Source: an optimization exercise on an open RTL-to-GDS flow (aim: small area). Production flows keep margins and buffers that such runs may drop.
Function was checked by simulation only, so behaviour that the tests miss may differ from the original.
Not every run is shown, and edits may drop behaviour that the tests do not exercise.

### Metal 1, run 1

Scale: 1 px per µm. Supply wires on this layer in grey.
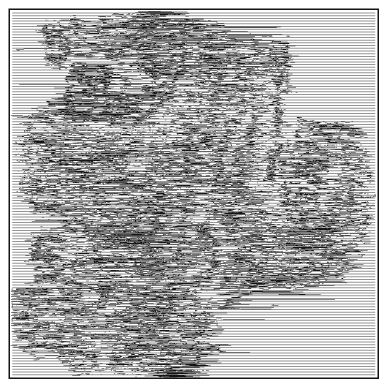
### M2 wires, run 1

Scale: 1 px per µm.
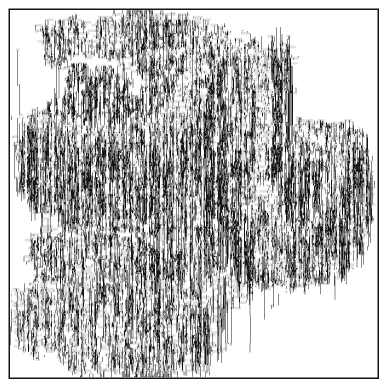
### Metal 3, run 1

Scale: 1.5 px per µm.
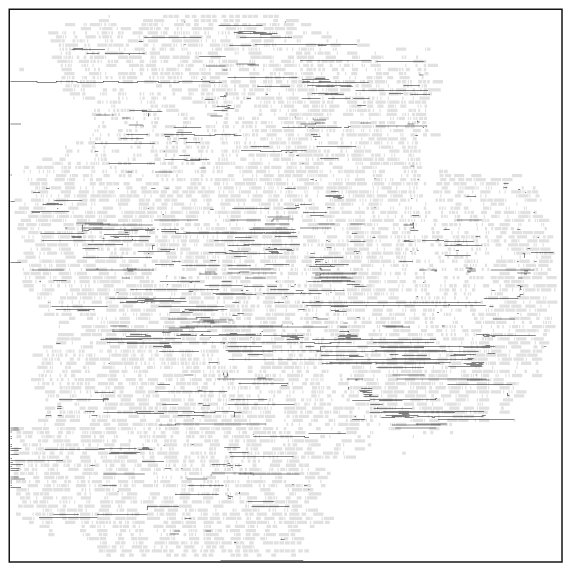
### Met4 routing, run 1

Scale: 1 px per µm. Supply wires on this layer in grey.
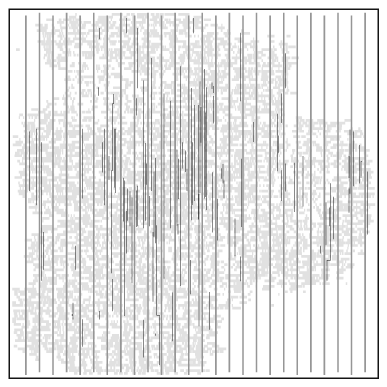
===== flow/design.v =====
`timescale 1ns/1ps
module RxD (
    input  wire       clk,
    input  wire       rx,        
    input  wire       rst,       
    output reg [7:0]  data,
    output reg        data_valid
);
    parameter CLK_FREQ = 100_000_000;            
    parameter BAUD     = 115200;
    localparam integer BAUD_TICKS = 868;         
    localparam integer HALF_BAUD  = 434;         
    reg [15:0] counter;                          
    reg [3:0]  bit_index;                        
    reg [9:0]  shift_reg;       
    reg [9:0]  next_shift;                      
    reg        receiving;                
    reg rx_ff1, rx_ff2; 
    wire rx_sync;
    always @(posedge clk) begin
        if (rst) begin
            rx_ff1 <= 1'b1;
            rx_ff2 <= 1'b1;
        end else begin
            rx_ff1 <= rx;
            rx_ff2 <= rx_ff1;
        end
    end
    assign rx_sync = rx_ff2;
    always @(posedge clk) begin
        if (rst) begin                           
            receiving  <= 1'b0;
            counter    <= 0;
            bit_index  <= 0;
            shift_reg  <= 10'b1111111111;
            data       <= 8'h00;
            data_valid <= 1'b0;
        end else begin
            data_valid <= 1'b0;                  
            if (!receiving) begin                
                if (rx_sync == 1'b0) begin
                    receiving <= 1'b1;           
                    counter   <= HALF_BAUD;      
                    bit_index <= 0;              
                end
            end else begin                       
                if (counter == BAUD_TICKS - 1) begin     
                    counter <= 0;                
                    next_shift = {rx_sync, shift_reg[9:1]};
                    shift_reg <= next_shift;
                    if (bit_index == 9) begin    
                        receiving  <= 1'b0;
                        data       <= next_shift[8:1];       
                        data_valid <= 1'b1;                  
                    end
                    bit_index <= bit_index + 1;      
                end else begin
                    counter <= counter + 1;          
                end
            end
        end
    end
endmodule
module TxD (
    input wire clk,
    input wire [7:0] data,
    input wire send,
    input wire rst,
    output reg tx,
    output reg busy
);
    parameter CLK_FREQ = 100000000;  
    parameter BAUD     = 115200;
    localparam integer BAUD_TICKS = 868;
    reg [15:0] counter;
    reg [3:0]  bit_index;
    reg [9:0]  shift_reg;
    always @(posedge clk) begin
        if (rst) begin
            busy      <= 1'b0;                 
            tx        <= 1'b1;                 
            counter   <= 0;
            bit_index <= 0;
            shift_reg <= 10'b1111111111;
        end 
        else begin
            if (!busy) begin
                tx <= 1'b1;  
                if (send) begin
                    shift_reg <= {1'b1, data, 1'b0}; 
                    busy      <= 1'b1;
                    counter   <= 0;
                    bit_index <= 0;
                end
            end 
            else begin 
                if (counter == BAUD_TICKS - 1) begin
                    counter   <= 0;
                    tx        <= shift_reg[0];  
                    shift_reg <= {1'b1, shift_reg[9:1]};  
                    bit_index <= bit_index + 1;
                    if (bit_index == 9) begin
                        busy <= 1'b0; 
                    end
                end 
                else begin
                    counter <= counter + 1;
                end
            end
        end
    end
endmodule
module data_parser (
    input  wire        clk,
    input  wire        rst,
    input  wire [7:0]  data_in,              
    input  wire        data_valid,           
    output reg  [7:0]  CT_out,               
    output reg [15:0]  FSA_out,
    output reg [15:0]  LSA_out,
    output reg         start_frame,          
    output reg         frame_done,
    output reg         sample_valid,         
    output reg [15:0]  sample_value,         
    output reg [15:0]  sample_idx           
);
    localparam S_HDR1      = 4'd0;          
    localparam S_HDR2      = 4'd1;
    localparam S_CT        = 4'd2;
    localparam S_FSA_LO    = 4'd3;
    localparam S_FSA_HI    = 4'd4;
    localparam S_LSA_LO    = 4'd5;
    localparam S_LSA_HI    = 4'd6;
    localparam S_SAMPLE_LO = 4'd7;
    localparam S_SAMPLE_HI = 4'd8;
    reg [3:0] state;                         
    reg [7:0] sample_lo;                     
    reg [15:0] next_sample_idx;              
    reg [15:0] sample_value_buf;
    reg [15:0] sample_idx_buf;
    reg        sample_ready;          
    reg        frame_done_pending;    
    always @(posedge clk) begin
        if (rst) begin                       
            state            <= S_HDR1;
            CT_out           <= 8'd0;
            FSA_out          <= 16'd0;
            LSA_out          <= 16'd0;
            start_frame      <= 1'b0;
            sample_valid     <= 1'b0;
            sample_value     <= 16'd0;
            sample_idx       <= 16'd0;
            frame_done       <= 1'b0;
            sample_lo        <= 8'd0;
            next_sample_idx  <= 16'd0;
            sample_value_buf <= 16'd0;
            sample_idx_buf   <= 16'd0;
            sample_ready     <= 1'b0;
            frame_done_pending<=1'b0;
        end else begin                       
            start_frame  <= 1'b0;
            sample_valid <= 1'b0;
            frame_done   <= 1'b0;
            if (sample_ready) begin
                sample_valid <= 1'b1;
                sample_value <= sample_value_buf;
                sample_idx   <= sample_idx_buf;
                if (frame_done_pending) begin
                    frame_done <= 1'b1;
                end
                sample_ready      <= 1'b0;
                frame_done_pending<= 1'b0;
            end
            case (state)
                S_HDR1: if (data_valid && data_in == 8'h55) state <= S_HDR2;      
                S_HDR2: if (data_valid) begin                       
                    if (data_in == 8'hAA) state <= S_CT;
                    else if (data_in == 8'h55) state <= S_HDR2;      
                    else state <= S_HDR1;                            
                end
                S_CT: if (data_valid) begin              
                    CT_out <= data_in;
                    start_frame <= 1'b1;
                    state <= S_FSA_LO;
                end
                S_FSA_LO: if (data_valid) begin          
                    FSA_out[7:0] <= data_in;
                    state <= S_FSA_HI;
                end
                S_FSA_HI: if (data_valid) begin          
                    FSA_out[15:8] <= data_in;
                    state <= S_LSA_LO;
                end
                S_LSA_LO: if (data_valid) begin          
                    LSA_out[7:0] <= data_in;
                    state <= S_LSA_HI;
                end
                S_LSA_HI: if (data_valid) begin          
                    LSA_out[15:8] <= data_in;
                    next_sample_idx <= 16'd0;            
                    state <= S_SAMPLE_LO;
                end
                S_SAMPLE_LO: if (data_valid) begin       
                    sample_lo <= data_in;
                    state <= S_SAMPLE_HI;
                end
                S_SAMPLE_HI: if (data_valid) begin
                    sample_value_buf <= {data_in, sample_lo};        
                    sample_idx_buf   <= next_sample_idx;
                    sample_ready     <= 1'b1;
                    if (next_sample_idx + 1 == CT_out) begin         
                        frame_done_pending <= 1'b1;
                        next_sample_idx <= 16'd0;
                        state <= S_HDR1;
                    end else begin
                        next_sample_idx <= next_sample_idx + 1;      
                        state <= S_SAMPLE_LO;
                    end
                end
                default: state <= S_HDR1;                            
            endcase
        end
    end
endmodule
module sample_processor (
    input  wire        clk,
    input  wire        rst,
    input  wire        start_frame,
    input  wire        sample_valid,
    input  wire [15:0] sample_value,
    input  wire [15:0] sample_idx_in,
    output reg  [15:0] max_idx,
    output reg  [15:0] min_idx,
    output reg  [15:0] max_dist,
    output reg  [15:0] min_dist,
    output reg  [15:0] obs_alert
);
    wire [10:0] THRESH = 11'b10000000000;
    wire is_close = sample_value < THRESH;
    wire [15:0] mask = (sample_idx_in < 16) ? (16'h1 << sample_idx_in) : 16'h0;
    always @(posedge clk) begin
        if (rst) begin                       
            max_idx  <= 16'd0;
            min_idx  <= 16'd0;
            max_dist <= 16'd0;
            min_dist <= 16'hFFFF;
            obs_alert<= 16'd0;
        end else if (start_frame) begin
            max_idx  <= 16'd0;                       
            min_idx  <= 16'd0;
            max_dist <= 16'd0;
            min_dist <= 16'hFFFF;
            obs_alert<= 16'd0;
        end else if (sample_valid) begin
            if (sample_value > max_dist) begin       
                max_dist <= sample_value;
                max_idx  <= sample_idx_in;
            end
            if (sample_value < min_dist) begin
                min_dist <= sample_value;
                min_idx  <= sample_idx_in;
            end
            obs_alert <= obs_alert | (mask & {16{is_close}});
        end
    end
endmodule
module angle_calc_simple (
    input  wire        clk,
    input  wire        rst,         
    input  wire        start,       
    input  wire [15:0] FSA,
    input  wire [15:0] LSA,
    input  wire [7:0]  CT,         
    input  wire [15:0] max_idx, 
    input  wire [15:0] min_idx,
    output reg  [15:0] max_angle,
    output reg  [15:0] min_angle,
    output reg         done         
);
    function [4:0] ct_log2;
        input [7:0] in_ct;
        begin
            case (in_ct)
                8'd1:   ct_log2 = 5'd0;
                8'd2:   ct_log2 = 5'd1;
                8'd4:   ct_log2 = 5'd2;
                8'd8:   ct_log2 = 5'd3;
                8'd16:  ct_log2 = 5'd4;
                8'd32:  ct_log2 = 5'd5;
                8'd64:  ct_log2 = 5'd6;
                8'd128: ct_log2 = 5'd7;
                default: ct_log2 = 5'd0;
            endcase
        end
    endfunction
    reg [15:0] FSA_r, LSA_r;
    reg [7:0]  CT_r;
    reg [15:0] max_idx_r, min_idx_r;
    reg [31:0] span_r;    
    reg [4:0]  k_r;       
    reg        do_calc;   
    wire [31:0] delta_w;
    assign delta_w = (k_r == 5'd0) ? span_r : (span_r >> k_r);
    wire [47:0] prod_max_w = delta_w * max_idx_r;
    wire [47:0] prod_min_w = delta_w * min_idx_r;
    wire [47:0] sum_max_w = prod_max_w + {32'd0, FSA_r};
    wire [47:0] sum_min_w = prod_min_w + {32'd0, FSA_r};
    wire [47:0] sum_max_adj_w = (sum_max_w >= 48'd36000) ? (sum_max_w - 48'd36000) : sum_max_w;
    wire [47:0] sum_min_adj_w = (sum_min_w >= 48'd36000) ? (sum_min_w - 48'd36000) : sum_min_w;
    always @(posedge clk) begin
        if (rst) begin                                   
            FSA_r     <= 16'd0;
            LSA_r     <= 16'd0;
            CT_r      <= 8'd0;
            max_idx_r <= 16'd0;
            min_idx_r <= 16'd0;
            span_r    <= 32'd0;
            k_r       <= 5'd0;
            do_calc   <= 1'b0;
            max_angle <= 16'd0;
            min_angle <= 16'd0;
            done      <= 1'b0;
        end else begin
            done <= 1'b0;
            if (start) begin                             
                FSA_r     <= FSA;
                LSA_r     <= LSA;
                CT_r      <= CT;
                max_idx_r <= max_idx;
                min_idx_r <= min_idx;
                if (LSA >= FSA) span_r <= LSA - FSA;     
                else             span_r <= (LSA + 16'd36000) - FSA;
                k_r <= ct_log2(CT);
                do_calc <= 1'b1;
            end else if (do_calc) begin                  
                max_angle <= sum_max_adj_w[15:0];
                min_angle <= sum_min_adj_w[15:0];
                done <= 1'b1;
                do_calc <= 1'b0;
            end
        end
    end
endmodule
`timescale 1ns/1ps
module distance_process (
    input  wire        clk,
    input  wire        rst,
    input  wire [7:0]  data_in,
    input  wire        data_valid,
    output wire [15:0] max_idx,
    output wire [15:0] min_idx,
    output wire [15:0] max_dist,
    output wire [15:0] min_dist,
    output wire [15:0] obs_alert,
    output wire [15:0] max_angle,
    output wire [15:0] min_angle,
    output wire        angle_done
);
    wire [7:0]  CT_w;
    wire [15:0] FSA_w, LSA_w;
    wire        start_frame_w;
    wire        sample_valid_w;
    wire [15:0] sample_value_w;
    wire [15:0] sample_idx_w;
    wire        frame_done_w;
    data_parser u_parser (
        .clk(clk),
        .rst(rst),
        .data_in(data_in),
        .data_valid(data_valid),
        .CT_out(CT_w),
        .FSA_out(FSA_w),
        .LSA_out(LSA_w),
        .start_frame(start_frame_w),
        .sample_valid(sample_valid_w),
        .sample_value(sample_value_w),
        .sample_idx(sample_idx_w),
        .frame_done(frame_done_w)
    );
    sample_processor u_sp (
        .clk(clk),
        .rst(rst),
        .start_frame(start_frame_w),
        .sample_valid(sample_valid_w),
        .sample_value(sample_value_w),
        .sample_idx_in(sample_idx_w),
        .max_idx(max_idx),
        .min_idx(min_idx),
        .max_dist(max_dist),
        .min_dist(min_dist),
        .obs_alert(obs_alert)
    );
    reg frame_done_d;
    reg angle_start_pulse;
    always @(posedge clk) begin
        if (rst) begin
            frame_done_d <= 1'b0;                
            angle_start_pulse <= 1'b0;
        end else begin
            frame_done_d <= frame_done_w;        
            angle_start_pulse <= frame_done_d;
        end
    end
    angle_calc_simple u_angle (
        .clk(clk),
        .rst(rst),
        .start(angle_start_pulse),
        .FSA(FSA_w),
        .LSA(LSA_w),
        .CT(CT_w),
        .max_idx(max_idx),
        .min_idx(min_idx),
        .max_angle(max_angle),
        .min_angle(min_angle),
        .done(angle_done)
    );
endmodule
`timescale 1ns/1ps
module lidar_system_top (
    input  wire clk,
    input  wire rst,
    input  wire rx,      
    output wire tx,      
    output wire [15:0] dbg_max_idx,
    output wire [15:0] dbg_min_idx,
    output wire [15:0] dbg_max_dist,
    output wire [15:0] dbg_min_dist,
    output wire [15:0] dbg_obs_alert,
    output wire [15:0] dbg_max_angle,
    output wire [15:0] dbg_min_angle,
    output wire        dbg_angle_done
);
    wire [7:0] rx_data;
    wire       rx_valid;
    RxD u_rxd (
        .clk(clk),
        .rx(rx),
        .rst(rst),
        .data(rx_data),
        .data_valid(rx_valid)
    );
    wire [15:0] max_idx, min_idx, max_dist, min_dist, obs_alert;
    wire [15:0] max_angle, min_angle;
    wire        angle_done;
    distance_process u_dp (
        .clk(clk),
        .rst(rst),
        .data_in(rx_data),
        .data_valid(rx_valid),
        .max_idx(max_idx),
        .min_idx(min_idx),
        .max_dist(max_dist),
        .min_dist(min_dist),
        .obs_alert(obs_alert),
        .max_angle(max_angle),
        .min_angle(min_angle),
        .angle_done(angle_done)
    );
    reg [7:0] tx_data;               
    reg       tx_send;               
    wire      tx_busy;               
    reg [31:0] tx_packet;            
    TxD u_txd (
        .clk(clk),
        .rst(rst),
        .data(tx_data),
        .send(tx_send),
        .tx(tx),
        .busy(tx_busy)
    );
    localparam TX_IDLE  = 3'd0;  
    localparam TX_PREP  = 3'd1;  
    localparam TX_SEND  = 3'd2;  
    localparam TX_WAIT  = 3'd3;  
    reg [2:0] tx_state;     
    reg [1:0] byte_ptr;     
    reg [15:0] send_word;   
    reg angle_done_d;
    always @(posedge clk) begin
        if (rst) angle_done_d <= 1'b0;
        else     angle_done_d <= angle_done;
    end
    always @(posedge clk) begin
        if (rst) begin                           
            tx_state   <= TX_IDLE;
            tx_send    <= 1'b0;
            tx_data    <= 8'd0;
            tx_packet  <= 32'd0;
            byte_ptr   <= 2'd0;
        end else begin
            tx_send <= 1'b0;
            case (tx_state)
                TX_IDLE: begin
                    if (angle_done_d) begin
                        tx_packet <= { min_angle[15:8], min_angle[7:0], max_angle[15:8], max_angle[7:0] };
                        byte_ptr <= 2'd0;            
                        tx_state <= TX_PREP;         
                    end
                end
                TX_PREP: begin
                    case (byte_ptr)                 
                        2'd0: tx_data <= tx_packet[7:0];     
                        2'd1: tx_data <= tx_packet[15:8];    
                        2'd2: tx_data <= tx_packet[23:16];   
                        2'd3: tx_data <= tx_packet[31:24];   
                        default: tx_data <= 8'h00;
                    endcase
                    tx_state <= TX_SEND;
                end
                TX_SEND: begin
                    if (!tx_busy) begin          
                        tx_send <= 1'b1;
                        tx_state <= TX_WAIT;
                    end
                end
                TX_WAIT: begin                       
                    if (!tx_busy) begin
                        if (byte_ptr == 2'd3) begin  
                            byte_ptr <= 2'd0;
                            tx_state <= TX_IDLE;
                       end else begin                
                            byte_ptr <= byte_ptr + 1'b1;
                            tx_state <= TX_PREP;
                        end
                    end
                end
                default: tx_state <= TX_IDLE;        
            endcase
        end
    end
    assign dbg_max_idx   = max_idx;
    assign dbg_min_idx   = min_idx;
    assign dbg_max_dist  = max_dist;
    assign dbg_min_dist  = min_dist;
    assign dbg_obs_alert = obs_alert;
    assign dbg_max_angle = max_angle;
    assign dbg_min_angle = min_angle;
    assign dbg_angle_done = angle_done;
endmodule

===== flow/config.mk =====
export PLATFORM = sky130hd
export DESIGN_NAME = lidar_system_top
export DESIGN_NICKNAME = lidar_system_top
export VERILOG_FILES = /design/flow/design.v
export SDC_FILE = /design/flow/constraint.sdc
export NUM_CORES = 4
export LEC_CHECK = 0
export CAP_MARGIN = 20
export CORE_MARGIN = 2
export CORE_UTILIZATION = 40
export PLACE_DENSITY = 0.6
export SLEW_MARGIN = 20

===== flow/run.sh =====
#!/bin/bash
# synth_recipe.tcl (not shown) runs the flow's synth.tcl, then flattens the netlist and writes it again
# the make line also repeats each setting of config.mk as NAME=value (left out here)
make -C /OpenROAD-flow-scripts/flow DESIGN_CONFIG=/design/flow/config.mk WORK_HOME=/design/flow/orfs CLKGATE_MAP_FILE= SYNTH_SCRIPT=/design/flow/synth_recipe.tcl finish

===== flow/constraint.sdc =====
create_clock -name core_clock -period 10.0 [get_ports {clk}]
set_input_delay 2.0000 -clock core_clock [delete_from_list [all_inputs] [get_ports {clk}]]
set_output_delay 2.0000 -clock core_clock [all_outputs]
set_load 0.01 [all_outputs]

==> summary.txt, run 1 <==
Yosys
  • Post-synthesis cell area: around 53,000 µm²
  • Count of cell types in the netlist: 98
  • Mean area per synthesized cell: ~8.5 µm²
  • Commonest cells in the netlist: inv_1 (1,073), nand2_1 (850), fa_1 (814), nor2_1 (513), dfxtp_1 (439)
  • Synth top area cells: fa_1 (31%), dfxtp_1 (17%), ha_1 (8.6%)
  • Top cell type's share of synthesized area: 0.308
  • EDFF count, synth: 0
  • Mapped Cells: ~6,200
  • Sequential area share after synthesis: 0.166
  • Synth Warn #: 7
  • Synth area leader: fa_1
  • Yosys reg bits: 439
  • Primary FF master, synth: dfxtp_1
  • Most frequent cell after synthesis: inv_1
  • Synth async-reset ratio: 0

Final layout
  • Fin nets: around 7,400
  • Layout Utilization: 0.438
  • Ant diodes: 0
  • Layout cell share with drive strength beyond 1: 0.0435
  • Max reg flops: 32
  • Synth-to-Final Area Change: 8.87%
  • Top flop regs: tx_packet (32), u_dp.u_angle.span_r (18)
  • Biggest register: tx_packet

Clock network
  • CTS tree: yes
  • Root Driver: clkbuf_16
  • Clock sink count: about 440
  • CTS Buf Count: 47
  • CTS Buffer Depth: 3
  • H-tree levels: 2
  • Clock latency (worst-skew pair): approximately 0.64 ns
  • Register clock-pin slew on the reported worst setup and hold paths: about 0.060 ns

Floorplanning
  • Die footprint: roughly 140,000 µm²
  • FP Rows: about 130
  • Die height: 367 µm
  • Die extent in x: between 300 and 400 µm
  • Io pins: around 120
  • Initial core utilization: 0.402
  • Core Region: around 130,000 µm²

STA
  • Hold Fails Final Rpt: 0
  • Tcrit/Tclk final: 0.940
  • Max-slew violations: 0
  • Slew @ Worst Pin: approximately 1.1 ns
  • Fin crit period: roughly 9.4 ns
  • Setup tns final: 0 ns
  • Fmax: between 0.1 and 0.15 GHz
  • Final WS setup: 0.603 ns
  • Final hold slack: 0.426 ns
  • Slew headroom: 0.247
  • # setup viols final: 0
  • Clk_skew: ~0.032 ns
  • RSZ-0062 raised after global routing: no

Worst setup path
  • Crit path max-delay family: adder cells
  • Critical Path RT: approximately 11 ns
  • Worst Reg2Reg Path Length in Cells: 31
  • Setup slack, reg-to-reg: a little over 0.6 ns
  • Buffers & Inverters on Critical Path: 7
  • R2R Path End: u_dp.u_angle.min_angle[8]
  • Slowest cell on crit path: mux2i_2
  • Worst R2R Start: u_dp.u_angle.k_r[1]
  • Crit path max fanout: 21
  • Setup crit start kind: flip-flop
  • WP data arrival: 9.92 ns
  • Most frequent CP cell: fa_1
  • Worst stage delay on the critical path: about 0.62 ns
  • CP Capture Type: flip-flop
  • Critical path class: flip-flop to flip-flop

Routing
  • 1st-iter DRT viols: ~2,900
  • Wire per inst: roughly 20 µm
  • Vias/cell: ~5.3
  • Drt drc: 0
  • TritonRoute pass-1 iters: 7
  • Antenna violation net count after detailed routing: 0

Run status
  • Status: no timing/DRC/antenna violations

Min path
  • Worst hold path type: flip-flop to flip-flop
  • Hold_sp: u_dp.frame_done_d
  • Hold EP: u_dp.angle_start_pulse
  • Hold depth: 1

GRT
  • Initial antenna violation count: 2
  • Vias in the first global route: ~44,000
  • First-pass GRT wire length: 254 mm
  • Pin count of the biggest net entering global routing: 64
  • Grt total ovfl: 0
  • Most Crowded Layer GR: met2
  • Tot GR Track Use: 0.238

Placement
  • Worst slack at placement: ~0.43 ns
  • Port Buffers: 116
  • DP HPWL: ~130 mm
  • Routability congestion estimate: between 0.9 and 1

Job
  • Max cap viols: 0
Notes on 'Metal 1' above:
main direction = horizontal
nets with wire on the layer = 6,861
final wirelength: 158 mm
met1 Use GR: 0.326
Vias: 41,873

Notes on 'M2 wires' above:
longest straight run = 113 µm
nets with wire on the layer = 6,048
share of all routed wire = 46%
met2 usage: 0.390

Notes on 'Metal 3' above:
wire length on this layer = 8,610 µm
main direction = horizontal
share of all routed wire = 5.4%
longest straight run = 162 µm
met3 Use GR: 0.0305

Notes on 'Met4 routing' above:
nets with wire on the layer = 69
share of all routed wire = 3.4%
wire length on this layer = 5,370 µm
longest straight run = 220 µm

run 1: cells by family (layout without fill, tap and decap cells):
| group | count (synthesis) | count (layout) | synth area share |
|---|---|---|---|
| AO/OA/AOI/OAI | 803 | 803 | 0.0952 |
| XOR/XNOR | 115 | 115 | 0.0191 |
| adder cells (fa/ha/maj) | 1176 | 1176 | 0.394 |
| buffers and inverters | 1403 | 1379 | 0.101 |
| flip-flops | 439 | 439 | 0.166 |
| multiplexers | 242 | 242 | 0.0462 |
| AND/OR/NAND/NOR | 2053 | 2053 | 0.178 |
run 1: through the flow:
step                std cells  cell area (µm²)
floorplan                6231            52800
global placement         7877            55800
detailed placement       7877            55800
CTS                      7962            57500
global route             7962            57500
finish                   7962            57500
run 1: layout make-up:
type / instances / area (µm²)
clock inverter: 18 / 256
inverter: 1075 / 4040
sequential: 439 / 8800
clock buffer: 67 / 1420
tap: 1755 / 2200
multi-input combinational: 4389 / 38900
fill: 13059 / 73800
timing repair buffer: 219 / 1950
run 1: worst max path at each step:
stage / startpoint / end / cells past startpoint
after floorplan: u_dp.u_angle.k_r[1] / u_dp.u_angle.min_angle[8] / 32
after global placement: u_dp.u_angle.k_r[1] / u_dp.u_angle.min_angle[8] / 31
after detailed placement: u_dp.u_angle.k_r[1] / u_dp.u_angle.min_angle[8] / 31
after CTS: u_dp.u_angle.k_r[1] / u_dp.u_angle.min_angle[8] / 31
after global routing: u_dp.u_angle.k_r[1] / u_dp.u_angle.min_angle[8] / 31
final: u_dp.u_angle.k_r[1] / u_dp.u_angle.min_angle[8] / 31
run 1: layout by cell type, fill, tap and decap left out, types with 21 or more instances in the layout:
master and n:
inv_1 1073, nand2_1 849, fa_1 814, nor2_1 510, dfxtp_1 435, ha_1 362, a21oi_1 298, and2_1 294
mux2i_1 229, o21ai_0 156, clkdlybuf4s50_1 115, buf_4 102, nand3_1 88, xnor2_1 66, xor2_1 49, clkbuf_16 48
a21o_1 46, nor3_1 44, and3_1 42, nand4_1 40, a211oi_1 34, a31oi_1 34, nand2b_1 32, nor2b_1 28
nor4_1 26, o211ai_1 25, or3_1 24, o21ai_1 22, o21a_1 21
run 1: timing repair:
| action | CTS | global route |
|---|---|---|
| gates resized for setup | 0 | 1 |
| endpoints found under the setup margin | 0 | 14 |
| hold buffers | 0 | 0 |
| buffers inserted | 0 | 0 |
run 1: metal layers:
layer,vias up,share of wire
met5,-,0
met4,0,0.034
met3,213,0.054
met2,1099,0.46
met1,21092,0.45
li1,19469,-
## Run 2: files that changed since run 1, shown whole
==> flow/design.v <==
`timescale 1ns/1ps
module lidar_system_top (
    input  wire clk,
    input  wire rst,
    input  wire rx,
    output wire tx,
    output wire [15:0] dbg_max_idx,
    output wire [15:0] dbg_min_idx,
    output wire [15:0] dbg_max_dist,
    output wire [15:0] dbg_min_dist,
    output wire [15:0] dbg_obs_alert,
    output wire [15:0] dbg_max_angle,
    output wire [15:0] dbg_min_angle,
    output wire        dbg_angle_done
);
    localparam [15:0] K36 = 16'd36000;
    localparam [15:0] K29 = 16'd29536;           
    reg        rxs;
    reg        rbusy;
    reg  [9:0] rcnt;
    reg  [3:0] rbit;
    reg [15:0] rsh;                              
    reg        rvalid;
    wire rtick = rbusy && (rcnt == 10'd867);
    always @(posedge clk) rxs <= rx;
    always @(posedge clk) begin
        if (rst) begin
            rbusy  <= 1'b0;
            rvalid <= 1'b0;
        end else begin
            rvalid <= rtick && (rbit == 4'd9);
            if (!rbusy) begin
                if (!rxs) rbusy <= 1'b1;
            end else if (rtick && (rbit == 4'd9)) begin
                rbusy <= 1'b0;
            end
        end
    end
    always @(posedge clk) begin
        if (!rbusy) begin
            rcnt <= 10'd434;
            rbit <= 4'd0;
        end else if (rtick) begin
            rcnt <= 10'd0;
            rbit <= rbit + 4'd1;
        end else begin
            rcnt <= rcnt + 10'd1;
        end
    end
    localparam [3:0] P_H1 = 4'd0, P_H2 = 4'd1, P_CT = 4'd2, P_F0 = 4'd3, P_F1 = 4'd4,
                     P_L0 = 4'd5, P_L1 = 4'd6, P_S0 = 4'd7, P_S1 = 4'd8;
    localparam [2:0] J_IDLE = 3'd0, J_COPY = 3'd1, J_ADJ = 3'd2, J_SPAN = 3'd3,
                     J_ADD36 = 3'd4, J_SHIFT = 3'd5, J_SAMP = 3'd6;
    reg  [3:0] st;
    reg  [7:0] ct;
    reg  [7:0] idx;
    reg  [2:0] js;
    reg        arm;
    reg  [3:0] ph;
    reg [15:0] acc, delta;
    reg        c, ge, sub, neg;
    reg        done;
    reg [15:0] max_dist, min_dist, max_angle, min_angle, obs;
    reg  [7:0] max_idx, min_idx;
    wire [7:0] byte_in = rsh[15:8];
    wire [7:0] idx_inc = idx + 8'd1;
    wire       is_last = (idx_inc == ct);
    wire       pow2 = (ct != 8'd0) && ((ct & (ct - 8'd1)) == 8'd0);
    wire [2:0] kk   = pow2 ? {|ct[7:4], ct[7] | ct[6] | ct[3] | ct[2], ct[7] | ct[5] | ct[3] | ct[1]}
                           : 3'd0;
    wire       doshift = (idx[2:0] != kk);
    wire p0  = (ph == 4'd0);
    wire p15 = (ph == 4'd15);
    wire op_copy  = arm && (js == J_COPY);
    wire op_adj   = arm && (js == J_ADJ);
    wire op_span  = arm && (js == J_SPAN);
    wire op_add36 = arm && (js == J_ADD36);
    wire op_shift = arm && (js == J_SHIFT);
    wire op_samp  = arm && (js == J_SAMP);
    wire k36b = K36[ph];
    wire k29b = K29[ph];
    wire cin  = p0 ? op_span : c;
    wire fa_a = (op_copy || op_span) ? rsh[0] : op_add36 ? delta[0] : acc[0];
    wire fa_b = op_adj ? k29b : op_span ? ~acc[0] : op_add36 ? k36b : op_samp ? delta[0] : 1'b0;
    wire sum  = fa_a ^ fa_b ^ cin;
    wire cout = (fa_a & fa_b) | (cin & (fa_a ^ fa_b));
    wire ge_in  = p0 ? 1'b1 : ge;
    wire ge_new = (sum != k36b) ? sum : ge_in;    
    wire last = (st == P_H1);                     
    always @(posedge clk) begin
        c  <= cout;
        ge <= ge_new;
        ph <= rst ? 4'd0 : ph + 4'd1;
        acc   <= {(op_copy || op_adj || op_samp) ? sum : acc[0], acc[15:1]};
        delta <= {(op_span || op_add36) ? sum :
                  (op_shift && doshift) ? (p15 ? neg : delta[1]) : delta[0], delta[15:1]};
    end
    always @(posedge clk) begin
        if (op_copy || op_span)
            rsh <= {rsh[0], rsh[15:1]};
        else if (rtick && (rbit != 4'd0) && (rbit != 4'd9))
            rsh <= {rxs, rsh[15:1]};
    end
    always @(posedge clk) begin
        if (rst) begin
            st   <= P_H1;
            js   <= J_IDLE;
            arm  <= 1'b0;
            done <= 1'b0;
        end else begin
            done <= 1'b0;
            if (rvalid) begin
                case (st)
                    P_H1: if (byte_in == 8'h55) st <= P_H2;
                    P_H2: if (byte_in == 8'hAA) st <= P_CT;
                          else if (byte_in != 8'h55) st <= P_H1;
                    P_CT: st <= P_F0;
                    P_F0: st <= P_F1;
                    P_F1: begin st <= P_L0; js <= J_COPY; end
                    P_L0: st <= P_L1;
                    P_L1: begin st <= P_S0; js <= J_SPAN; end
                    P_S0: st <= P_S1;
                    P_S1: begin st <= is_last ? P_H1 : P_S0; js <= J_SAMP; end
                    default: st <= P_H1;
                endcase
            end
            if (p15) begin
                if (!arm) begin
                    arm <= (js != J_IDLE);
                end else begin
                    case (js)
                        J_COPY:  begin js <= J_IDLE; arm <= 1'b0; end
                        J_ADJ:   begin js <= J_IDLE; arm <= 1'b0; end
                        J_SPAN:  begin js <= cout ? J_SHIFT : J_ADD36; end
                        J_ADD36: begin js <= J_SHIFT; end
                        J_SHIFT: if (!doshift) begin js <= sub ? J_ADJ : J_IDLE; arm <= sub; end
                        J_SAMP:  begin
                            js  <= (!sub && (cout || neg || ge_new)) ? J_ADJ : J_IDLE;
                            arm <= (!sub && (cout || neg || ge_new));
                            done <= last;
                        end
                        default: begin js <= J_IDLE; arm <= 1'b0; end
                    endcase
                end
            end
        end
    end
    always @(posedge clk) begin
        if (rvalid && st == P_CT) ct <= byte_in;
        if (p15 && op_copy) sub <= ge_new;
        if (p15 && op_adj)  sub <= 1'b1;
        if (p15 && op_span && cout) neg <= 1'b0;
        if (p15 && op_add36) neg <= ~cout;
        if (rvalid && st == P_L1) idx <= 8'd0;
        else if (op_shift && p15) idx <= doshift ? idx_inc : 8'd0;
        else if (op_samp && (p0 || (last && !idx[4] && !idx[7:5]))) idx <= idx_inc;
        if (op_samp && idx[7:4] == 4'd0) begin
            if (p0) obs <= {~|rsh[15:10], obs[15:1]};
            else if (last) obs <= {1'b0, obs[15:1]};
        end
        if (op_samp && p0) begin
            if ((idx == 8'd0) || (rsh > max_dist)) begin
                max_dist  <= rsh;
                max_idx   <= idx;
                max_angle <= acc;
            end
            if ((idx == 8'd0) || (rsh < min_dist)) begin
                min_dist  <= rsh;
                min_idx   <= idx;
                min_angle <= acc;
            end
        end
    end
    reg       tact;
    reg [1:0] tbyte;
    reg [3:0] tbit;
    reg [9:0] tcnt;
    wire ttick = (tcnt == 10'd867);
    always @(posedge clk) begin
        if (rst) tact <= 1'b0;
        else if (done) tact <= 1'b1;
        else if (ttick && (tbit == 4'd8) && (tbyte == 2'd3)) tact <= 1'b0;
    end
    always @(posedge clk) begin
        if (!tact) begin
            tcnt  <= 10'd0;
            tbit  <= 4'd15;
            tbyte <= 2'd0;
        end else if (ttick) begin
            tcnt <= 10'd0;
            if (tbit == 4'd8) begin
                tbit  <= 4'd15;
                tbyte <= tbyte + 2'd1;
            end else begin
                tbit <= tbit + 4'd1;
            end
        end else begin
            tcnt <= tcnt + 10'd1;
        end
    end
    wire [31:0] tword = {min_angle, max_angle};
    wire        tdata = tword[{tbyte, tbit[2:0]}];
    assign tx = ~tact | (tbit[3] ? ~tbit[0] : tdata);
    assign dbg_max_idx    = {8'd0, max_idx};
    assign dbg_min_idx    = {8'd0, min_idx};
    assign dbg_max_dist   = max_dist;
    assign dbg_min_dist   = min_dist;
    assign dbg_obs_alert  = obs;
    assign dbg_max_angle  = max_angle;
    assign dbg_min_angle  = min_angle;
    assign dbg_angle_done = done;
endmodule
==> summary.txt, run 2 <==
GRT
  • Pin count of the biggest net entering global routing: 41 (was 64)
  • Initial antenna violation count: 0 (was 2)
  • Vias in the first global route: 5,420 (was 43,715)
  • Grt total ovfl: 0 (unchanged)
  • First-pass GRT wire length: 29.0 mm (was 254 mm)

Yosys
  • EDFF count, synth: 121 (was 0)
  • Synth top area cells: edfxtp_1 (41%), dfxtp_1 (20%), ha_1 (6.2%) (was fa_1 (31%), dfxtp_1 (17%), ha_1 (8.6%))
  • Sequential area share after synthesis: 0.611 (was 0.166)
  • Mean area per synthesized cell: 12.0 µm² (was 8.48 µm²)
  • Most frequent cell after synthesis: edfxtp_1 (was inv_1)
  • Synth async-reset ratio: 0 (unchanged)
  • Synth Warn #: 1 (was 7)
  • Mapped Cells: 739 (was 6,231)
  • Primary FF master, synth: edfxtp_1 (was dfxtp_1)
  • Yosys reg bits: 211 (was 439)
  • Top cell type's share of synthesized area: 0.408 (was 0.308)
  • Post-synthesis cell area: 8900 µm² (was 52,800 µm²)
  • Count of cell types in the netlist: 65 (was 98)
  • Synth area leader: edfxtp_1 (was fa_1)
  • Commonest cells in the netlist: edfxtp_1 (121), dfxtp_1 (90), nor2_1 (74), inv_1 (49), nand2_1 (46) (was inv_1 (1,073), nand2_1 (850), fa_1 (814), nor2_1 (513), dfxtp_1 (439))

STA
  • Clk_skew: 0.0153 ns (was 0.0322 ns)
  • Slew @ Worst Pin: 0.855 ns (was 1.13 ns)
  • Setup tns final: 0 ns (unchanged)
  • Hold Fails Final Rpt: 0 (unchanged)
  • Tcrit/Tclk final: 0.537 (was 0.940)
  • # setup viols final: 0 (unchanged)
  • Final hold slack: 0.315 ns (was 0.426 ns)
  • Fin crit period: 5.37 ns (was 9.40 ns)
  • Slew headroom: 0.430 (was 0.247)
  • Fmax: 0.186 GHz (was 0.106 GHz)
  • RSZ-0062 raised after global routing: no (unchanged)
  • Max-slew violations: 0 (unchanged)

Worst setup path
  • Buffers & Inverters on Critical Path: 1 (was 7)
  • CP Cell Sequence: mux4_2 -> mux4_2 -> mux2_2 -> o21ai_0 -> nand2_1 -> clkdlybuf4s50_1
  • Crit path max-delay family: multiplexers (was adder cells)
  • Crit path max fanout: 13 (was 21)
  • CP Capture Type: output pin (was flip-flop)
  • WP data arrival: 3.37 ns (was 9.92 ns)
  • Critical path class: flip-flop to output pin (was flip-flop to flip-flop)
  • Worst stage delay on the critical path: 0.80 ns (was 0.62 ns)
  • Setup crit start kind: flip-flop (unchanged)
  • Critical Path RT: 8.00 ns (was 10.52 ns)
  • Most frequent CP cell: mux4_2 (was fa_1)
  • Slowest cell on crit path: dfxtp_1 (was mux2i_2)

Routing
  • 1st-iter DRT viols: 310 (was 2,945)
  • Drt drc: 0 (unchanged)
  • Vias/cell: 4.97 (was 5.26)
  • Antenna violation net count after detailed routing: 0 (unchanged)
  • TritonRoute pass-1 iters: 5 (was 7)

Floorplanning
  • Die height: 153 µm (was 367 µm)
  • Die extent in x: 153 µm (was 367 µm)
  • Core Region: 21,800 µm² (was 131,000 µm²)
  • Die footprint: 23,500 µm² (was 135,000 µm²)
  • Io pins: 117 (unchanged)
  • FP Rows: 54 (was 133)
  • Initial core utilization: 0.408 (was 0.402)

Clock network
  • Post-CTS Hold Fix Bufs: 0 (unchanged)
  • Clock latency (worst-skew pair): 0.52 ns (was 0.64 ns)
  • H-tree levels: 1 (was 2)
  • CTS Buffer Depth: 3 (unchanged)
  • Register clock-pin slew on the reported worst setup and hold paths: 0.06 ns (about the same)
  • CTS Buf Count: 23 (was 47)
  • CTS tree: yes (unchanged)
  • Clock sink count: 211 (was 439)
  • Root Driver: clkbuf_16 (unchanged)
  • Post-CTS sizing: 0 (unchanged)
  • Post-CTS setup buffer count: 0 (unchanged)

Min path
  • Worst hold path type: flip-flop to flip-flop (unchanged)

Final layout
  • Synth-to-Final Area Change: 22.8% (was 8.87%)
  • Most common cell after layout, fill and taps aside: edfxtp_1 (was inv_1)
  • Ant diodes: 0 (unchanged)
  • Layout cell share with drive strength beyond 1: 0.0729 (was 0.0435)
  • Fin nets: 895 (was 7,350)
  • Most frequent cells in the layout: edfxtp_1 (121), clkdlybuf4s50_1 (100), dfxtp_1 (90), nor2_1 (74), inv_1 (49) (was inv_1 (1,073), nand2_1 (849), fa_1 (814), nor2_1 (510), dfxtp_1 (435))

Run status
  • Status: no timing/DRC/antenna violations (unchanged)

Placement
  • Routability congestion estimate: 0.819 (was 0.912)
  • Port Buffers: 100 (was 116)
  • DP HPWL: 12.7 mm (was 126 mm)

Job
  • Max cap viols: 0 (unchanged)
-- run 2: logic make-up (layout without fill, tap and decap cells) --
logic type	after synthesis	count (layout)	synth area share
buffers and inverters	85	195	0.0437
AND/OR/NAND/NOR	227	227	0.127
XOR/XNOR	40	40	0.0394
adder cells (fa/ha/maj)	46	46	0.0652
flip-flops	211	211	0.611
multiplexers	15	15	0.0311
other	1	16	0.000421
AO/OA/AOI/OAI	114	114	0.0824
-- run 2: metrics by stage --
step                      instances  setup slack (ns)  area [µm²]  utilization
after floorplan                 754              4.66        8960            -
after global placement         1102              5.13       10200        0.466
after global routing           1144              4.44       10900        0.501
after detailed placement       1102              5.14       10200        0.466
after CTS                      1144              4.57       10900        0.501
final                          1144              4.63       10900        0.501
-- run 2: final timing paths --
check	depth (start not counted)	end	slack [ns]	from
setup / recovery	6	tx	4.63	tbit[0]
hold / removal	0	delta[8]	0.32	delta[9]
setup reg to reg	6	max_angle[12]	6.44	idx[4]
hold reg to reg	0	delta[8]	0.32	delta[9]
-- run 2: area by class of cell --
cell class                 count  area, µm²
fill                        1913      10900
sequential                   211       5440
multi-input combinational    458       3170
timing repair buffer         104       1030
clock buffer                  30        632
tap                          280        350
inverter                      49        184
clock inverter                12        128
-- run 2: worst reg2reg max path: cells and delay by family (launching register included) --
family	cells	cell delay [ns]
compound gates	2	0.88
flops	1	0.37
simple gates	3	1.49
buf+inv	1	0.48
-- run 2: routing by layer --
metal  GRT usage  part of all wire  vias up
li1            -                 -     2852
met1       0.219              0.48     2651
met2       0.233              0.45      146
met3      0.0252             0.050       31
met4      0.0441             0.025        0
met5           0                 0        -
### Met4 routing, run 2

Scale: 3 px per µm. Supply wires on this layer in grey.
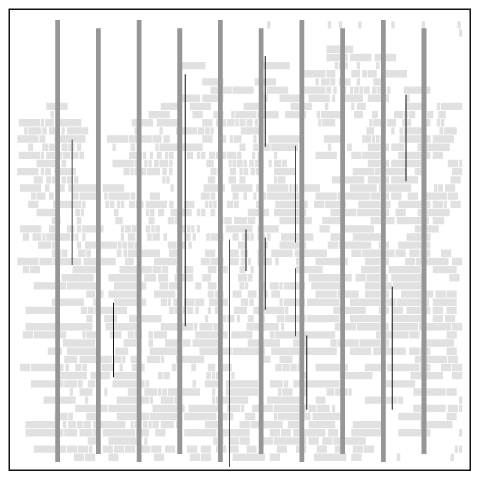
main direction = vertical
share of all routed wire = 2.5%
longest straight run = 83.6 µm
nets with wire on the layer = 5
wire length on this layer = 441 µm
final wirelength: 17.8 mm
Vias: 5,680

### Routing congestion, run 2

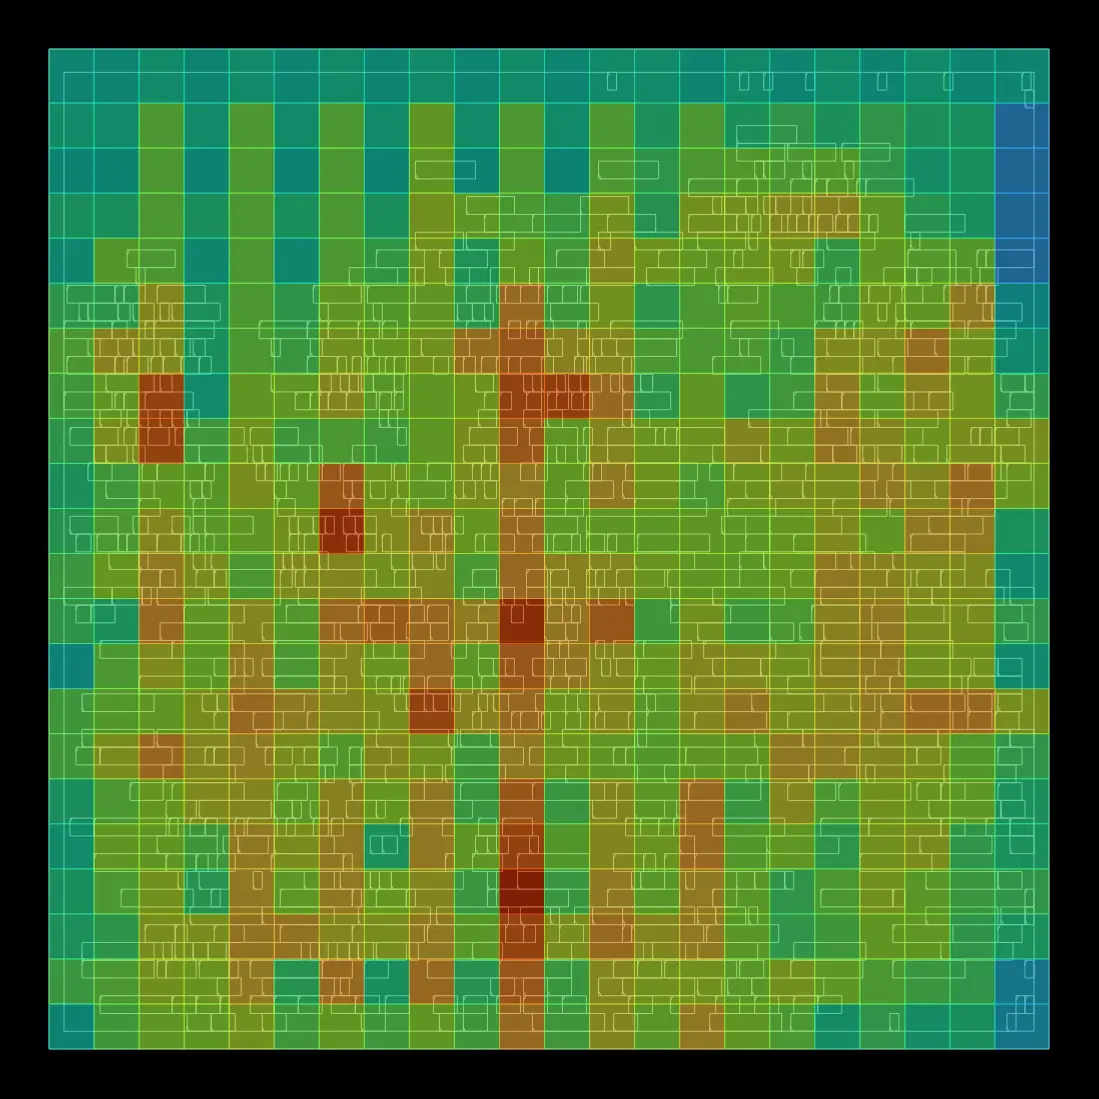
met1 Use GR: 0.219
Tot GR Track Use: 0.151
wire per inst: 15.6 µm
met3 Use GR: 0.0252

==> run 3: a larger rewrite; changed files in full <==
==> flow/design.v <==
`timescale 1ns/1ps
module lidar_system_top (
    input  wire clk,
    input  wire rst,
    input  wire rx,
    output wire tx,
    output wire [15:0] dbg_max_idx,
    output wire [15:0] dbg_min_idx,
    output wire [15:0] dbg_max_dist,
    output wire [15:0] dbg_min_dist,
    output wire [15:0] dbg_obs_alert,
    output wire [15:0] dbg_max_angle,
    output wire [15:0] dbg_min_angle,
    output wire        dbg_angle_done
);
    localparam [15:0] K36 = 16'd36000;
    localparam [15:0] K29 = 16'd29536;           
    reg  [7:0] pre;
    wire       ptick = (pre == 8'd216);
    always @(posedge clk) pre <= (rst || ptick) ? 8'd0 : pre + 8'd1;
    reg  [3:0] ph;
    always @(posedge clk) ph <= rst ? 4'd0 : ph + 4'd1;
    wire p0  = (ph == 4'd0);
    wire p15 = (ph == 4'd15);
    reg        rxs;
    reg        rbusy;
    reg  [5:0] rq;
    reg        rpend;
    wire rsamp = ptick && rbusy && (rq[1:0] == 2'd1);
    always @(posedge clk) rxs <= rx;
    always @(posedge clk) begin
        if (rst) rbusy <= 1'b0;
        else if (ptick) begin
            if (!rbusy) rbusy <= !rxs;
            else if (rsamp && (rq[5:2] == 4'd9)) rbusy <= 1'b0;
        end
    end
    always @(posedge clk) begin
        if (!rbusy) rq <= 6'd0;
        else if (ptick) rq <= rq + 6'd1;
    end
    localparam [3:0] J_IDLE = 4'd0, J_RXBIT = 4'd1, J_COPY = 4'd2, J_ADJ = 4'd3,
                     J_SPAN = 4'd4, J_ADD36 = 4'd5, J_SHIFT = 4'd6, J_CMP = 4'd7,
                     J_SAMP = 4'd8;
    localparam [3:0] P_H1 = 4'd0, P_H2 = 4'd1, P_CT = 4'd2, P_F0 = 4'd3, P_F1 = 4'd4,
                     P_L0 = 4'd5, P_L1 = 4'd6, P_S0 = 4'd7, P_S1 = 4'd8;
    reg  [3:0] js;
    reg  [3:0] st;
    reg  [7:0] ct;
    reg  [7:0] idx;
    reg [15:0] rsh, acc, delta;
    reg        c, ge, sub, neg, gt, lt;
    reg        done;
    reg [15:0] max_dist, min_dist, max_angle, min_angle, obs;
    reg  [7:0] max_idx, min_idx;
    wire op_rxbit = (js == J_RXBIT);
    wire op_copy  = (js == J_COPY);
    wire op_adj   = (js == J_ADJ);
    wire op_span  = (js == J_SPAN);
    wire op_add36 = (js == J_ADD36);
    wire op_shift = (js == J_SHIFT);
    wire op_cmp   = (js == J_CMP);
    wire op_samp  = (js == J_SAMP);
    wire [7:0] byte_in = {rsh[0], rsh[15:9]};
    wire [7:0] idx_inc = idx + 8'd1;
    wire       is_last = (idx_inc == ct);
    wire       first   = (idx == 8'd0);
    wire       last    = (st == P_H1);            
    wire       pow2 = (ct != 8'd0) && ((ct & (ct - 8'd1)) == 8'd0);
    wire [2:0] kk   = pow2 ? {|ct[7:4], ct[7] | ct[6] | ct[3] | ct[2], ct[7] | ct[5] | ct[3] | ct[1]}
                           : 3'd0;
    wire       doshift = (idx[2:0] != kk);
    wire k36b = K36[ph];
    wire k29b = K29[ph];
    wire cin  = p0 ? op_span : c;
    wire fa_a = (op_copy || op_span) ? rsh[0] : op_add36 ? delta[0] : acc[0];
    wire fa_b = op_adj ? k29b : op_span ? ~acc[0] : op_add36 ? k36b : op_samp ? delta[0] : 1'b0;
    wire sum  = fa_a ^ fa_b ^ cin;
    wire cout = (fa_a & fa_b) | (cin & (fa_a ^ fa_b));
    wire ge_new = (sum != k36b) ? sum : (p0 | ge);    
    wire gt_new = (rsh[0] != max_dist[0]) ? rsh[0]       : (!p0 & gt);
    wire lt_new = (rsh[0] != min_dist[0]) ? min_dist[0]  : (!p0 & lt);
    always @(posedge clk) begin
        c  <= cout;
        ge <= ge_new;
        rsh   <= {op_rxbit ? (p15 ? rxs : rsh[1]) : rsh[0], rsh[15:1]};
        acc   <= {(op_copy || op_adj || op_samp) ? sum : acc[0], acc[15:1]};
        delta <= {(op_span || op_add36) ? sum :
                  (op_shift && doshift) ? (p15 ? neg : delta[1]) : delta[0], delta[15:1]};
        if (op_cmp) begin
            gt <= gt_new | (p15 & first);
            lt <= lt_new | (p15 & first);
        end
    end
    always @(posedge clk) begin
        if (rst) begin
            st    <= P_H1;
            js    <= J_IDLE;
            rpend <= 1'b0;
            done  <= 1'b0;
        end else begin
            if (rsamp && (rq[5:2] != 4'd0)) rpend <= 1'b1;
            done <= 1'b0;
            if (p15) begin
                case (js)
                    J_IDLE: if (rpend) begin
                        rpend <= 1'b0;
                        if (rbusy) js <= J_RXBIT;
                        else begin
                            case (st)
                                P_H1: if (byte_in == 8'h55) st <= P_H2;
                                P_H2: if (byte_in == 8'hAA) st <= P_CT;
                                      else if (byte_in != 8'h55) st <= P_H1;
                                P_CT: st <= P_F0;
                                P_F0: st <= P_F1;
                                P_F1: begin st <= P_L0; js <= J_COPY; end
                                P_L0: st <= P_L1;
                                P_L1: begin st <= P_S0; js <= J_SPAN; end
                                P_S0: st <= P_S1;
                                P_S1: begin st <= is_last ? P_H1 : P_S0; js <= J_CMP; end
                                default: st <= P_H1;
                            endcase
                        end
                    end
                    J_SPAN:  js <= cout ? J_SHIFT : J_ADD36;
                    J_ADD36: js <= J_SHIFT;
                    J_SHIFT: if (!doshift) js <= sub ? J_ADJ : J_IDLE;
                    J_CMP:   js <= J_SAMP;
                    J_SAMP:  begin
                        js   <= (!sub && (cout || neg || ge_new)) ? J_ADJ : J_IDLE;
                        done <= last;
                    end
                    default: js <= J_IDLE;
                endcase
            end
        end
    end
    always @(posedge clk) begin
        if (p15 && js == J_IDLE && rpend && !rbusy && st == P_CT) ct <= byte_in;
        if (p15 && op_copy) sub <= ge_new;
        if (p15 && op_adj)  sub <= 1'b1;
        if (p15 && op_span && cout) neg <= 1'b0;
        if (p15 && op_add36) neg <= ~cout;
        if (p15 && js == J_IDLE && st == P_L1) idx <= 8'd0;
        else if (op_shift && p15) idx <= doshift ? idx_inc : 8'd0;
        else if (op_samp && (p0 || (last && idx[7:4] == 4'd0))) idx <= idx_inc;
        if (op_samp && idx[7:4] == 4'd0) begin
            if (p0) obs <= {~|rsh[15:10], obs[15:1]};
            else if (last) obs <= {1'b0, obs[15:1]};
        end
        if (op_samp && p0) begin
            if (gt) max_idx <= idx;
            if (lt) min_idx <= idx;
        end
        if (op_cmp || op_samp) begin
            max_dist <= {(op_samp && gt) ? rsh[0] : max_dist[0], max_dist[15:1]};
            min_dist <= {(op_samp && lt) ? rsh[0] : min_dist[0], min_dist[15:1]};
        end
        if (op_samp) begin
            max_angle <= {gt ? acc[0] : max_angle[0], max_angle[15:1]};
            min_angle <= {lt ? acc[0] : min_angle[0], min_angle[15:1]};
        end
    end
    reg       tact;
    reg [1:0] tbyte;
    reg [3:0] tbit;
    reg [1:0] tq;
    wire      tend = ptick && (tbit == 4'd8) && (tq == 2'd3);
    always @(posedge clk) begin
        if (rst) tact <= 1'b0;
        else if (done) tact <= 1'b1;
        else if (tend && (tbyte == 2'd3)) tact <= 1'b0;
    end
    always @(posedge clk) begin
        if (!tact) begin
            tbit  <= 4'd14;
            tq    <= 2'd3;
            tbyte <= 2'd0;
        end else if (tend) begin
            tbit  <= 4'd15;
            tq    <= 2'd0;
            tbyte <= tbyte + 2'd1;
        end else if (ptick) begin
            {tbit, tq} <= {tbit, tq} + 6'd1;
        end
    end
    wire [31:0] tword = {min_angle, max_angle};
    wire        tdata = tword[{tbyte, tbit[2:0]}];
    assign tx = ~tact | (tbit[3] ? ~&tbit[2:0] : tdata);
    assign dbg_max_idx    = {8'd0, max_idx};
    assign dbg_min_idx    = {8'd0, min_idx};
    assign dbg_max_dist   = max_dist;
    assign dbg_min_dist   = min_dist;
    assign dbg_obs_alert  = obs;
    assign dbg_max_angle  = max_angle;
    assign dbg_min_angle  = min_angle;
    assign dbg_angle_done = done;
endmodule
==> summary.txt, run 3 <==
Floorplanning
  • FP Rows: 51 (was 54)
  • Core Region: 19,400 µm² (was 21,800 µm²)
  • Io pins: 117 (unchanged)
  • Die height: 144 µm (was 153 µm)
  • Die extent in x: 144 µm (was 153 µm)
  • Die footprint: 20,800 µm² (was 23,500 µm²)
  • Initial core utilization: 0.406 (was 0.408)

Clock network
  • CTS Buf Count: 22 (was 23)
  • Post-CTS Hold Fix Bufs: 0 (unchanged)
  • H-tree levels: 1 (unchanged)
  • Post-CTS sizing: 0 (unchanged)
  • CTS tree: yes (unchanged)
  • Root Driver: clkbuf_16 (unchanged)
  • Post-CTS setup buffer count: 0 (unchanged)
  • Clock sink count: 205 (was 211)
  • Register clock-pin slew on the reported worst setup and hold paths: 0.06 ns (about the same)
  • Clock latency (worst-skew pair): 0.49 ns (was 0.52 ns)
  • CTS Buffer Depth: 3 (unchanged)

Yosys
  • Sequential area share after synthesis: 0.657 (was 0.611)
  • Most frequent cell after synthesis: edfxtp_1 (unchanged)
  • Synth area leader: edfxtp_1 (unchanged)
  • Primary FF master, synth: edfxtp_1 (unchanged)
  • Synth Warn #: 1 (unchanged)
  • Mean area per synthesized cell: 12.8 µm² (was 12.0 µm²)
  • Synth async-reset ratio: 0 (unchanged)
  • Count of cell types in the netlist: 66 (was 65)
  • Synth top area cells: edfxtp_1 (41%), dfxtp_1 (25%), mux4_2 (2.9%) (was edfxtp_1 (41%), dfxtp_1 (20%), ha_1 (6.2%))
  • EDFF count, synth: 107 (was 121)
  • Post-synthesis cell area: 7880 µm² (was 8900 µm²)
  • Top cell type's share of synthesized area: 0.408 (about the same)
  • Yosys reg bits: 205 (was 211)
  • Commonest cells in the netlist: edfxtp_1 (107), dfxtp_1 (98), nand2_1 (48), nor2_1 (41) (was edfxtp_1 (121), dfxtp_1 (90), nor2_1 (74), inv_1 (49), nand2_1 (46))
  • Mapped Cells: 616 (was 739)

GRT
  • Initial antenna violation count: 0 (unchanged)
  • Pin count of the biggest net entering global routing: 37 (was 41)
  • Vias in the first global route: 4,805 (was 5,420)
  • Grt total ovfl: 0 (unchanged)
  • First-pass GRT wire length: 24.8 mm (was 29.0 mm)

STA
  • Hold Fails Final Rpt: 0 (unchanged)
  • # setup viols final: 0 (unchanged)
  • Slew @ Worst Pin: 1.04 ns (was 0.855 ns)
  • Slew headroom: 0.298 (was 0.430)
  • Tcrit/Tclk final: 0.532 (was 0.537)
  • Setup tns final: 0 ns (unchanged)
  • Max-slew violations: 0 (unchanged)
  • Fmax: 0.188 GHz (was 0.186 GHz)
  • Fin crit period: 5.32 ns (was 5.37 ns)
  • RSZ-0062 raised after global routing: no (unchanged)
  • Clk_skew: 0.0159 ns (was 0.0153 ns)

Worst setup path
  • Setup slack, reg-to-reg: 6.72 ns (was 6.44 ns)
  • Critical path class: flip-flop to output pin (unchanged)
  • CP Capture Type: output pin (unchanged)
  • Crit path max fanout: 14 (was 13)
  • Critical Path RT: 8.00 ns (about the same)
  • Setup crit start kind: flip-flop (unchanged)
  • WP data arrival: 3.32 ns (was 3.37 ns)

Final layout
  • Most frequent cells in the layout: edfxtp_1 (107), clkdlybuf4s50_1 (100), dfxtp_1 (98), nand2_1 (48), nor2_1 (41) (was edfxtp_1 (121), clkdlybuf4s50_1 (100), dfxtp_1 (90), nor2_1 (74), inv_1 (49))
  • Layout cell share with drive strength beyond 1: 0.0848 (was 0.0729)
  • Most common cell after layout, fill and taps aside: edfxtp_1 (unchanged)
  • Flip-flop and latch area: 5170 µm² (was 5440 µm²)
  • Ant diodes: 0 (unchanged)
  • # fillers: 1,717 (was 1,913)
  • Multi-input gate area: 2480 µm² (was 3170 µm²)
  • Synth-to-Final Area Change: 24.5% (was 22.8%)
  • Fin nets: 730 (was 895)

Routing
  • Drt drc: 0 (unchanged)
  • Antenna violation net count after detailed routing: 0 (unchanged)
  • 1st-iter DRT viols: 350 (was 310)
  • Vias/cell: 5.02 (was 4.97)
  • Wire per inst: 15.5 µm (was 15.6 µm)
  • TritonRoute pass-1 iters: 4 (was 5)

Placement
  • Port Buffers: 100 (unchanged)
  • DP HPWL: 10.5 mm (was 12.7 mm)
  • Routability congestion estimate: 0.855 (was 0.819)

Min path
  • Worst hold path type: flip-flop to flip-flop (unchanged)

Job
  • Max cap viols: 0 (unchanged)

Run status
  • Status: no timing/DRC/antenna violations (unchanged)
[run 3: cell count changes after synthesis, moves of 6 or more]
cell,previous run,this run
a21o_1,8,1
a21oi_1,32,20
dfxtp_1,90,98
edfxtp_1,121,107
ha_1,44,11
inv_1,49,17
nor2_1,74,41
nor3_1,7,23
o21ai_0,29,23
o31ai_1,6,0
[run 3: layout make-up]
cell class / count / area share
flip-flops and latches: 205 / 0.528
multi-input cells: 366 / 0.253
repair buffers: 102 / 0.104
clock buffers: 32 / 0.0642
well taps: 265 / 0.0338
clock inverters: 8 / 0.0114
inverters: 18 / 0.00689
[run 3: final timing paths]
check / depth (start not counted) / startpoint / end
hold / removal: 0 / delta[7] / delta[6]
setup reg to reg: 11 / js[2] / js[0]
setup / recovery: 6 / tbit[0] / tx
hold reg to reg: 0 / delta[7] / delta[6]
[run 3: cells by family after synthesis]
kind of cell | synth area share
xor+xnor | 0.0440
simple gates | 0.128
flops | 0.657
fa+ha+maj | 0.0226
other cells | 0.000476
mux | 0.0397
buf+inv | 0.0380
compound gates | 0.0710
[run 3: per-stage QoR]
stage | instance area (µm²) | util | setup WS, ns | hold WS [ns] | instances
after detailed placement | 9070 | 0.467 | 5.12 | 0.312 | 956
final | 9810 | 0.506 | 4.68 | 0.322 | 996
after global routing | 9810 | 0.506 | 4.45 | 0.330 | 996
after CTS | 9810 | 0.506 | 4.60 | 0.325 | 996
after global placement | 9070 | 0.467 | 5.13 | 0.313 | 956
after floorplan | 7940 | - | 5.98 | 0.310 | 631
[run 3: metal layers]
metal / share of wire / vias up / wire [µm]
li1: - / 2394 / -
met2: 0.46 / 170 / 7170
met3: 0.063 / 28 / 976
met1: 0.45 / 2410 / 6980
met4: 0.021 / 0 / 327
met5: 0 / - / 0
[run 3: critical path: stages, from the launching register on]
cell and delay, ns:
dfxtp_1 0.79, mux4_2 0.60, mux4_2 0.47, mux2_2 0.28, o21ai_1 0.13, nand2_1 0.07
clkdlybuf4s50_1 0.49
### Metal 3, run 3

Scale: 4 px per µm.
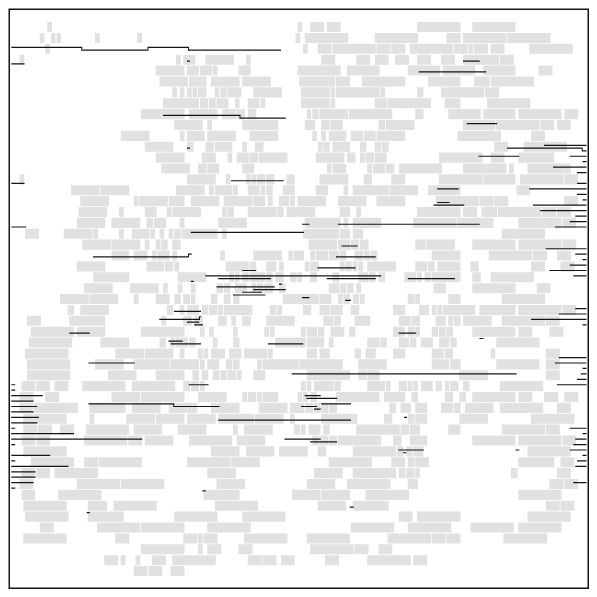
main direction = horizontal
nets with wire on the layer = 99
longest straight run = 55.9 µm
share of all routed wire = 6.3%
Vias: 5,002
met3 Use GR: 0.0288
final wirelength: 15.5 mm

### Routing congestion, run 3

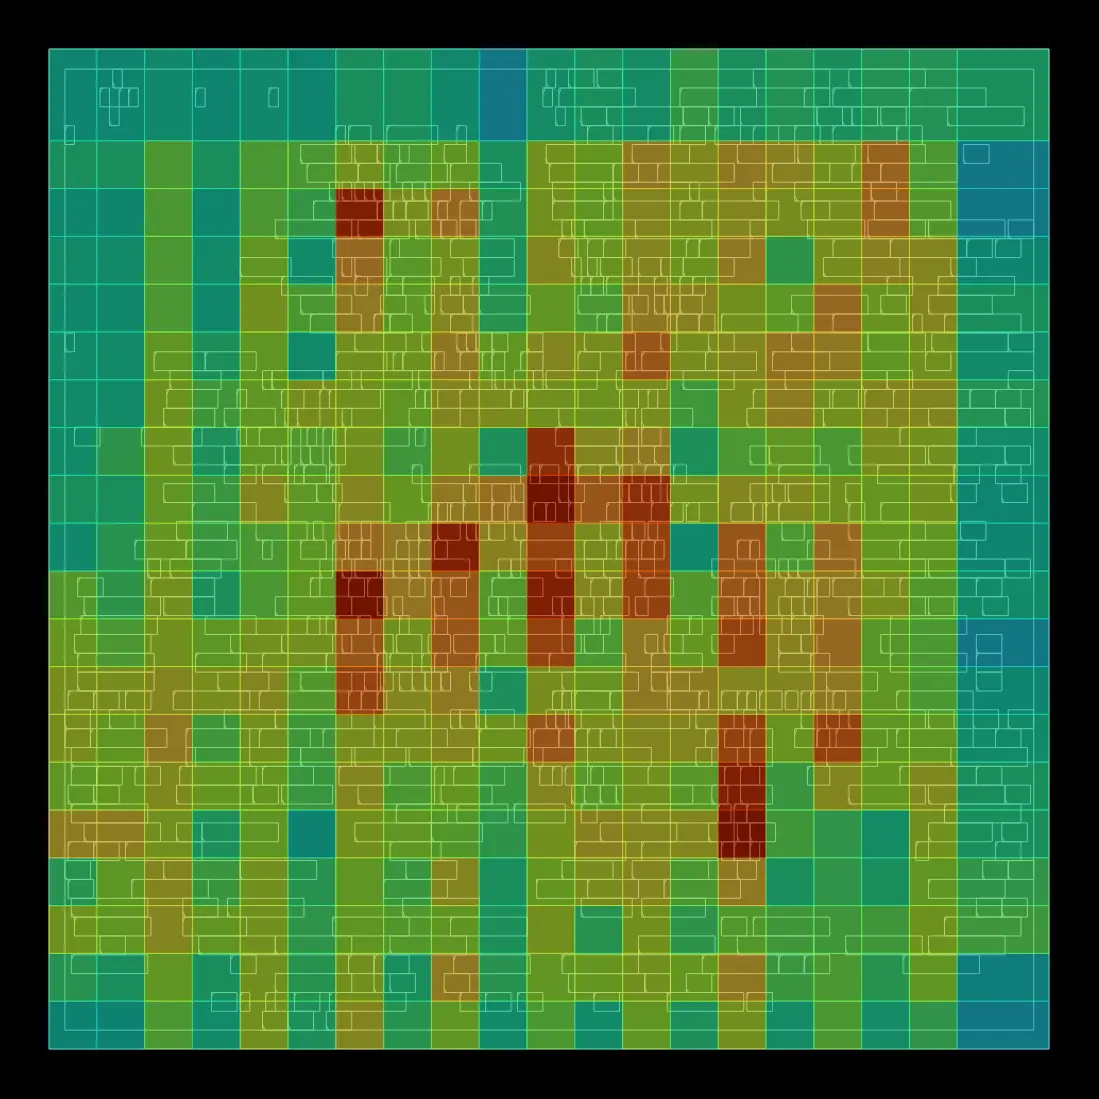
Most Crowded Layer GR: met2
Tot GR Track Use: 0.148
met2 usage: 0.236
met1 Use GR: 0.204

==> run 3 -> run 4 <==
--- a/flow/config.mk
+++ b/flow/config.mk
@@ -8,5 +8,8 @@
 export CAP_MARGIN = 20
 export CORE_MARGIN = 2
 export CORE_UTILIZATION = 40
+export CTS_BUF_LIST = sky130_fd_sc_hd__clkbuf_8
+export CTS_CLUSTER_DIAMETER = 60
+export CTS_CLUSTER_SIZE = 20
 export PLACE_DENSITY = 0.6
 export SLEW_MARGIN = 20
==> summary.txt, run 4 <==
Clock network
  • Register clock-pin slew on the reported worst setup and hold paths: 0.11 ns (was 0.06 ns)
  • Root Driver: clkbuf_8 (was clkbuf_16)
  • Clock latency (worst-skew pair): 0.52 ns (was 0.49 ns)
  • Post-CTS setup buffer count: 0 (unchanged)
  • Post-CTS Hold Fix Bufs: 0 (unchanged)
  • CTS Buf Count: 17 (was 22)
  • H-tree levels: 1 (unchanged)
  • CTS tree: yes (unchanged)
  • Post-CTS sizing: 0 (unchanged)
  • CTS Buffer Depth: 3 (unchanged)
  • Clock sink count: 205 (unchanged)

Job
  • Max cap viols: 0 (unchanged)

Yosys
  • Primary FF master, synth: edfxtp_1 (unchanged)
  • Synth async-reset ratio: 0 (unchanged)
  • Top cell type's share of synthesized area: 0.408 (unchanged)
  • Post-Synth XOR/XNOR Area: 0.0440 (unchanged)
  • Mapped Cells: 616 (unchanged)
  • Commonest cells in the netlist: edfxtp_1 (107), dfxtp_1 (98), nand2_1 (48), nor2_1 (41) (unchanged)
  • Synth Warn #: 1 (unchanged)
  • EDFF count, synth: 107 (unchanged)
  • Post-synthesis simple-gate area fraction: 0.128 (unchanged)
  • Post-synthesis cell area: 7880 µm² (unchanged)
  • Most frequent cell after synthesis: edfxtp_1 (unchanged)
  • Largest family of logic cells by synthesized area: simple AND/OR/NAND/NOR gates (unchanged)
  • Yosys reg bits: 205 (unchanged)
  • Multiplexer share of the synthesized area: 0.0397 (unchanged)
  • Synth area leader: edfxtp_1 (unchanged)
  • Compound-Gate Fraction of Synth Area: 0.0710 (unchanged)
  • Mean area per synthesized cell: 12.8 µm² (unchanged)
  • Count of cell types in the netlist: 66 (unchanged)
  • Sequential area share after synthesis: 0.657 (unchanged)
  • Post-Synth Adder-Cell Area: 0.0226 (unchanged)
  • Synth top area cells: edfxtp_1 (41%), dfxtp_1 (25%), mux4_2 (2.9%) (unchanged)

STA
  • Tcrit/Tclk final: 0.537 (was 0.532)
  • Slew @ Worst Pin: 1.01 ns (was 1.04 ns)
  • Setup tns final: 0 ns (unchanged)
  • Max-slew violations: 0 (unchanged)
  • Final WS setup: 4.63 ns (was 4.68 ns)
  • # setup viols final: 0 (unchanged)
  • Clk_skew: 0.0277 ns (was 0.0159 ns)
  • Final hold slack: 0.333 ns (was 0.322 ns)
  • RSZ-0062 raised after global routing: no (unchanged)
  • Slew headroom: 0.324 (was 0.298)
  • Hold Fails Final Rpt: 0 (unchanged)
  • Fmax: 0.186 GHz (was 0.188 GHz)
  • Fin crit period: 5.37 ns (was 5.32 ns)

Floorplanning
  • FP Rows: 51 (unchanged)
  • Initial core utilization: 0.406 (unchanged)
  • Die height: 144 µm (unchanged)
  • Io pins: 117 (unchanged)
  • Die extent in x: 144 µm (unchanged)
  • Die footprint: 20,800 µm² (unchanged)
  • Core Region: 19,400 µm² (unchanged)

Placement
  • DP Area: 9070 µm² (unchanged)
  • DP HPWL: 10.5 mm (unchanged)
  • Worst slack at placement: 5.12 ns (unchanged)
  • Port Buffers: 100 (unchanged)
  • Routability congestion estimate: 0.855 (unchanged)

Worst setup path
  • Worst stage delay on the critical path: 0.82 ns (was 0.79 ns)
  • Critical Path RT: 8.00 ns (about the same)
  • CP Cell Sequence: mux4_2 -> mux4_2 -> mux2_2 -> o21ai_1 -> nand2_1 -> clkdlybuf4s50_1 (unchanged)
  • Slowest cell on crit path: dfxtp_1 (unchanged)
  • WP data arrival: 3.37 ns (was 3.32 ns)
  • CP Capture Type: output pin (unchanged)
  • Crit path max fanout: 14 (unchanged)
  • Critical path class: flip-flop to output pin (unchanged)
  • Most frequent CP cell: mux4_2 (unchanged)
  • Setup crit start kind: flip-flop (unchanged)

Run status
  • Status: no timing/DRC/antenna violations (unchanged)

GRT
  • Pin count of the biggest net entering global routing: 37 (unchanged)
  • Initial antenna violation count: 0 (unchanged)
  • Vias in the first global route: 4,733 (was 4,805)
  • First-pass GRT wire length: 24.5 mm (was 24.8 mm)
  • Grt total ovfl: 0 (unchanged)

Final layout
  • Post-route design area: 9530 µm² (was 9810 µm²)
  • Ant diodes: 0 (unchanged)
  • Most common cell after layout, fill and taps aside: edfxtp_1 (unchanged)
  • Fin nets: 725 (was 730)
  • Synth-to-Final Area Change: 20.9% (was 24.5%)
  • Layout cell share with drive strength beyond 1: 0.0846 (was 0.0848)
  • Most frequent cells in the layout: edfxtp_1 (107), clkdlybuf4s50_1 (100), dfxtp_1 (98), nand2_1 (48), nor2_1 (41) (unchanged)

Routing
  • Drt drc: 0 (unchanged)
  • Wire per inst: 15.5 µm (about the same)
  • TritonRoute pass-1 iters: 5 (was 4)
  • Antenna violation net count after detailed routing: 0 (unchanged)
  • Vias/cell: 5.02 (about the same)
  • 1st-iter DRT viols: 380 (was 350)

Min path
  • Worst hold path type: flip-flop to flip-flop (unchanged)
==> run 4: cell counts after synthesis <==
No cell type changed its count.
==> run 4: worst paths after layout <==
path | startpoint | endpoint | slack (ns) | cells past startpoint
hold reg to reg | rsh[7] | rsh[6] | 0.33 | 0
hold / removal | rsh[7] | rsh[6] | 0.33 | 0
setup reg to reg | js[2] | js[0] | 6.67 | 11
setup / recovery | tbit[0] | tx | 4.63 | 6
==> run 4: critical path, delay by kind of cell, from the launching register on <==
kind,cells,cell delay [ns]
AOI/OAI and AO/OA,1,0.13
DFF,1,0.82
muxes,3,1.34
buffers and inverters,1,0.49
and+or+nand+nor,1,0.07
==> run 4: area by class of cell <==
| class | count | area, µm² |
|---|---|---|
| Multi-Input combinational cell | 366 | 2480 |
| Clock buffer | 18 | 248 |
| Fill cell | 1742 | 9870 |
| Tap cell | 265 | 332 |
| Sequential cell | 205 | 5170 |
| Inverter | 18 | 67.6 |
| Clock inverter | 12 | 209 |
| Timing Repair Buffer | 102 | 1020 |
==> run 4: cells by family after synthesis <==
family / count (synthesis)
mux: 18
flops: 205
compound gates: 84
other cells: 1
simple gates: 196
xor+xnor: 38
buf+inv: 60
fa+ha+maj: 14
==> run 4: through the flow <==
stage	std cells	util
detailed placement	956	0.467
finish	986	0.491
global route	986	0.491
floorplan	631	-
global placement	956	0.467
CTS	986	0.491
==> run 4: layer usage <==
layer,wire [µm],global-route usage
met1,7010,0.203
met2,7110,0.233
met3,873,0.0278
met4,316,0.0465
met5,0,0
### Routing congestion, run 4

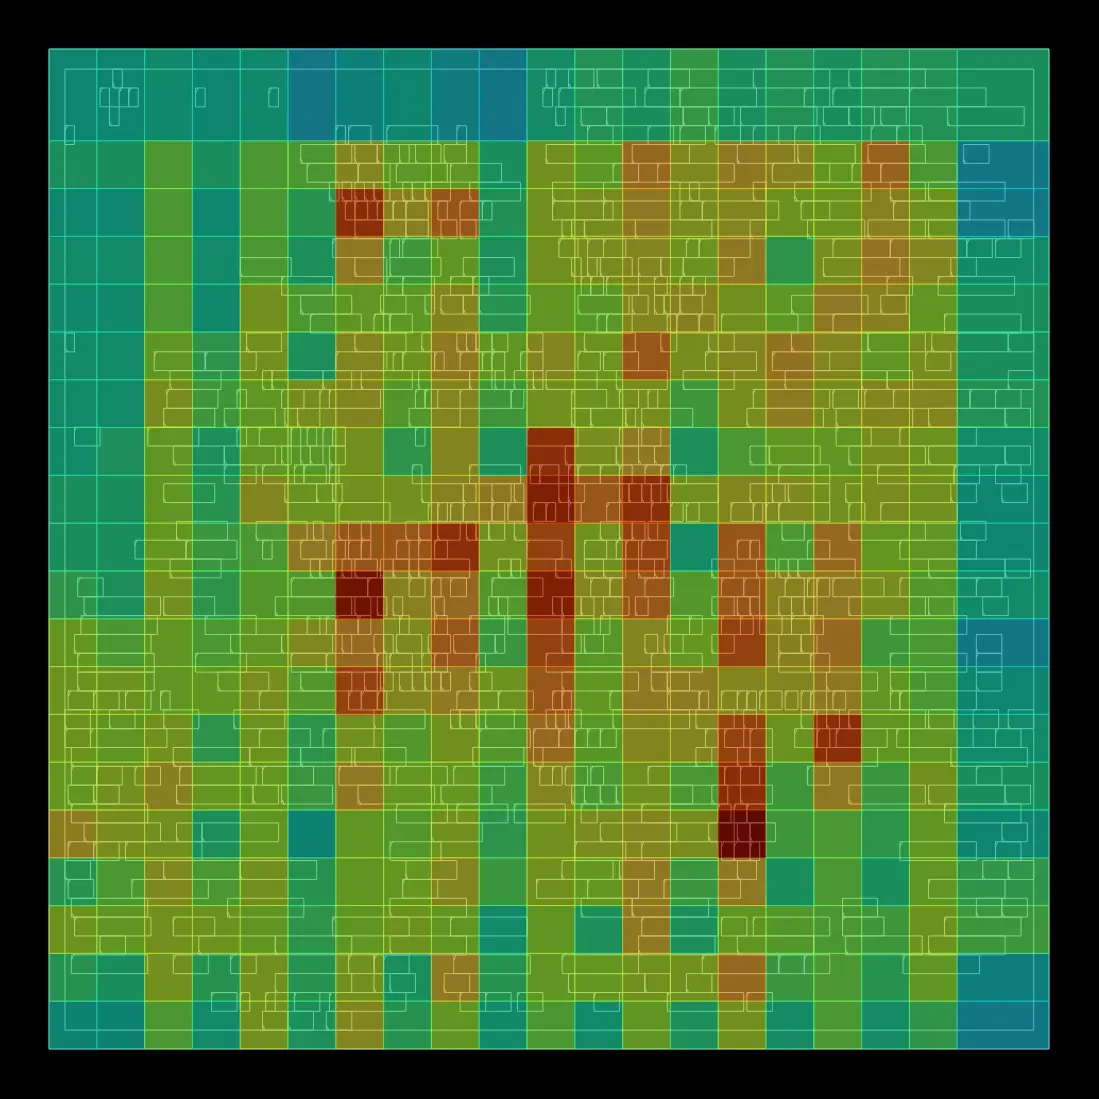
Tot GR Track Use: 0.146
met2 usage: 0.233
met1 Use GR: 0.203
met3 Use GR: 0.0278
Layout Utilization: 0.491

### Metal 3, run 4

Scale: 4 px per µm.
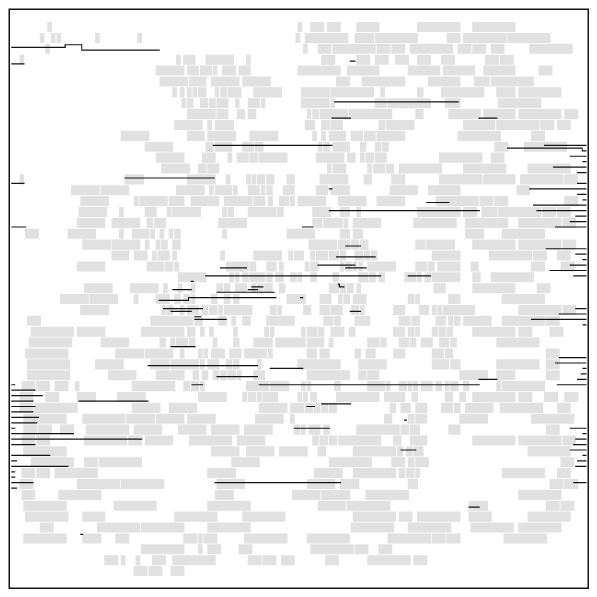
share of all routed wire = 5.7%
nets with wire on the layer = 91
wire length on this layer = 873 µm
main direction = horizontal
Vias: 4,953
final wirelength: 15.3 mm

==> run 4 -> run 5 <==
--- a/flow/config.mk
+++ b/flow/config.mk
@@ -8,8 +8,8 @@
 export CAP_MARGIN = 20
 export CORE_MARGIN = 2
 export CORE_UTILIZATION = 40
-export CTS_BUF_LIST = sky130_fd_sc_hd__clkbuf_8
-export CTS_CLUSTER_DIAMETER = 60
-export CTS_CLUSTER_SIZE = 20
+export CTS_BUF_LIST = sky130_fd_sc_hd__clkbuf_4
+export CTS_CLUSTER_DIAMETER = 40
+export CTS_CLUSTER_SIZE = 10
 export PLACE_DENSITY = 0.6
 export SLEW_MARGIN = 20
==> summary.txt, run 5 <==
Yosys
  • Synth area leader: edfxtp_1 (unchanged)
  • Synth top area cells: edfxtp_1 (41%), dfxtp_1 (25%), mux4_2 (2.9%) (unchanged)
  • Synth async-reset ratio: 0 (unchanged)
  • Sequential area share after synthesis: 0.657 (unchanged)
  • Top cell type's share of synthesized area: 0.408 (unchanged)
  • Count of cell types in the netlist: 66 (unchanged)
  • Commonest cells in the netlist: edfxtp_1 (107), dfxtp_1 (98), nand2_1 (48), nor2_1 (41) (unchanged)
  • Most frequent cell after synthesis: edfxtp_1 (unchanged)
  • Yosys reg bits: 205 (unchanged)
  • Synth Warn #: 1 (unchanged)
  • EDFF count, synth: 107 (unchanged)
  • Mean area per synthesized cell: 12.8 µm² (unchanged)
  • Mapped Cells: 616 (unchanged)
  • Primary FF master, synth: edfxtp_1 (unchanged)
  • Post-synthesis cell area: 7880 µm² (unchanged)

GRT
  • Initial antenna violation count: 1 (was 0)
  • Vias in the first global route: 4,835 (was 4,733)
  • First-pass GRT wire length: 24.8 mm (was 24.5 mm)
  • Pin count of the biggest net entering global routing: 37 (unchanged)
  • Grt total ovfl: 0 (unchanged)
  • Tot GR Track Use: 0.148 (was 0.146)

Clock network
  • CTS Buf Count: 30 (was 17)
  • Post-CTS sizing: 0 (unchanged)
  • H-tree levels: 1 (unchanged)
  • Post-CTS setup buffer count: 0 (unchanged)
  • Root Driver: clkbuf_4 (was clkbuf_8)
  • Clock latency (worst-skew pair): 0.67 ns (was 0.52 ns)
  • Clock sink count: 205 (unchanged)
  • Post-CTS Hold Fix Bufs: 0 (unchanged)
  • Register clock-pin slew on the reported worst setup and hold paths: 0.11 ns (about the same)
  • CTS tree: yes (unchanged)
  • CTS Buffer Depth: 3 (unchanged)

STA
  • Clk_skew: 0.0424 ns (was 0.0277 ns)
  • Tcrit/Tclk final: 0.552 (was 0.537)
  • # setup viols final: 0 (unchanged)
  • Slew @ Worst Pin: 1.05 ns (was 1.01 ns)
  • Final hold slack: 0.318 ns (was 0.333 ns)
  • Fin crit period: 5.52 ns (was 5.37 ns)
  • RSZ-0062 raised after global routing: no (unchanged)
  • Slew headroom: 0.294 (was 0.324)
  • Final WS setup: 4.48 ns (was 4.63 ns)
  • Setup tns final: 0 ns (unchanged)
  • Fmax: 0.181 GHz (was 0.186 GHz)
  • Hold Fails Final Rpt: 0 (unchanged)
  • Max-slew violations: 0 (unchanged)

Placement
  • Port Buffers: 100 (unchanged)
  • Routability congestion estimate: 0.855 (unchanged)
  • Worst slack at placement: 5.12 ns (unchanged)
  • DP HPWL: 10.5 mm (unchanged)

Routing
  • Drt drc: 0 (unchanged)
  • Antenna violation net count after detailed routing: 0 (unchanged)
  • Vias/cell: 4.98 (was 5.02)
  • 1st-iter DRT viols: 346 (was 380)
  • TritonRoute pass-1 iters: 5 (unchanged)
  • Wire per inst: 15.4 µm (was 15.5 µm)

Final layout
  • Synth-to-Final Area Change: 21.9% (was 20.9%)
  • Most common cell after layout, fill and taps aside: edfxtp_1 (unchanged)
  • Most frequent cells in the layout: edfxtp_1 (107), clkdlybuf4s50_1 (100), dfxtp_1 (98), nand2_1 (48), nor2_1 (41) (unchanged)
  • Fin nets: 738 (was 725)
  • Layout cell share with drive strength beyond 1: 0.113 (was 0.0846)

Worst setup path
  • Setup slack, reg-to-reg: 6.67 ns (about the same)
  • Critical path class: flip-flop to output pin (unchanged)
  • CP Capture Type: output pin (unchanged)
  • WP data arrival: 3.52 ns (was 3.37 ns)
  • Critical Path RT: 8.00 ns (about the same)
  • Setup crit start kind: flip-flop (unchanged)
  • Crit path max fanout: 14 (unchanged)

Run status
  • Status: no timing/DRC/antenna violations (unchanged)

Min path
  • Worst hold path type: flip-flop to flip-flop (unchanged)

Floorplanning
  • Initial core utilization: 0.406 (unchanged)
  • Die height: 144 µm (unchanged)
  • Die extent in x: 144 µm (unchanged)
  • Io pins: 117 (unchanged)
  • Core Region: 19,400 µm² (unchanged)
  • FP Rows: 51 (unchanged)
  • Die footprint: 20,800 µm² (unchanged)

Job
  • Max cap viols: 0 (unchanged)
## run 5: cell counts after synthesis
No cell type changed its count.
## run 5: metal layers
| layer | vias up | GRT usage | routed length [µm] |
|---|---|---|---|
| met5 | - | 0 | 0 |
| met3 | 35 | 0.0331 | 880 |
| li1 | 2430 | - | - |
| met4 | 0 | 0.0521 | 385 |
| met1 | 2419 | 0.202 | 7170 |
| met2 | 158 | 0.233 | 7140 |
## run 5: worst paths after layout
path | from | end | cells after the start
max | tbit[0] | tx | 6
min | rsh[5] | rsh[4] | 0
max reg2reg | js[2] | js[0] | 11
min reg2reg | rsh[5] | rsh[4] | 0
## run 5: logic make-up after synthesis
kind of cell | share of synthesized area
flops | 0.657
buf+inv | 0.0380
xor+xnor | 0.0440
mux | 0.0397
compound gates | 0.0710
simple gates | 0.128
fa+ha+maj | 0.0226
other cells | 0.000476
## run 5: per-stage QoR
stage | std cells | area, µm² | utilization
after detailed placement | 956 | 9070 | 0.467
after global placement | 956 | 9070 | 0.467
final | 1012 | 9600 | 0.495
after floorplan | 631 | 7940 | -
after global routing | 1012 | 9600 | 0.495
after CTS | 1011 | 9600 | 0.495
## run 5: cell type report
class | count | area (µm²)
repair buffers | 102 | 1020
well taps | 265 | 332
inverters | 18 | 67.6
multi-input cells | 366 | 2480
diodes | 1 | 2.50
clock inverters | 16 | 239
flip-flops and latches | 205 | 5170
clock buffers | 39 | 293
fillers | 1763 | 9800
## run 5: critical path: stages (launching register included)
cell,delay (ns)
dfxtp_1,0.81
mux4_2,0.61
mux4_2,0.46
mux2_2,0.28
o21ai_1,0.14
nand2_1,0.07
clkdlybuf4s50_1,0.49
### Routing view, run 5

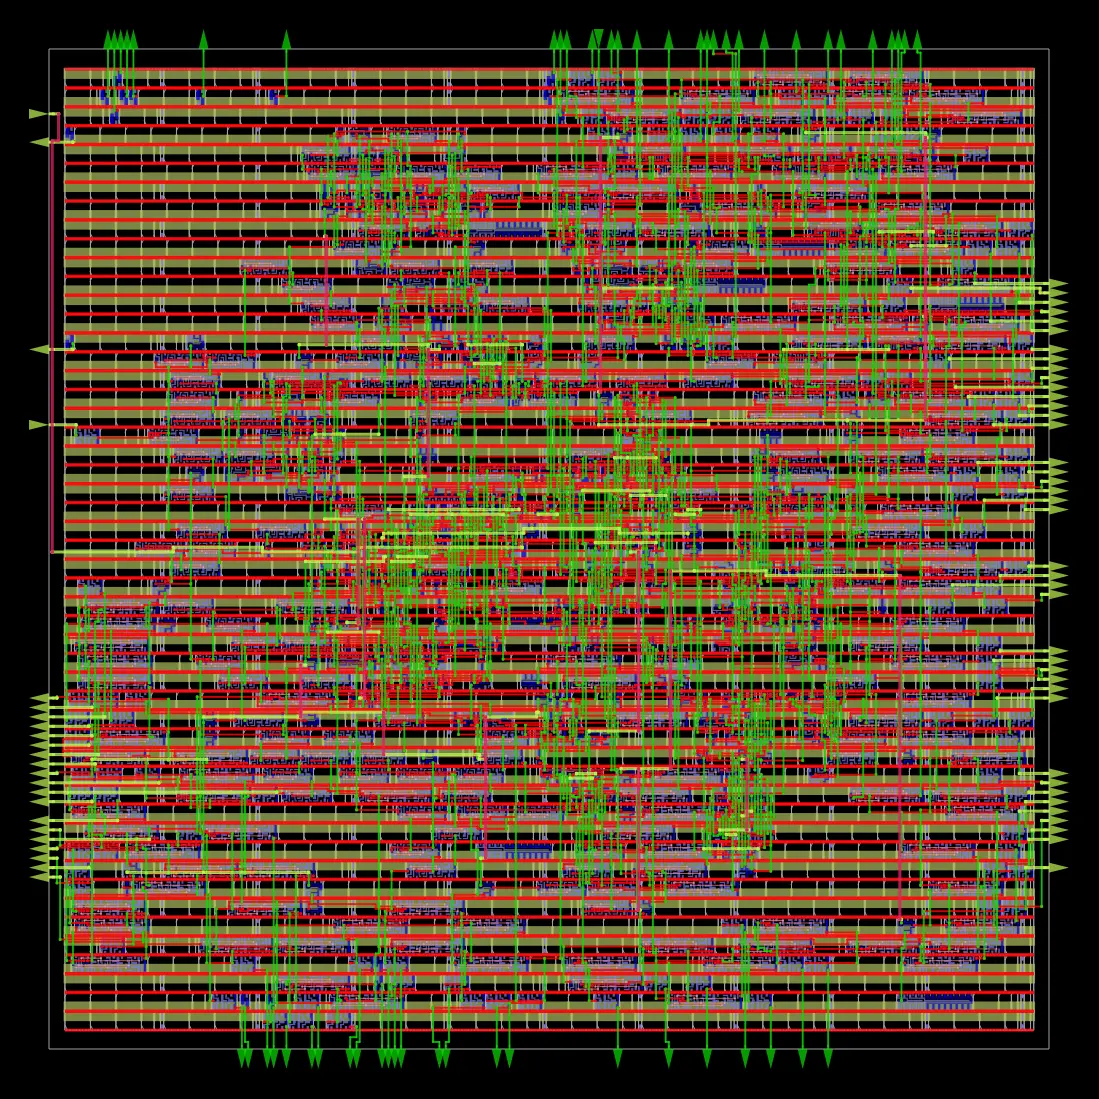
met2 WL: 7.14 mm
met1 WL: 7.17 mm

### Met4 routing, run 5

Scale: 3 px per µm. Supply wires on this layer in grey.
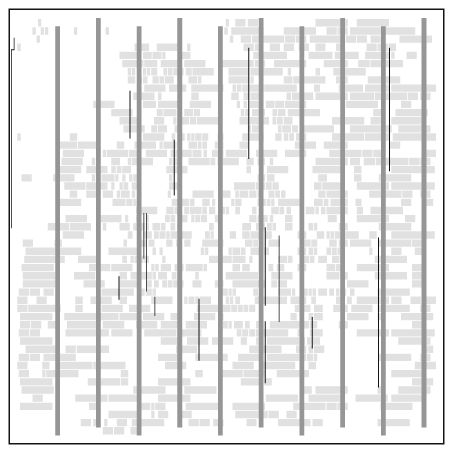
wire length on this layer = 385 µm
longest straight run = 59.4 µm
share of all routed wire = 2.5%
main direction = vertical
Vias: 5,042
final wirelength: 15.6 mm

==> run 5 -> run 6 <==
==> flow/flow/run.sh (new file) <==
#!/bin/bash
# Standard synthesis, then the standard ORFS steps with two changes:
#  - port buffers use sky130_fd_sc_hd__buf_1
#  - clock tree: small buffers and sink clusters, no dummy loads
set -euo pipefail
bash standard.sh synth > synth.log 2>&1
export BUFFER_PORTS_ARGS="-buffer_cell sky130_fd_sc_hd__buf_1"
export CTS_ARGS="-sink_clustering_enable -repair_clock_nets -dont_use_dummy_load -buf_list sky130_fd_sc_hd__clkbuf_4 -root_buf sky130_fd_sc_hd__clkbuf_16 -sink_clustering_size 12 -sink_clustering_max_diameter 50"
bash standard.sh finish > finish.log 2>&1
==> flow/standard.sh (new file) <==
#!/bin/bash
# synth_recipe.tcl (not shown) runs the flow's synth.tcl, then flattens the netlist and writes it again
# the make line also repeats each setting of config.mk as NAME=value (left out here)
make -C /OpenROAD-flow-scripts/flow DESIGN_CONFIG=/design/flow/config.mk WORK_HOME=/design/flow/orfs CLKGATE_MAP_FILE= SYNTH_SCRIPT=/design/flow/synth_recipe.tcl "${@:-finish}"
--- a/flow/config.mk
+++ b/flow/config.mk
@@ -8,8 +8,5 @@
 export CAP_MARGIN = 20
 export CORE_MARGIN = 2
 export CORE_UTILIZATION = 40
-export CTS_BUF_LIST = sky130_fd_sc_hd__clkbuf_4
-export CTS_CLUSTER_DIAMETER = 40
-export CTS_CLUSTER_SIZE = 10
 export PLACE_DENSITY = 0.6
 export SLEW_MARGIN = 20
removed: flow/run.sh
==> summary.txt, run 6 <==
Run status
  • Status: no timing/DRC/antenna violations (unchanged)

STA
  • Hold Fails Final Rpt: 0 (unchanged)
  • Max-slew violations: 0 (unchanged)
  • Setup tns final: 0 ns (unchanged)
  • Fin crit period: 4.98 ns (was 5.52 ns)
  • RSZ-0062 raised after global routing: no (unchanged)
  • Clk_skew: 0.0599 ns (was 0.0424 ns)
  • # setup viols final: 0 (unchanged)
  • Slew @ Worst Pin: 0.970 ns (was 1.05 ns)
  • Tcrit/Tclk final: 0.498 (was 0.552)
  • Fmax: 0.201 GHz (was 0.181 GHz)
  • Slew headroom: 0.348 (was 0.294)

Clock network
  • Root Driver: clkbuf_16 (was clkbuf_4)
  • Post-CTS Hold Fix Bufs: 0 (unchanged)
  • Clock sink count: 205 (unchanged)
  • Register clock-pin slew on the reported worst setup and hold paths: 0.11 ns (about the same)
  • CTS Buffer Depth: 3 (unchanged)
  • CTS tree: yes (unchanged)
  • Post-CTS sizing: 0 (unchanged)
  • H-tree levels: 1 (unchanged)
  • Clock latency (worst-skew pair): 0.49 ns (was 0.67 ns)
  • CTS Buf Count: 23 (was 30)
  • Post-CTS setup buffer count: 0 (unchanged)

Yosys
  • Sequential area share after synthesis: 0.657 (unchanged)
  • Commonest cells in the netlist: edfxtp_1 (107), dfxtp_1 (98), nand2_1 (48), nor2_1 (41) (unchanged)
  • Synth Warn #: 1 (unchanged)
  • Mean area per synthesized cell: 12.8 µm² (unchanged)
  • Synth async-reset ratio: 0 (unchanged)
  • Count of cell types in the netlist: 66 (unchanged)
  • EDFF count, synth: 107 (unchanged)
  • Primary FF master, synth: edfxtp_1 (unchanged)
  • Top cell type's share of synthesized area: 0.408 (unchanged)
  • Most frequent cell after synthesis: edfxtp_1 (unchanged)
  • Mapped Cells: 616 (unchanged)
  • Yosys reg bits: 205 (unchanged)
  • Synth area leader: edfxtp_1 (unchanged)
  • Post-synthesis cell area: 7880 µm² (unchanged)
  • Synth top area cells: edfxtp_1 (41%), dfxtp_1 (25%), mux4_2 (2.9%) (unchanged)

Floorplanning
  • Io pins: 117 (unchanged)
  • FP Rows: 51 (unchanged)
  • Die footprint: 20,800 µm² (unchanged)
  • Die height: 144 µm (unchanged)
  • Core Region: 19,400 µm² (unchanged)
  • Die extent in x: 144 µm (unchanged)
  • Initial core utilization: 0.406 (unchanged)

Final layout
  • Synth-to-Final Area Change: 10.1% (was 21.9%)
  • Layout cell share with drive strength beyond 1: 0.0783 (was 0.113)
  • Multi-input gate area: 2480 µm² (unchanged)
  • Most frequent cells in the layout: edfxtp_1 (107), buf_1 (100), dfxtp_1 (98), nand2_1 (48), nor2_1 (41) (was edfxtp_1 (107), clkdlybuf4s50_1 (100), dfxtp_1 (98), nand2_1 (48), nor2_1 (41))
  • Ant diodes: 0 (was 1)
  • Flip-flop and latch area: 5170 µm² (unchanged)
  • # fillers: 1,797 (was 1,763)
  • Fin nets: 732 (was 738)
  • Most common cell after layout, fill and taps aside: edfxtp_1 (unchanged)

GRT
  • Tot GR Track Use: 0.141 (was 0.148)
  • First-pass GRT wire length: 23.5 mm (was 24.8 mm)
  • Pin count of the biggest net entering global routing: 38 (was 37)
  • Initial antenna violation count: 0 (was 1)
  • Vias in the first global route: 4,685 (was 4,835)
  • Grt total ovfl: 0 (unchanged)

Routing
  • Wire per inst: 15.2 µm (was 15.4 µm)
  • Drt drc: 0 (unchanged)
  • 1st-iter DRT viols: 310 (was 346)
  • TritonRoute pass-1 iters: 5 (unchanged)
  • Antenna violation net count after detailed routing: 0 (unchanged)
  • Vias/cell: 5.01 (was 4.98)

Worst setup path
  • WP data arrival: 2.98 ns (was 3.52 ns)
  • Critical path class: flip-flop to output pin (unchanged)
  • Origin of the worst setup path: tbit[0] (unchanged)
  • Critical Path RT: 8.00 ns (about the same)
  • Setup slack, reg-to-reg: 6.73 ns (was 6.67 ns)
  • Worst stage delay on the critical path: 0.81 ns (about the same)
  • CP Capture Type: output pin (unchanged)
  • R2R Path End: js[0] (unchanged)
  • Slowest cell on crit path: dfxtp_1 (unchanged)
  • Worst Reg2Reg Path Length in Cells: 11 (unchanged)
  • Crit path max fanout: 14 (unchanged)
  • Most frequent CP cell: mux4_2 (unchanged)
  • Setup crit start kind: flip-flop (unchanged)
  • CP Cell Sequence: mux4_2 -> mux4_2 -> mux2_2 -> o21ai_1 -> nand2_1 -> buf_1 (was mux4_2 -> mux4_2 -> mux2_2 -> o21ai_1 -> nand2_1 -> clkdlybuf4s50_1)
  • Worst R2R Start: js[3] (was js[2])

Placement
  • DP HPWL: 10.3 mm (was 10.5 mm)
  • Port Buffers: 100 (unchanged)
  • Routability congestion estimate: 0.874 (was 0.855)

Min path
  • Hold_sp: delta[7] (was rsh[5])
  • Hold depth: 0 (unchanged)
  • Worst hold path type: flip-flop to flip-flop (unchanged)
  • Hold EP: delta[6] (was rsh[4])

Job
  • Max cap viols: 0 (unchanged)
[run 6: cell counts after synthesis]
Identical to the previous run, type by type.
[run 6: worst max-delay path by stage]
stage | slack (ns) | depth (start not counted) | endpoint
detailed placement | 5.46 | 6 | tx
floorplan | 5.98 | 7 | tx
CTS | 4.95 | 6 | tx
global route | 4.84 | 6 | tx
finish | 5.02 | 6 | tx
global placement | 5.48 | 6 | tx
[run 6: stage by stage]
stage	std cells	utilization	worst slack, ns	hold WS [ns]	instance area [µm²]
3_5_place_dp	957	0.436	5.46	0.312	8450
3_3_place_gp	957	0.436	5.48	0.312	8450
4_1_cts	980	0.447	4.95	0.322	8670
5_1_grt	980	0.447	4.84	0.324	8670
6_report	980	0.447	5.02	0.317	8670
2_1_floorplan	631	-	5.98	0.310	7940
[run 6: layout make-up]
type / count / share of cell area
flip-flops and latches: 205 / 0.597
multi-input cells: 366 / 0.286
repair buffers: 103 / 0.0459
well taps: 265 / 0.0382
clock buffers: 23 / 0.0260
inverters: 18 / 0.00779
[run 6: metal layers]
| layer | wire length (µm) | vias to the layer above | global-route usage | share of wire |
|---|---|---|---|---|
| met4 | 318 | 0 | 0.0491 | 0.021 |
| met5 | 0 | - | 0 | 0 |
| met3 | 742 | 27 | 0.0291 | 0.050 |
| li1 | - | 2372 | - | - |
| met2 | 7070 | 148 | 0.231 | 0.48 |
| met1 | 6720 | 2366 | 0.186 | 0.45 |
[run 6: kinds of logic (layout without fill, tap and decap cells)]
family          count (synthesis)  after routing  synth area share
compound gates                 84             84            0.0710
mux                            18             18            0.0397
other cells                     1             16          0.000476
flops                         205            205             0.657
fa+ha+maj                      14             14            0.0226
xor+xnor                       38             38            0.0440
simple gates                  196            196             0.128
buf+inv                        60            144            0.0380
[run 6: worst max-delay path: cells and delay by family (launching register included)]
family                 cells  cell delay, ns
muxes                      3            1.35
DFF                        1            0.81
buffers and inverters      1            0.15
AOI/OAI and AO/OA          1            0.14
and+or+nand+nor            1            0.07
### M2 wires, run 6

Scale: 2 px per µm.
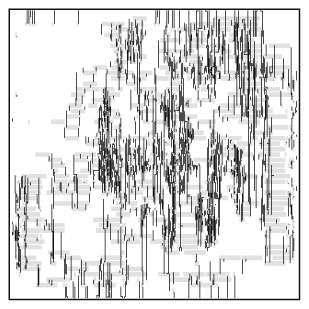
share of all routed wire = 48%
nets with wire on the layer = 646
longest straight run = 74.8 µm
Vias: 4,913
final wirelength: 14.8 mm
met2 usage: 0.231

### Met4 routing, run 6

Scale: 3 px per µm. Supply wires on this layer in grey.
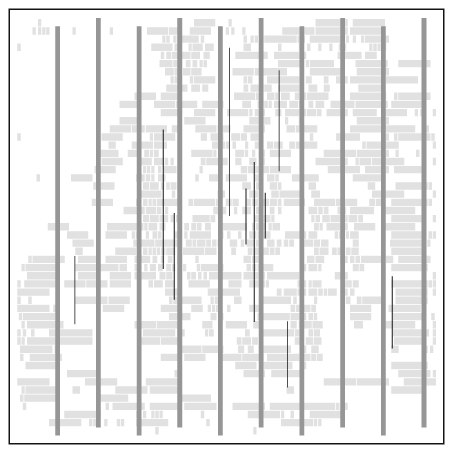
wire length on this layer = 318 µm
longest straight run = 55.8 µm
nets with wire on the layer = 6
main direction = vertical

==> run 6 -> run 7 <==
==> flow/flow/run.sh (replaced) <==
#!/bin/bash
# Standard synthesis, then the standard ORFS steps with two changes:
#  - port buffers use sky130_fd_sc_hd__buf_1
#  - clock tree: small buffers and sink clusters, no dummy loads
set -euo pipefail
bash standard.sh synth > synth.log 2>&1
export BUFFER_PORTS_ARGS="-buffer_cell sky130_fd_sc_hd__buf_1"
export CTS_ARGS="-sink_clustering_enable -repair_clock_nets -dont_use_dummy_load -buf_list sky130_fd_sc_hd__clkbuf_4 -root_buf sky130_fd_sc_hd__clkbuf_8 -sink_clustering_size 10 -sink_clustering_max_diameter 40"
bash standard.sh finish > finish.log 2>&1
==> summary.txt, run 7 <==
Yosys
  • Most frequent cell after synthesis: edfxtp_1 (unchanged)
  • Sequential area share after synthesis: 0.657 (unchanged)
  • Mean area per synthesized cell: 12.8 µm² (unchanged)
  • Primary FF master, synth: edfxtp_1 (unchanged)
  • EDFF count, synth: 107 (unchanged)
  • Mapped Cells: 616 (unchanged)
  • Commonest cells in the netlist: edfxtp_1 (107), dfxtp_1 (98), nand2_1 (48), nor2_1 (41) (unchanged)
  • Post-synthesis cell area: 7880 µm² (unchanged)
  • Count of cell types in the netlist: 66 (unchanged)
  • Synth area leader: edfxtp_1 (unchanged)
  • Top cell type's share of synthesized area: 0.408 (unchanged)
  • Synth async-reset ratio: 0 (unchanged)
  • Synth top area cells: edfxtp_1 (41%), dfxtp_1 (25%), mux4_2 (2.9%) (unchanged)
  • Synth Warn #: 1 (unchanged)
  • Yosys reg bits: 205 (unchanged)

STA
  • Clk_skew: 0.0767 ns (was 0.0599 ns)
  • # setup viols final: 0 (unchanged)
  • Tcrit/Tclk final: 0.506 (was 0.498)
  • Hold Fails Final Rpt: 0 (unchanged)
  • RSZ-0062 raised after global routing: no (unchanged)
  • Fin crit period: 5.06 ns (was 4.98 ns)
  • Slew @ Worst Pin: 0.979 ns (was 0.970 ns)
  • Setup tns final: 0 ns (unchanged)
  • Slew headroom: 0.343 (was 0.348)
  • Max-slew violations: 0 (unchanged)
  • Fmax: 0.197 GHz (was 0.201 GHz)

Final layout
  • Ant diodes: 0 (unchanged)
  • Post-route design area: 8690 µm² (was 8670 µm²)
  • Most frequent cells in the layout: edfxtp_1 (107), buf_1 (100), dfxtp_1 (98), nand2_1 (48), nor2_1 (41) (unchanged)
  • Layout cell share with drive strength beyond 1: 0.0860 (was 0.0783)
  • Most common cell after layout, fill and taps aside: edfxtp_1 (unchanged)
  • # fillers: 1,801 (was 1,797)
  • Synth-to-Final Area Change: 10.2% (was 10.1%)
  • Fin nets: 738 (was 732)

Worst setup path
  • Buffers & Inverters on Critical Path: 1 (unchanged)
  • Worst R2R Start: js[3] (unchanged)
  • Slowest cell on crit path: dfxtp_1 (unchanged)
  • Worst Reg2Reg Path Length in Cells: 11 (unchanged)
  • Most frequent CP cell: mux4_2 (unchanged)
  • WP data arrival: 3.06 ns (was 2.98 ns)
  • Setup slack, reg-to-reg: 6.78 ns (was 6.73 ns)
  • R2R Path End: js[0] (unchanged)
  • Critical path class: flip-flop to output pin (unchanged)
  • Critical Path RT: 8.00 ns (about the same)
  • CP Capture Type: output pin (unchanged)
  • Worst stage delay on the critical path: 0.82 ns (was 0.81 ns)
  • CP Cell Sequence: mux4_2 -> mux4_2 -> mux2_2 -> o21ai_1 -> nand2_1 -> buf_1 (unchanged)
  • Crit path max fanout: 14 (unchanged)
  • Crit path max-delay family: multiplexers (unchanged)
  • Setup crit start kind: flip-flop (unchanged)

Run status
  • Status: no timing/DRC/antenna violations (unchanged)

Placement
  • DP Area: 8450 µm² (unchanged)
  • Port Buffers: 100 (unchanged)
  • Routability congestion estimate: 0.874 (unchanged)
  • DP HPWL: 10.3 mm (unchanged)

Floorplanning
  • Die extent in x: 144 µm (unchanged)
  • FP Rows: 51 (unchanged)
  • Io pins: 117 (unchanged)
  • Core Region: 19,400 µm² (unchanged)
  • Die footprint: 20,800 µm² (unchanged)
  • Initial core utilization: 0.406 (unchanged)
  • Die height: 144 µm (unchanged)

Min path
  • Worst hold path type: flip-flop to flip-flop (unchanged)
  • Hold depth: 0 (unchanged)
  • Hold_sp: acc[6] (was delta[7])
  • Hold EP: acc[5] (was delta[6])

Clock network
  • Root Driver: clkbuf_8 (was clkbuf_16)
  • Post-CTS Hold Fix Bufs: 0 (unchanged)
  • Post-CTS sizing: 0 (unchanged)
  • Register clock-pin slew on the reported worst setup and hold paths: 0.09 ns (was 0.11 ns)
  • CTS Buf Count: 29 (was 23)
  • CTS Buffer Depth: 3 (unchanged)
  • CTS tree: yes (unchanged)
  • Clock latency (worst-skew pair): 0.55 ns (was 0.49 ns)
  • Post-CTS setup buffer count: 0 (unchanged)
  • H-tree levels: 1 (unchanged)
  • Clock sink count: 205 (unchanged)

Routing
  • Vias/cell: 5.01 (about the same)
  • 1st-iter DRT viols: 318 (was 310)
  • TritonRoute pass-1 iters: 5 (unchanged)
  • Drt drc: 0 (unchanged)
  • Antenna violation net count after detailed routing: 0 (unchanged)

GRT
  • Vias in the first global route: 4,698 (was 4,685)
  • First-pass GRT wire length: 23.4 mm (was 23.5 mm)
  • Grt total ovfl: 0 (unchanged)
  • Initial antenna violation count: 0 (unchanged)
  • Pin count of the biggest net entering global routing: 38 (unchanged)

Job
  • Max cap viols: 0 (unchanged)
[run 7: through the flow]
stage | hold WS [ns] | setup WS (ns) | instances | util
floorplan | 0.310 | 5.98 | 631 | -
global route | 0.279 | 4.74 | 986 | 0.448
global placement | 0.312 | 5.48 | 957 | 0.436
CTS | 0.281 | 4.85 | 986 | 0.448
detailed placement | 0.312 | 5.46 | 957 | 0.436
finish | 0.279 | 4.94 | 986 | 0.448
[run 7: logic make-up after synthesis]
| kind of cell | share of synthesized area |
|---|---|
| other cells | 0.000476 |
| simple gates | 0.128 |
| xor+xnor | 0.0440 |
| compound gates | 0.0710 |
| buf+inv | 0.0380 |
| fa+ha+maj | 0.0226 |
| flops | 0.657 |
| mux | 0.0397 |
[run 7: how the worst max path moves through the flow]
stage,start,endpoint,slack (ns),cells after the start
3_3_place_gp,tbit[0],tx,5.48,6
6_report,tbit[0],tx,4.94,6
4_1_cts,tbit[0],tx,4.85,6
5_1_grt,tbit[0],tx,4.74,6
3_5_place_dp,tbit[0],tx,5.46,6
2_1_floorplan,tbit[0],tx,5.98,7
[run 7: per-layer routing]
layer	global-route usage	up-vias	routed length [µm]
met5	0	-	0
met4	0.0501	0	343
met3	0.0318	30	839
met2	0.229	165	6960
met1	0.182	2356	6680
li1	-	2384	-
[run 7: cell type report]
type | instances | area, µm² | share of cell area
clock buffer | 29 | 236 | 0.0272
inverter | 18 | 67.6 | 0.00778
multi-input combinational | 366 | 2480 | 0.285
sequential | 205 | 5170 | 0.596
tap | 265 | 332 | 0.0382
timing repair buffer | 103 | 398 | 0.0458
### Routing view, run 7

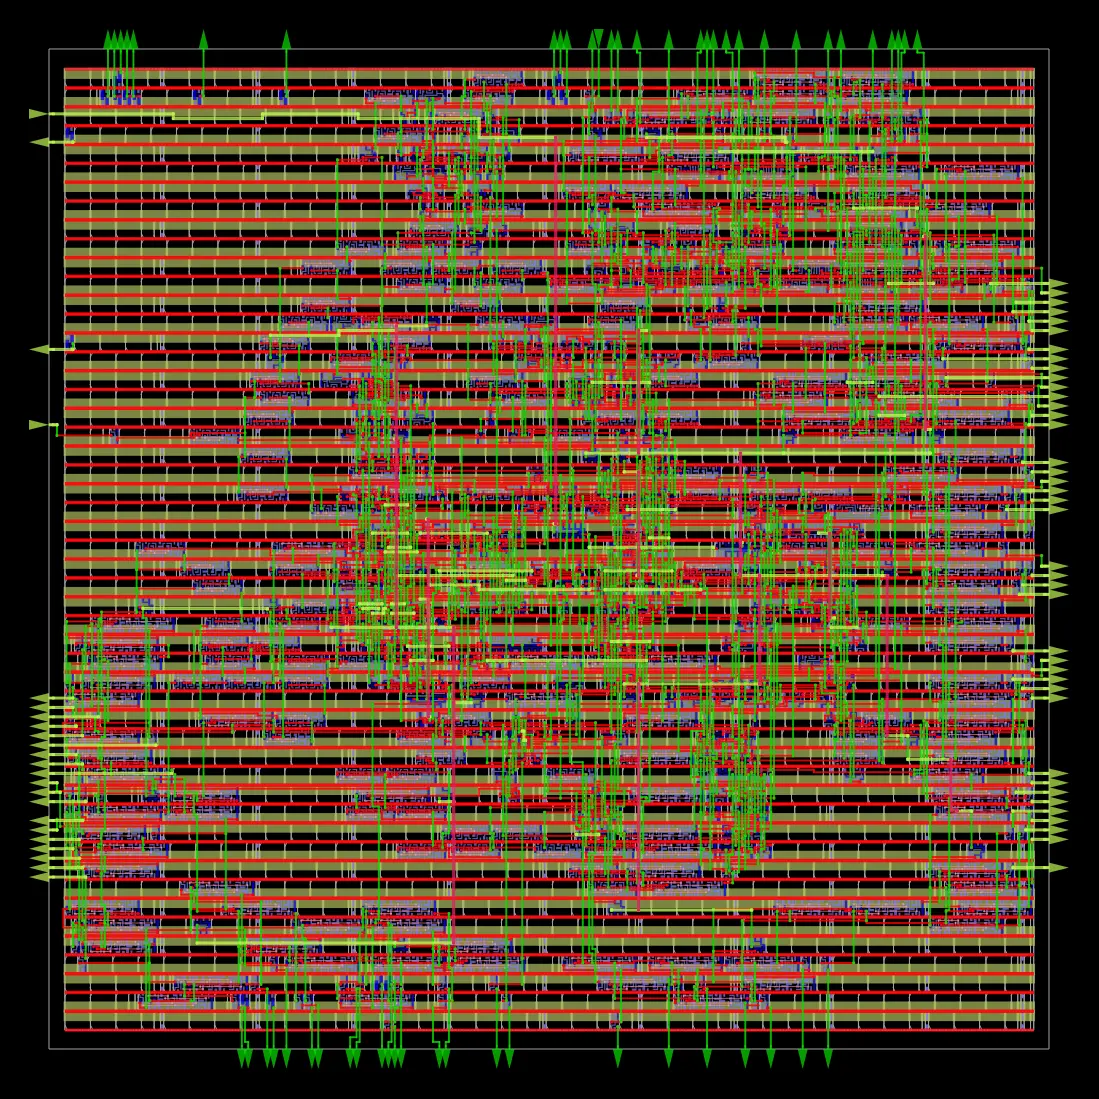
top layer in use: met4
Tot GR Track Use: 0.140
wire per inst: 15.0 µm

### Metal 3, run 7

Scale: 4 px per µm.
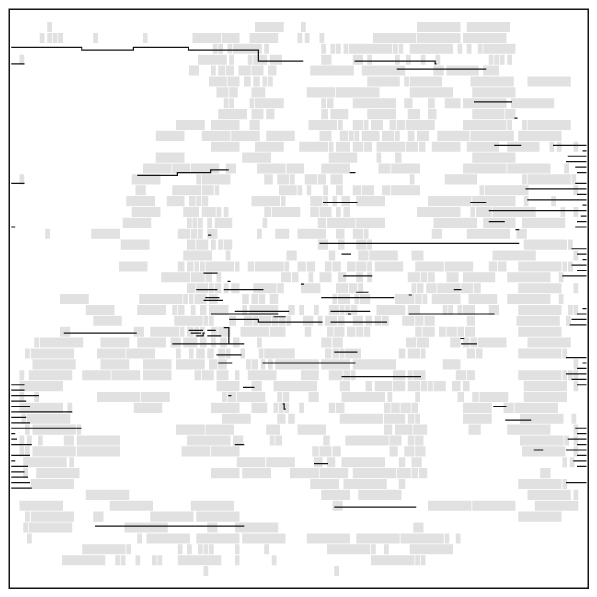
wire length on this layer = 840 µm
main direction = horizontal
Vias: 4,935
final wirelength: 14.8 mm
met3 Use GR: 0.0318

==> run 7 -> run 8 <==
--- a/flow/flow/run.sh
+++ b/flow/flow/run.sh
@@ -1,7 +1,10 @@
 #!/bin/bash
-# Standard synthesis, then the standard ORFS steps with two changes:
+# Standard synthesis, then the standard ORFS steps with these changes:
 #  - port buffers use sky130_fd_sc_hd__buf_1
 #  - clock tree: small buffers and sink clusters, no dummy loads
+#  - non-critical gates downsized (RECOVER_POWER), one tie cell per constant
+export RECOVER_POWER=100
+export SKIP_REPAIR_TIE_FANOUT=1
 set -euo pipefail
 bash standard.sh synth > synth.log 2>&1
 export BUFFER_PORTS_ARGS="-buffer_cell sky130_fd_sc_hd__buf_1"
==> summary.txt, run 8 <==
Clock network
  • Clock latency (worst-skew pair): 0.55 ns (about the same)
  • CTS Buf Count: 31 (was 29)
  • CTS tree: yes (unchanged)
  • CTS Buffer Depth: 3 (unchanged)
  • Post-CTS sizing: 0 (unchanged)
  • Clock sink count: 205 (unchanged)
  • Post-CTS Hold Fix Bufs: 0 (unchanged)
  • Root Driver: clkbuf_8 (unchanged)
  • Register clock-pin slew on the reported worst setup and hold paths: 0.09 ns (about the same)

Floorplanning
  • FP Rows: 51 (unchanged)
  • Initial core utilization: 0.406 (unchanged)
  • Die extent in x: 144 µm (unchanged)
  • Io pins: 117 (unchanged)
  • Die footprint: 20,800 µm² (unchanged)
  • Die height: 144 µm (unchanged)

GRT
  • Initial antenna violation count: 0 (unchanged)
  • First-pass GRT wire length: 23.9 mm (was 23.4 mm)
  • Vias in the first global route: 4,732 (was 4,698)

Min path
  • Hold_sp: delta[11] (was acc[6])
  • Hold EP: delta[10] (was acc[5])

Yosys
  • Mean area per synthesized cell: 12.8 µm² (unchanged)
  • EDFF count, synth: 107 (unchanged)
  • Top cell type's share of synthesized area: 0.408 (unchanged)
  • Synth async-reset ratio: 0 (unchanged)
  • Most frequent cell after synthesis: edfxtp_1 (unchanged)
  • Synth area leader: edfxtp_1 (unchanged)
  • Commonest cells in the netlist: edfxtp_1 (107), dfxtp_1 (98), nand2_1 (48), nor2_1 (41) (unchanged)
  • Synth Warn #: 1 (unchanged)
  • Count of cell types in the netlist: 66 (unchanged)
  • Synth top area cells: edfxtp_1 (41%), dfxtp_1 (25%), mux4_2 (2.9%) (unchanged)

Worst setup path
  • R2R Path End: min_dist[7] (was js[0])
  • Most frequent CP cell: mux4_2 (unchanged)
  • Crit path max fanout: 14 (unchanged)
  • Crit path max-delay family: multiplexers (unchanged)
  • Worst stage delay on the critical path: 0.80 ns (was 0.82 ns)
  • CP Cell Sequence: mux4_2 -> mux4_2 -> mux2_2 -> o21ai_0 -> nand2_1 -> buf_1 (was mux4_2 -> mux4_2 -> mux2_2 -> o21ai_1 -> nand2_1 -> buf_1)
  • Critical path class: flip-flop to output pin (unchanged)
  • Critical Path RT: 8.00 ns (about the same)
  • Setup crit start kind: flip-flop (unchanged)
  • CP Capture Type: output pin (unchanged)

STA
  • Final hold slack: 0.298 ns (was 0.279 ns)
  • Hold Fails Final Rpt: 0 (unchanged)
  • Max-slew violations: 70 (was 0)
  • Fin crit period: 5.04 ns (was 5.06 ns)
  • Tcrit/Tclk final: 0.504 (was 0.506)
  • Clk_skew: 0.0642 ns (was 0.0767 ns)
  • Setup tns final: 0 ns (unchanged)

Run status
  • Status: failed layout checks (was no timing/DRC/antenna violations)
  • Failing Checks: max-capacitance violations, max-slew violations

Job
  • Max cap viols: 2 (was 0)

Placement
  • Worst slack at placement: 5.48 ns (was 5.46 ns)
  • Routability congestion estimate: 0.805 (was 0.874)

Routing
  • Antenna violation net count after detailed routing: 0 (unchanged)
  • WL met3: 812 µm (was 839 µm)
  • Met1 WL: 6.79 mm (was 6.68 mm)
  • Top layer in use: met4 (unchanged)
  • Drt drc: 0 (unchanged)

Final layout
  • Fin nets: 726 (was 738)
  • Most common cell after layout, fill and taps aside: edfxtp_1 (unchanged)
  • Post-route design area: 8590 µm² (was 8690 µm²)
  • Ant diodes: 0 (unchanged)
  • Synth-to-Final Area Change: 9.05% (was 10.2%)
run 8: cell types whose count changed in the layout (fill, tap and decap cells not counted), moves of 2 or more:
cell,previous run,this run
o21ai_1,4,1
mux2_2,6,4
buf_4,3,0
conb_1,16,1
clkbuf_1,0,4
o21ai_0,22,26
mux2_1,0,2
clkbuf_4,26,28
run 8: worst reg2reg max path, delay by kind of cell (launching register included):
kind / cells / cell delay [ns]
compound gates: 1 / 3.13
flops: 1 / 0.52
simple gates: 2 / 0.34
run 8: cells by family after synthesis:
family | Yosys count | share of synthesized area
adders and majority gates | 14 | 0.0226
AOI/OAI and AO/OA | 84 | 0.0710
buffers and inverters | 60 | 0.0380
DFF | 205 | 0.657
other | 1 | 0.000476
muxes | 18 | 0.0397
and+or+nand+nor | 196 | 0.128
xor gates and xnor gates | 38 | 0.0440
run 8: how the worst max path moves through the flow:
stage | to | slack (ns) | cells after the start
after detailed placement | tx | 5.48 | 6
after global routing | min_dist[7] | 4.71 | 3
final | tx | 4.96 | 6
after global placement | tx | 5.48 | 6
after floorplan | tx | 5.98 | 7
after CTS | tx | 4.91 | 6
run 8: layout make-up:
type	instances	area (µm²)	share of cell area
Inverter	18	67.6	0.00786
Multi-Input combinational cell	351	2380	0.277
Timing Repair Buffer	104	390	0.0454
Clock buffer	31	251	0.0293
Sequential cell	205	5170	0.602
Tap cell	265	332	0.0386
run 8: metal layers:
metal	track usage	vias to the layer above
met4	0.0531	0
li1	-	2390
met5	0	-
met3	0.0315	41
met1	0.189	2344
met2	0.231	152
### Routing view, run 8

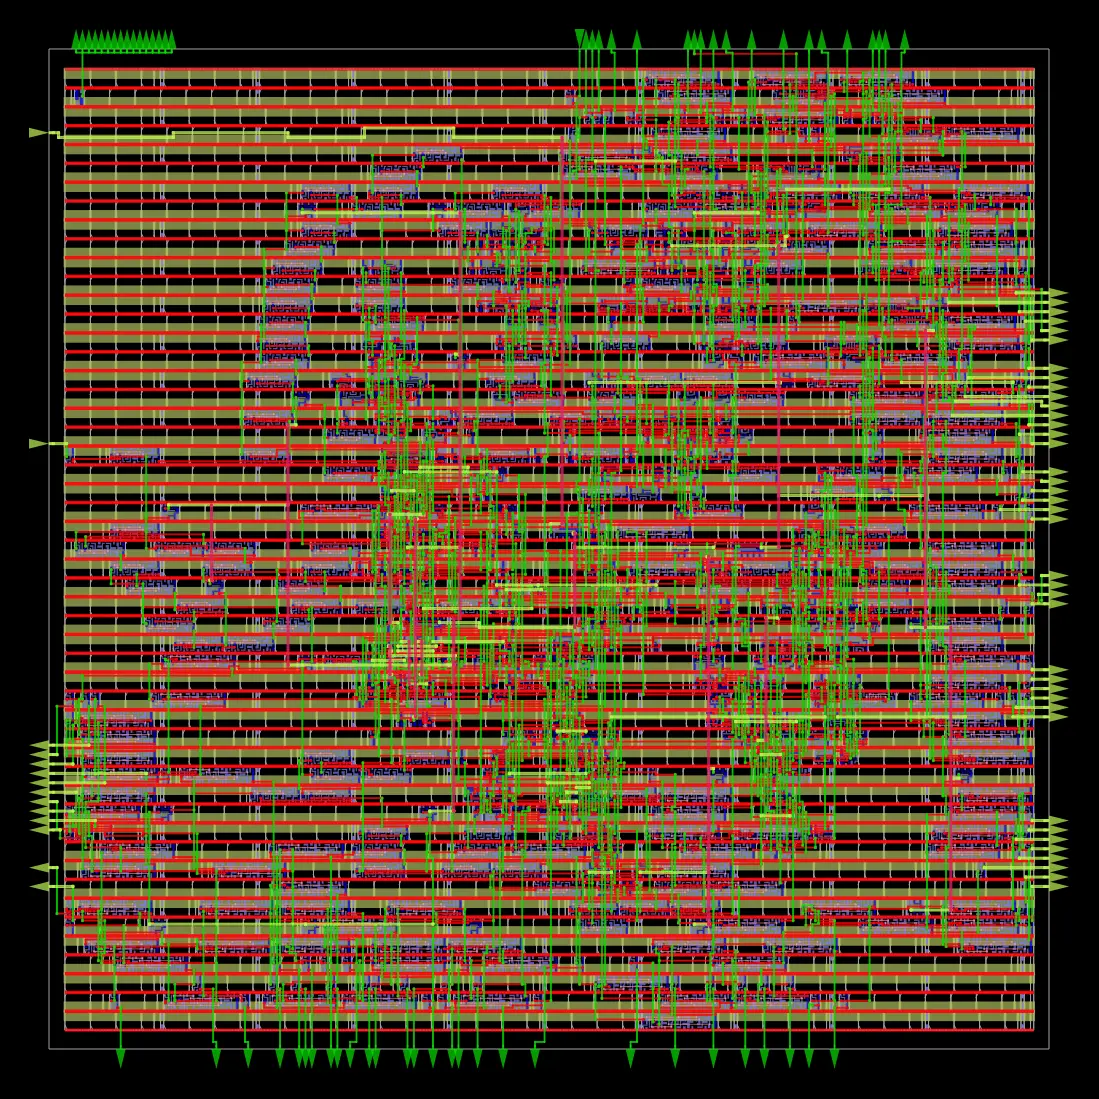
met2 WL: 6.99 mm
Tot GR Track Use: 0.143
final wirelength: 15.1 mm
wire per inst: 15.5 µm
Vias: 4,927

### M2 wires, run 8

Scale: 2 px per µm.
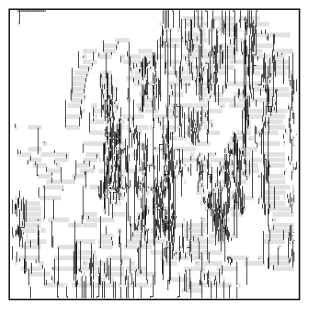
nets with wire on the layer = 630
main direction = vertical
share of all routed wire = 46%
wire length on this layer = 6,990 µm
met2 usage: 0.231

==> run 8 -> run 9 <==
--- a/flow/flow/run.sh
+++ b/flow/flow/run.sh
@@ -2,9 +2,8 @@
 # Standard synthesis, then the standard ORFS steps with these changes:
 #  - port buffers use sky130_fd_sc_hd__buf_1
 #  - clock tree: small buffers and sink clusters, no dummy loads
-#  - non-critical gates downsized (RECOVER_POWER), one tie cell per constant
+#  - non-critical gates downsized (RECOVER_POWER)
 export RECOVER_POWER=100
-export SKIP_REPAIR_TIE_FANOUT=1
 set -euo pipefail
 bash standard.sh synth > synth.log 2>&1
 export BUFFER_PORTS_ARGS="-buffer_cell sky130_fd_sc_hd__buf_1"
==> summary.txt, run 9 <==
Run status
  • Status: failed layout checks (unchanged)
  • Failing Checks: max-capacitance violations, max-slew violations (unchanged)

Final layout
  • Layout cell share with drive strength beyond 1: 0.0735 (was 0.0733)
  • Ant diodes: 0 (unchanged)
  • Multi-input gate area: 2450 µm² (was 2380 µm²)
  • Most common cell after layout, fill and taps aside: edfxtp_1 (unchanged)
  • Most frequent cells in the layout: edfxtp_1 (107), buf_1 (100), dfxtp_1 (98), nand2_1 (48), nor2_1 (41) (unchanged)
  • Synth-to-Final Area Change: 9.80% (was 9.05%)

Floorplanning
  • Io pins: 117 (unchanged)
  • Die footprint: 20,800 µm² (unchanged)
  • Die height: 144 µm (unchanged)
  • Initial core utilization: 0.406 (unchanged)
  • Core Region: 19,400 µm² (unchanged)
  • Die extent in x: 144 µm (unchanged)

Yosys
  • Synth area leader: edfxtp_1 (unchanged)
  • EDFF count, synth: 107 (unchanged)
  • Post-Synth XOR/XNOR Area: 0.0440 (unchanged)
  • Multiplexer share of the synthesized area: 0.0397 (unchanged)
  • Mapped Cells: 616 (unchanged)
  • Compound-Gate Fraction of Synth Area: 0.0710 (unchanged)
  • Mean area per synthesized cell: 12.8 µm² (unchanged)
  • Largest family of logic cells by synthesized area: simple AND/OR/NAND/NOR gates (unchanged)
  • Commonest cells in the netlist: edfxtp_1 (107), dfxtp_1 (98), nand2_1 (48), nor2_1 (41) (unchanged)
  • Synth top area cells: edfxtp_1 (41%), dfxtp_1 (25%), mux4_2 (2.9%) (unchanged)
  • Most frequent cell after synthesis: edfxtp_1 (unchanged)
  • Synth Warn #: 1 (unchanged)
  • Count of cell types in the netlist: 66 (unchanged)
  • Primary FF master, synth: edfxtp_1 (unchanged)

STA
  • Tcrit/Tclk final: 0.511 (was 0.504)
  • RSZ-0062 raised after global routing: no (unchanged)
  • Clk_skew: 0.0777 ns (was 0.0642 ns)
  • Hold Fails Final Rpt: 0 (unchanged)
  • Max-slew violations: 71 (was 70)
  • Fin crit period: 5.11 ns (was 5.04 ns)
  • Fmax: 0.196 GHz (was 0.199 GHz)
  • Slew headroom: -1.74 (was -1.83)
  • Setup tns final: 0 ns (unchanged)
  • Slew @ Worst Pin: 4.07 ns (was 4.20 ns)

Job
  • Max cap viols: 2 (unchanged)

Clock network
  • Post-CTS sizing: 0 (unchanged)
  • Clock latency (worst-skew pair): 0.55 ns (about the same)
  • Post-CTS setup buffer count: 0 (unchanged)
  • CTS Buf Count: 29 (was 31)
  • Root Driver: clkbuf_8 (unchanged)
  • CTS Buffer Depth: 3 (unchanged)
  • H-tree levels: 1 (unchanged)
  • CTS tree: yes (unchanged)

GRT
  • Vias in the first global route: 4,698 (was 4,732)
  • Initial antenna violation count: 0 (unchanged)
  • First-pass GRT wire length: 23.4 mm (was 23.9 mm)
  • Pin count of the biggest net entering global routing: 38 (was 37)

Worst setup path
  • Crit path max fanout: 14 (unchanged)
  • Worst R2R Start: js[1] (was js[2])
  • Critical Path RT: 8.00 ns (about the same)
  • Setup crit start kind: flip-flop (unchanged)

Routing
  • Antenna violation net count after detailed routing: 0 (unchanged)
  • TritonRoute pass-1 iters: 5 (unchanged)

Placement
  • Routability congestion estimate: 0.874 (was 0.805)
  • DP HPWL: 10.3 mm (about the same)

Min path
  • Hold_sp: acc[6] (was delta[11])
  • Worst hold path type: flip-flop to flip-flop (unchanged)
==> run 9: cell count changes in the layout (fill, tap and decap cells not counted) <==
cell,change
and2_0,+5
o2111ai_1,-1
nor4_1,-1
conb_1,+15
and2_1,-5
clkbuf_1,-1
clkbuf_4,-2
inv_2,+1
o2111ai_2,+1
nor4_4,+1
inv_1,-1
==> run 9: layout make-up <==
type / instances / area share
Inverter: 18 / 0.00781
Sequential cell: 205 / 0.598
Multi-Input combinational cell: 366 / 0.284
Tap cell: 265 / 0.0383
Timing Repair Buffer: 103 / 0.0447
Clock buffer: 29 / 0.0273
==> run 9: cells by family after synthesis <==
group | Yosys count
DFF | 205
buffers and inverters | 60
AOI/OAI and AO/OA | 84
other | 1
adders and majority gates | 14
and+or+nand+nor | 196
muxes | 18
xor gates and xnor gates | 38
==> run 9: worst paths after layout <==
| check | cells after the start | to |
|---|---|---|
| max | 6 | tx |
| min | 0 | acc[5] |
| max reg2reg | 2 | max_dist[2] |
| min reg2reg | 0 | acc[5] |
==> run 9: critical path, cell delays in order (launching register included) <==
cell     delay, ns
dfxtp_1       0.82
mux4_2        0.61
mux4_2        0.48
mux2_2        0.27
o21ai_0       0.18
nand2_1       0.08
buf_1         0.15
==> run 9: through the flow <==
step	util	cell area [µm²]	instances	setup WS (ns)	hold slack [ns]
global placement	0.436	8450	957	5.48	0.312
finish	0.446	8650	986	4.89	0.279
detailed placement	0.436	8450	957	5.46	0.312
floorplan	-	7940	631	5.98	0.310
global route	0.446	8650	986	4.69	0.279
CTS	0.448	8690	986	4.85	0.281
==> run 9: routing by layer <==
metal / vias to the layer above / GRT usage / share of wire
li1: 2383 / - / -
met1: 2373 / 0.182 / 0.45
met2: 177 / 0.229 / 0.47
met3: 31 / 0.0318 / 0.061
met4: 0 / 0.0501 / 0.023
met5: - / 0 / 0
### Metal 1, run 9

Scale: 2 px per µm. Supply wires on this layer in grey.
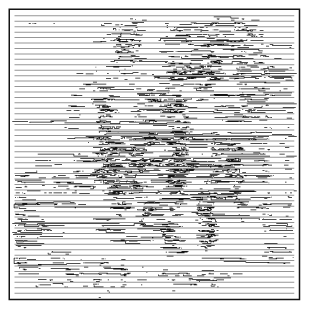
longest straight run = 42.8 µm
share of all routed wire = 45%
nets with wire on the layer = 647
wire length on this layer = 6,640 µm
main direction = horizontal
Vias: 4,964
met1 Use GR: 0.182
final wirelength: 14.8 mm

### Routing view, run 9

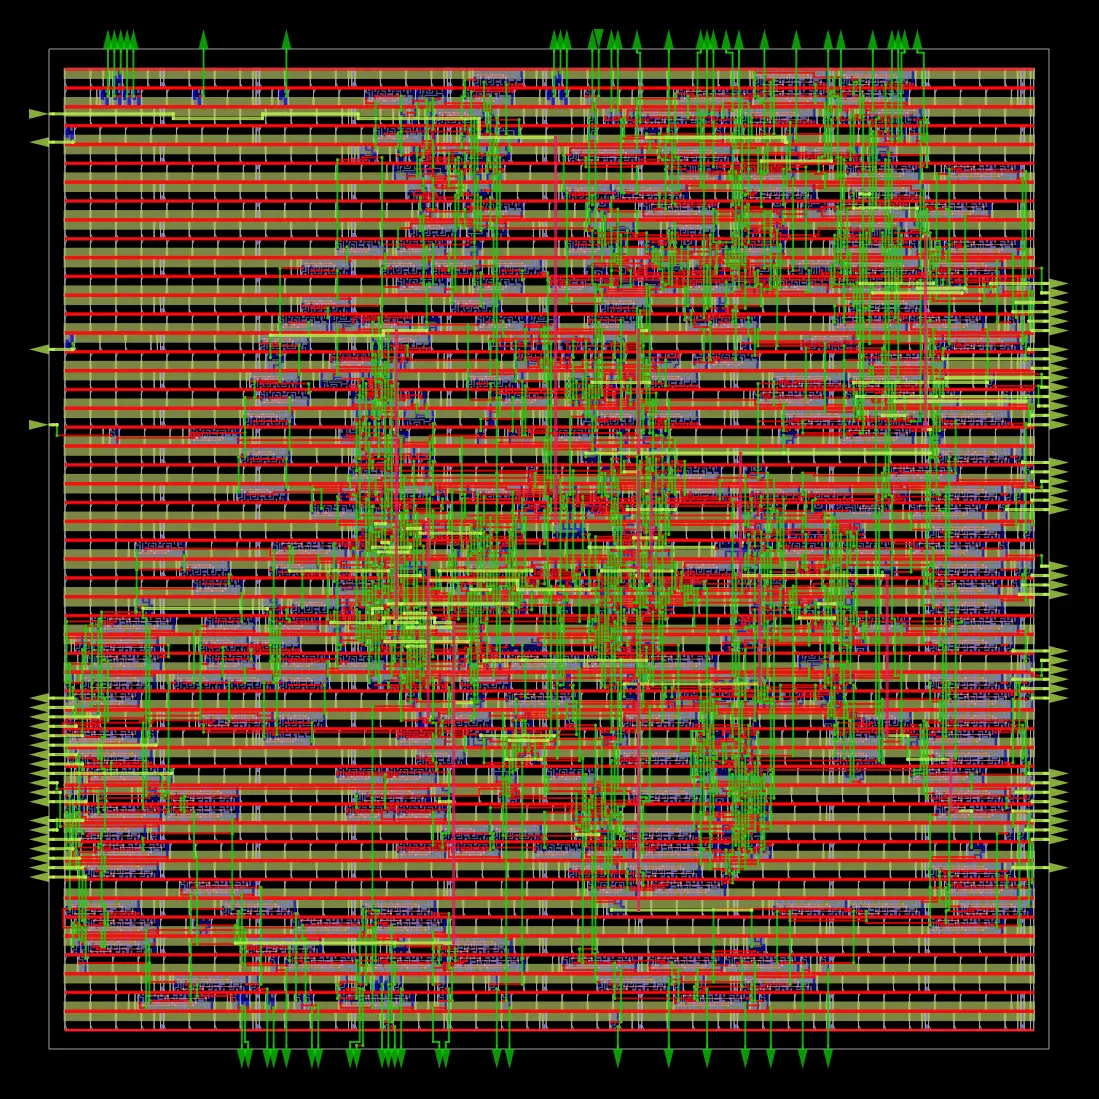
WL met3: 907 µm
wire per inst: 15.1 µm

==> static timing again, ports no longer ideal <==
The results above use ideal ports. As a check the final layouts listed here were re-extracted and re-timed, cells and wires unchanged.
Step 1 assumes that a clkbuf_16 drives the clock port and a buf_2 every other input.
Step 2, shift: input delay + t, output delay - t, t = (earliest + latest rising clock arrival at the registers) / 2. This alone moves slack from input paths to output paths.
Three values: ideal, step 1, step 2; two values: the first two.
run | shift t [ns] | slack for setup (ns) | worst setup path after step 2 | slew at the worst register clock pin (ns) | worst data-port slew with drivers (ns)
run 1 | 0.700 | 0.603 / 0.603 / 0.603 | register to register | 0.07 / 0.07 | 0.05
run 2 | 0.557 | 4.635 / 4.590 / 5.147 | register to output | 0.06 / 0.06 | 0.04
run 3 | 0.528 | 4.679 / 4.639 / 5.167 | register to output | 0.06 / 0.06 | 0.03
run 4 | 0.548 | 4.625 / 4.587 / 5.135 | register to output | 0.11 / 0.11 | 0.03
run 5 | 0.681 | 4.480 / 4.444 / 5.125 | register to output | 0.11 / 0.11 | 0.03
run 6 | 0.504 | 5.016 / 4.972 / 5.476 | register to output | 0.13 / 0.13 | 0.03
run 7 | 0.549 | 4.936 / 4.898 / 5.447 | register to output | 0.11 / 0.11 | 0.03
run 8 | 0.556 | 4.964 / 4.927 / 5.475 | register to register | 0.11 / 0.11 | 0.03
run 9 | 0.550 | 4.885 / 4.847 / 5.397 | register to output | 0.11 / 0.11 | 0.03
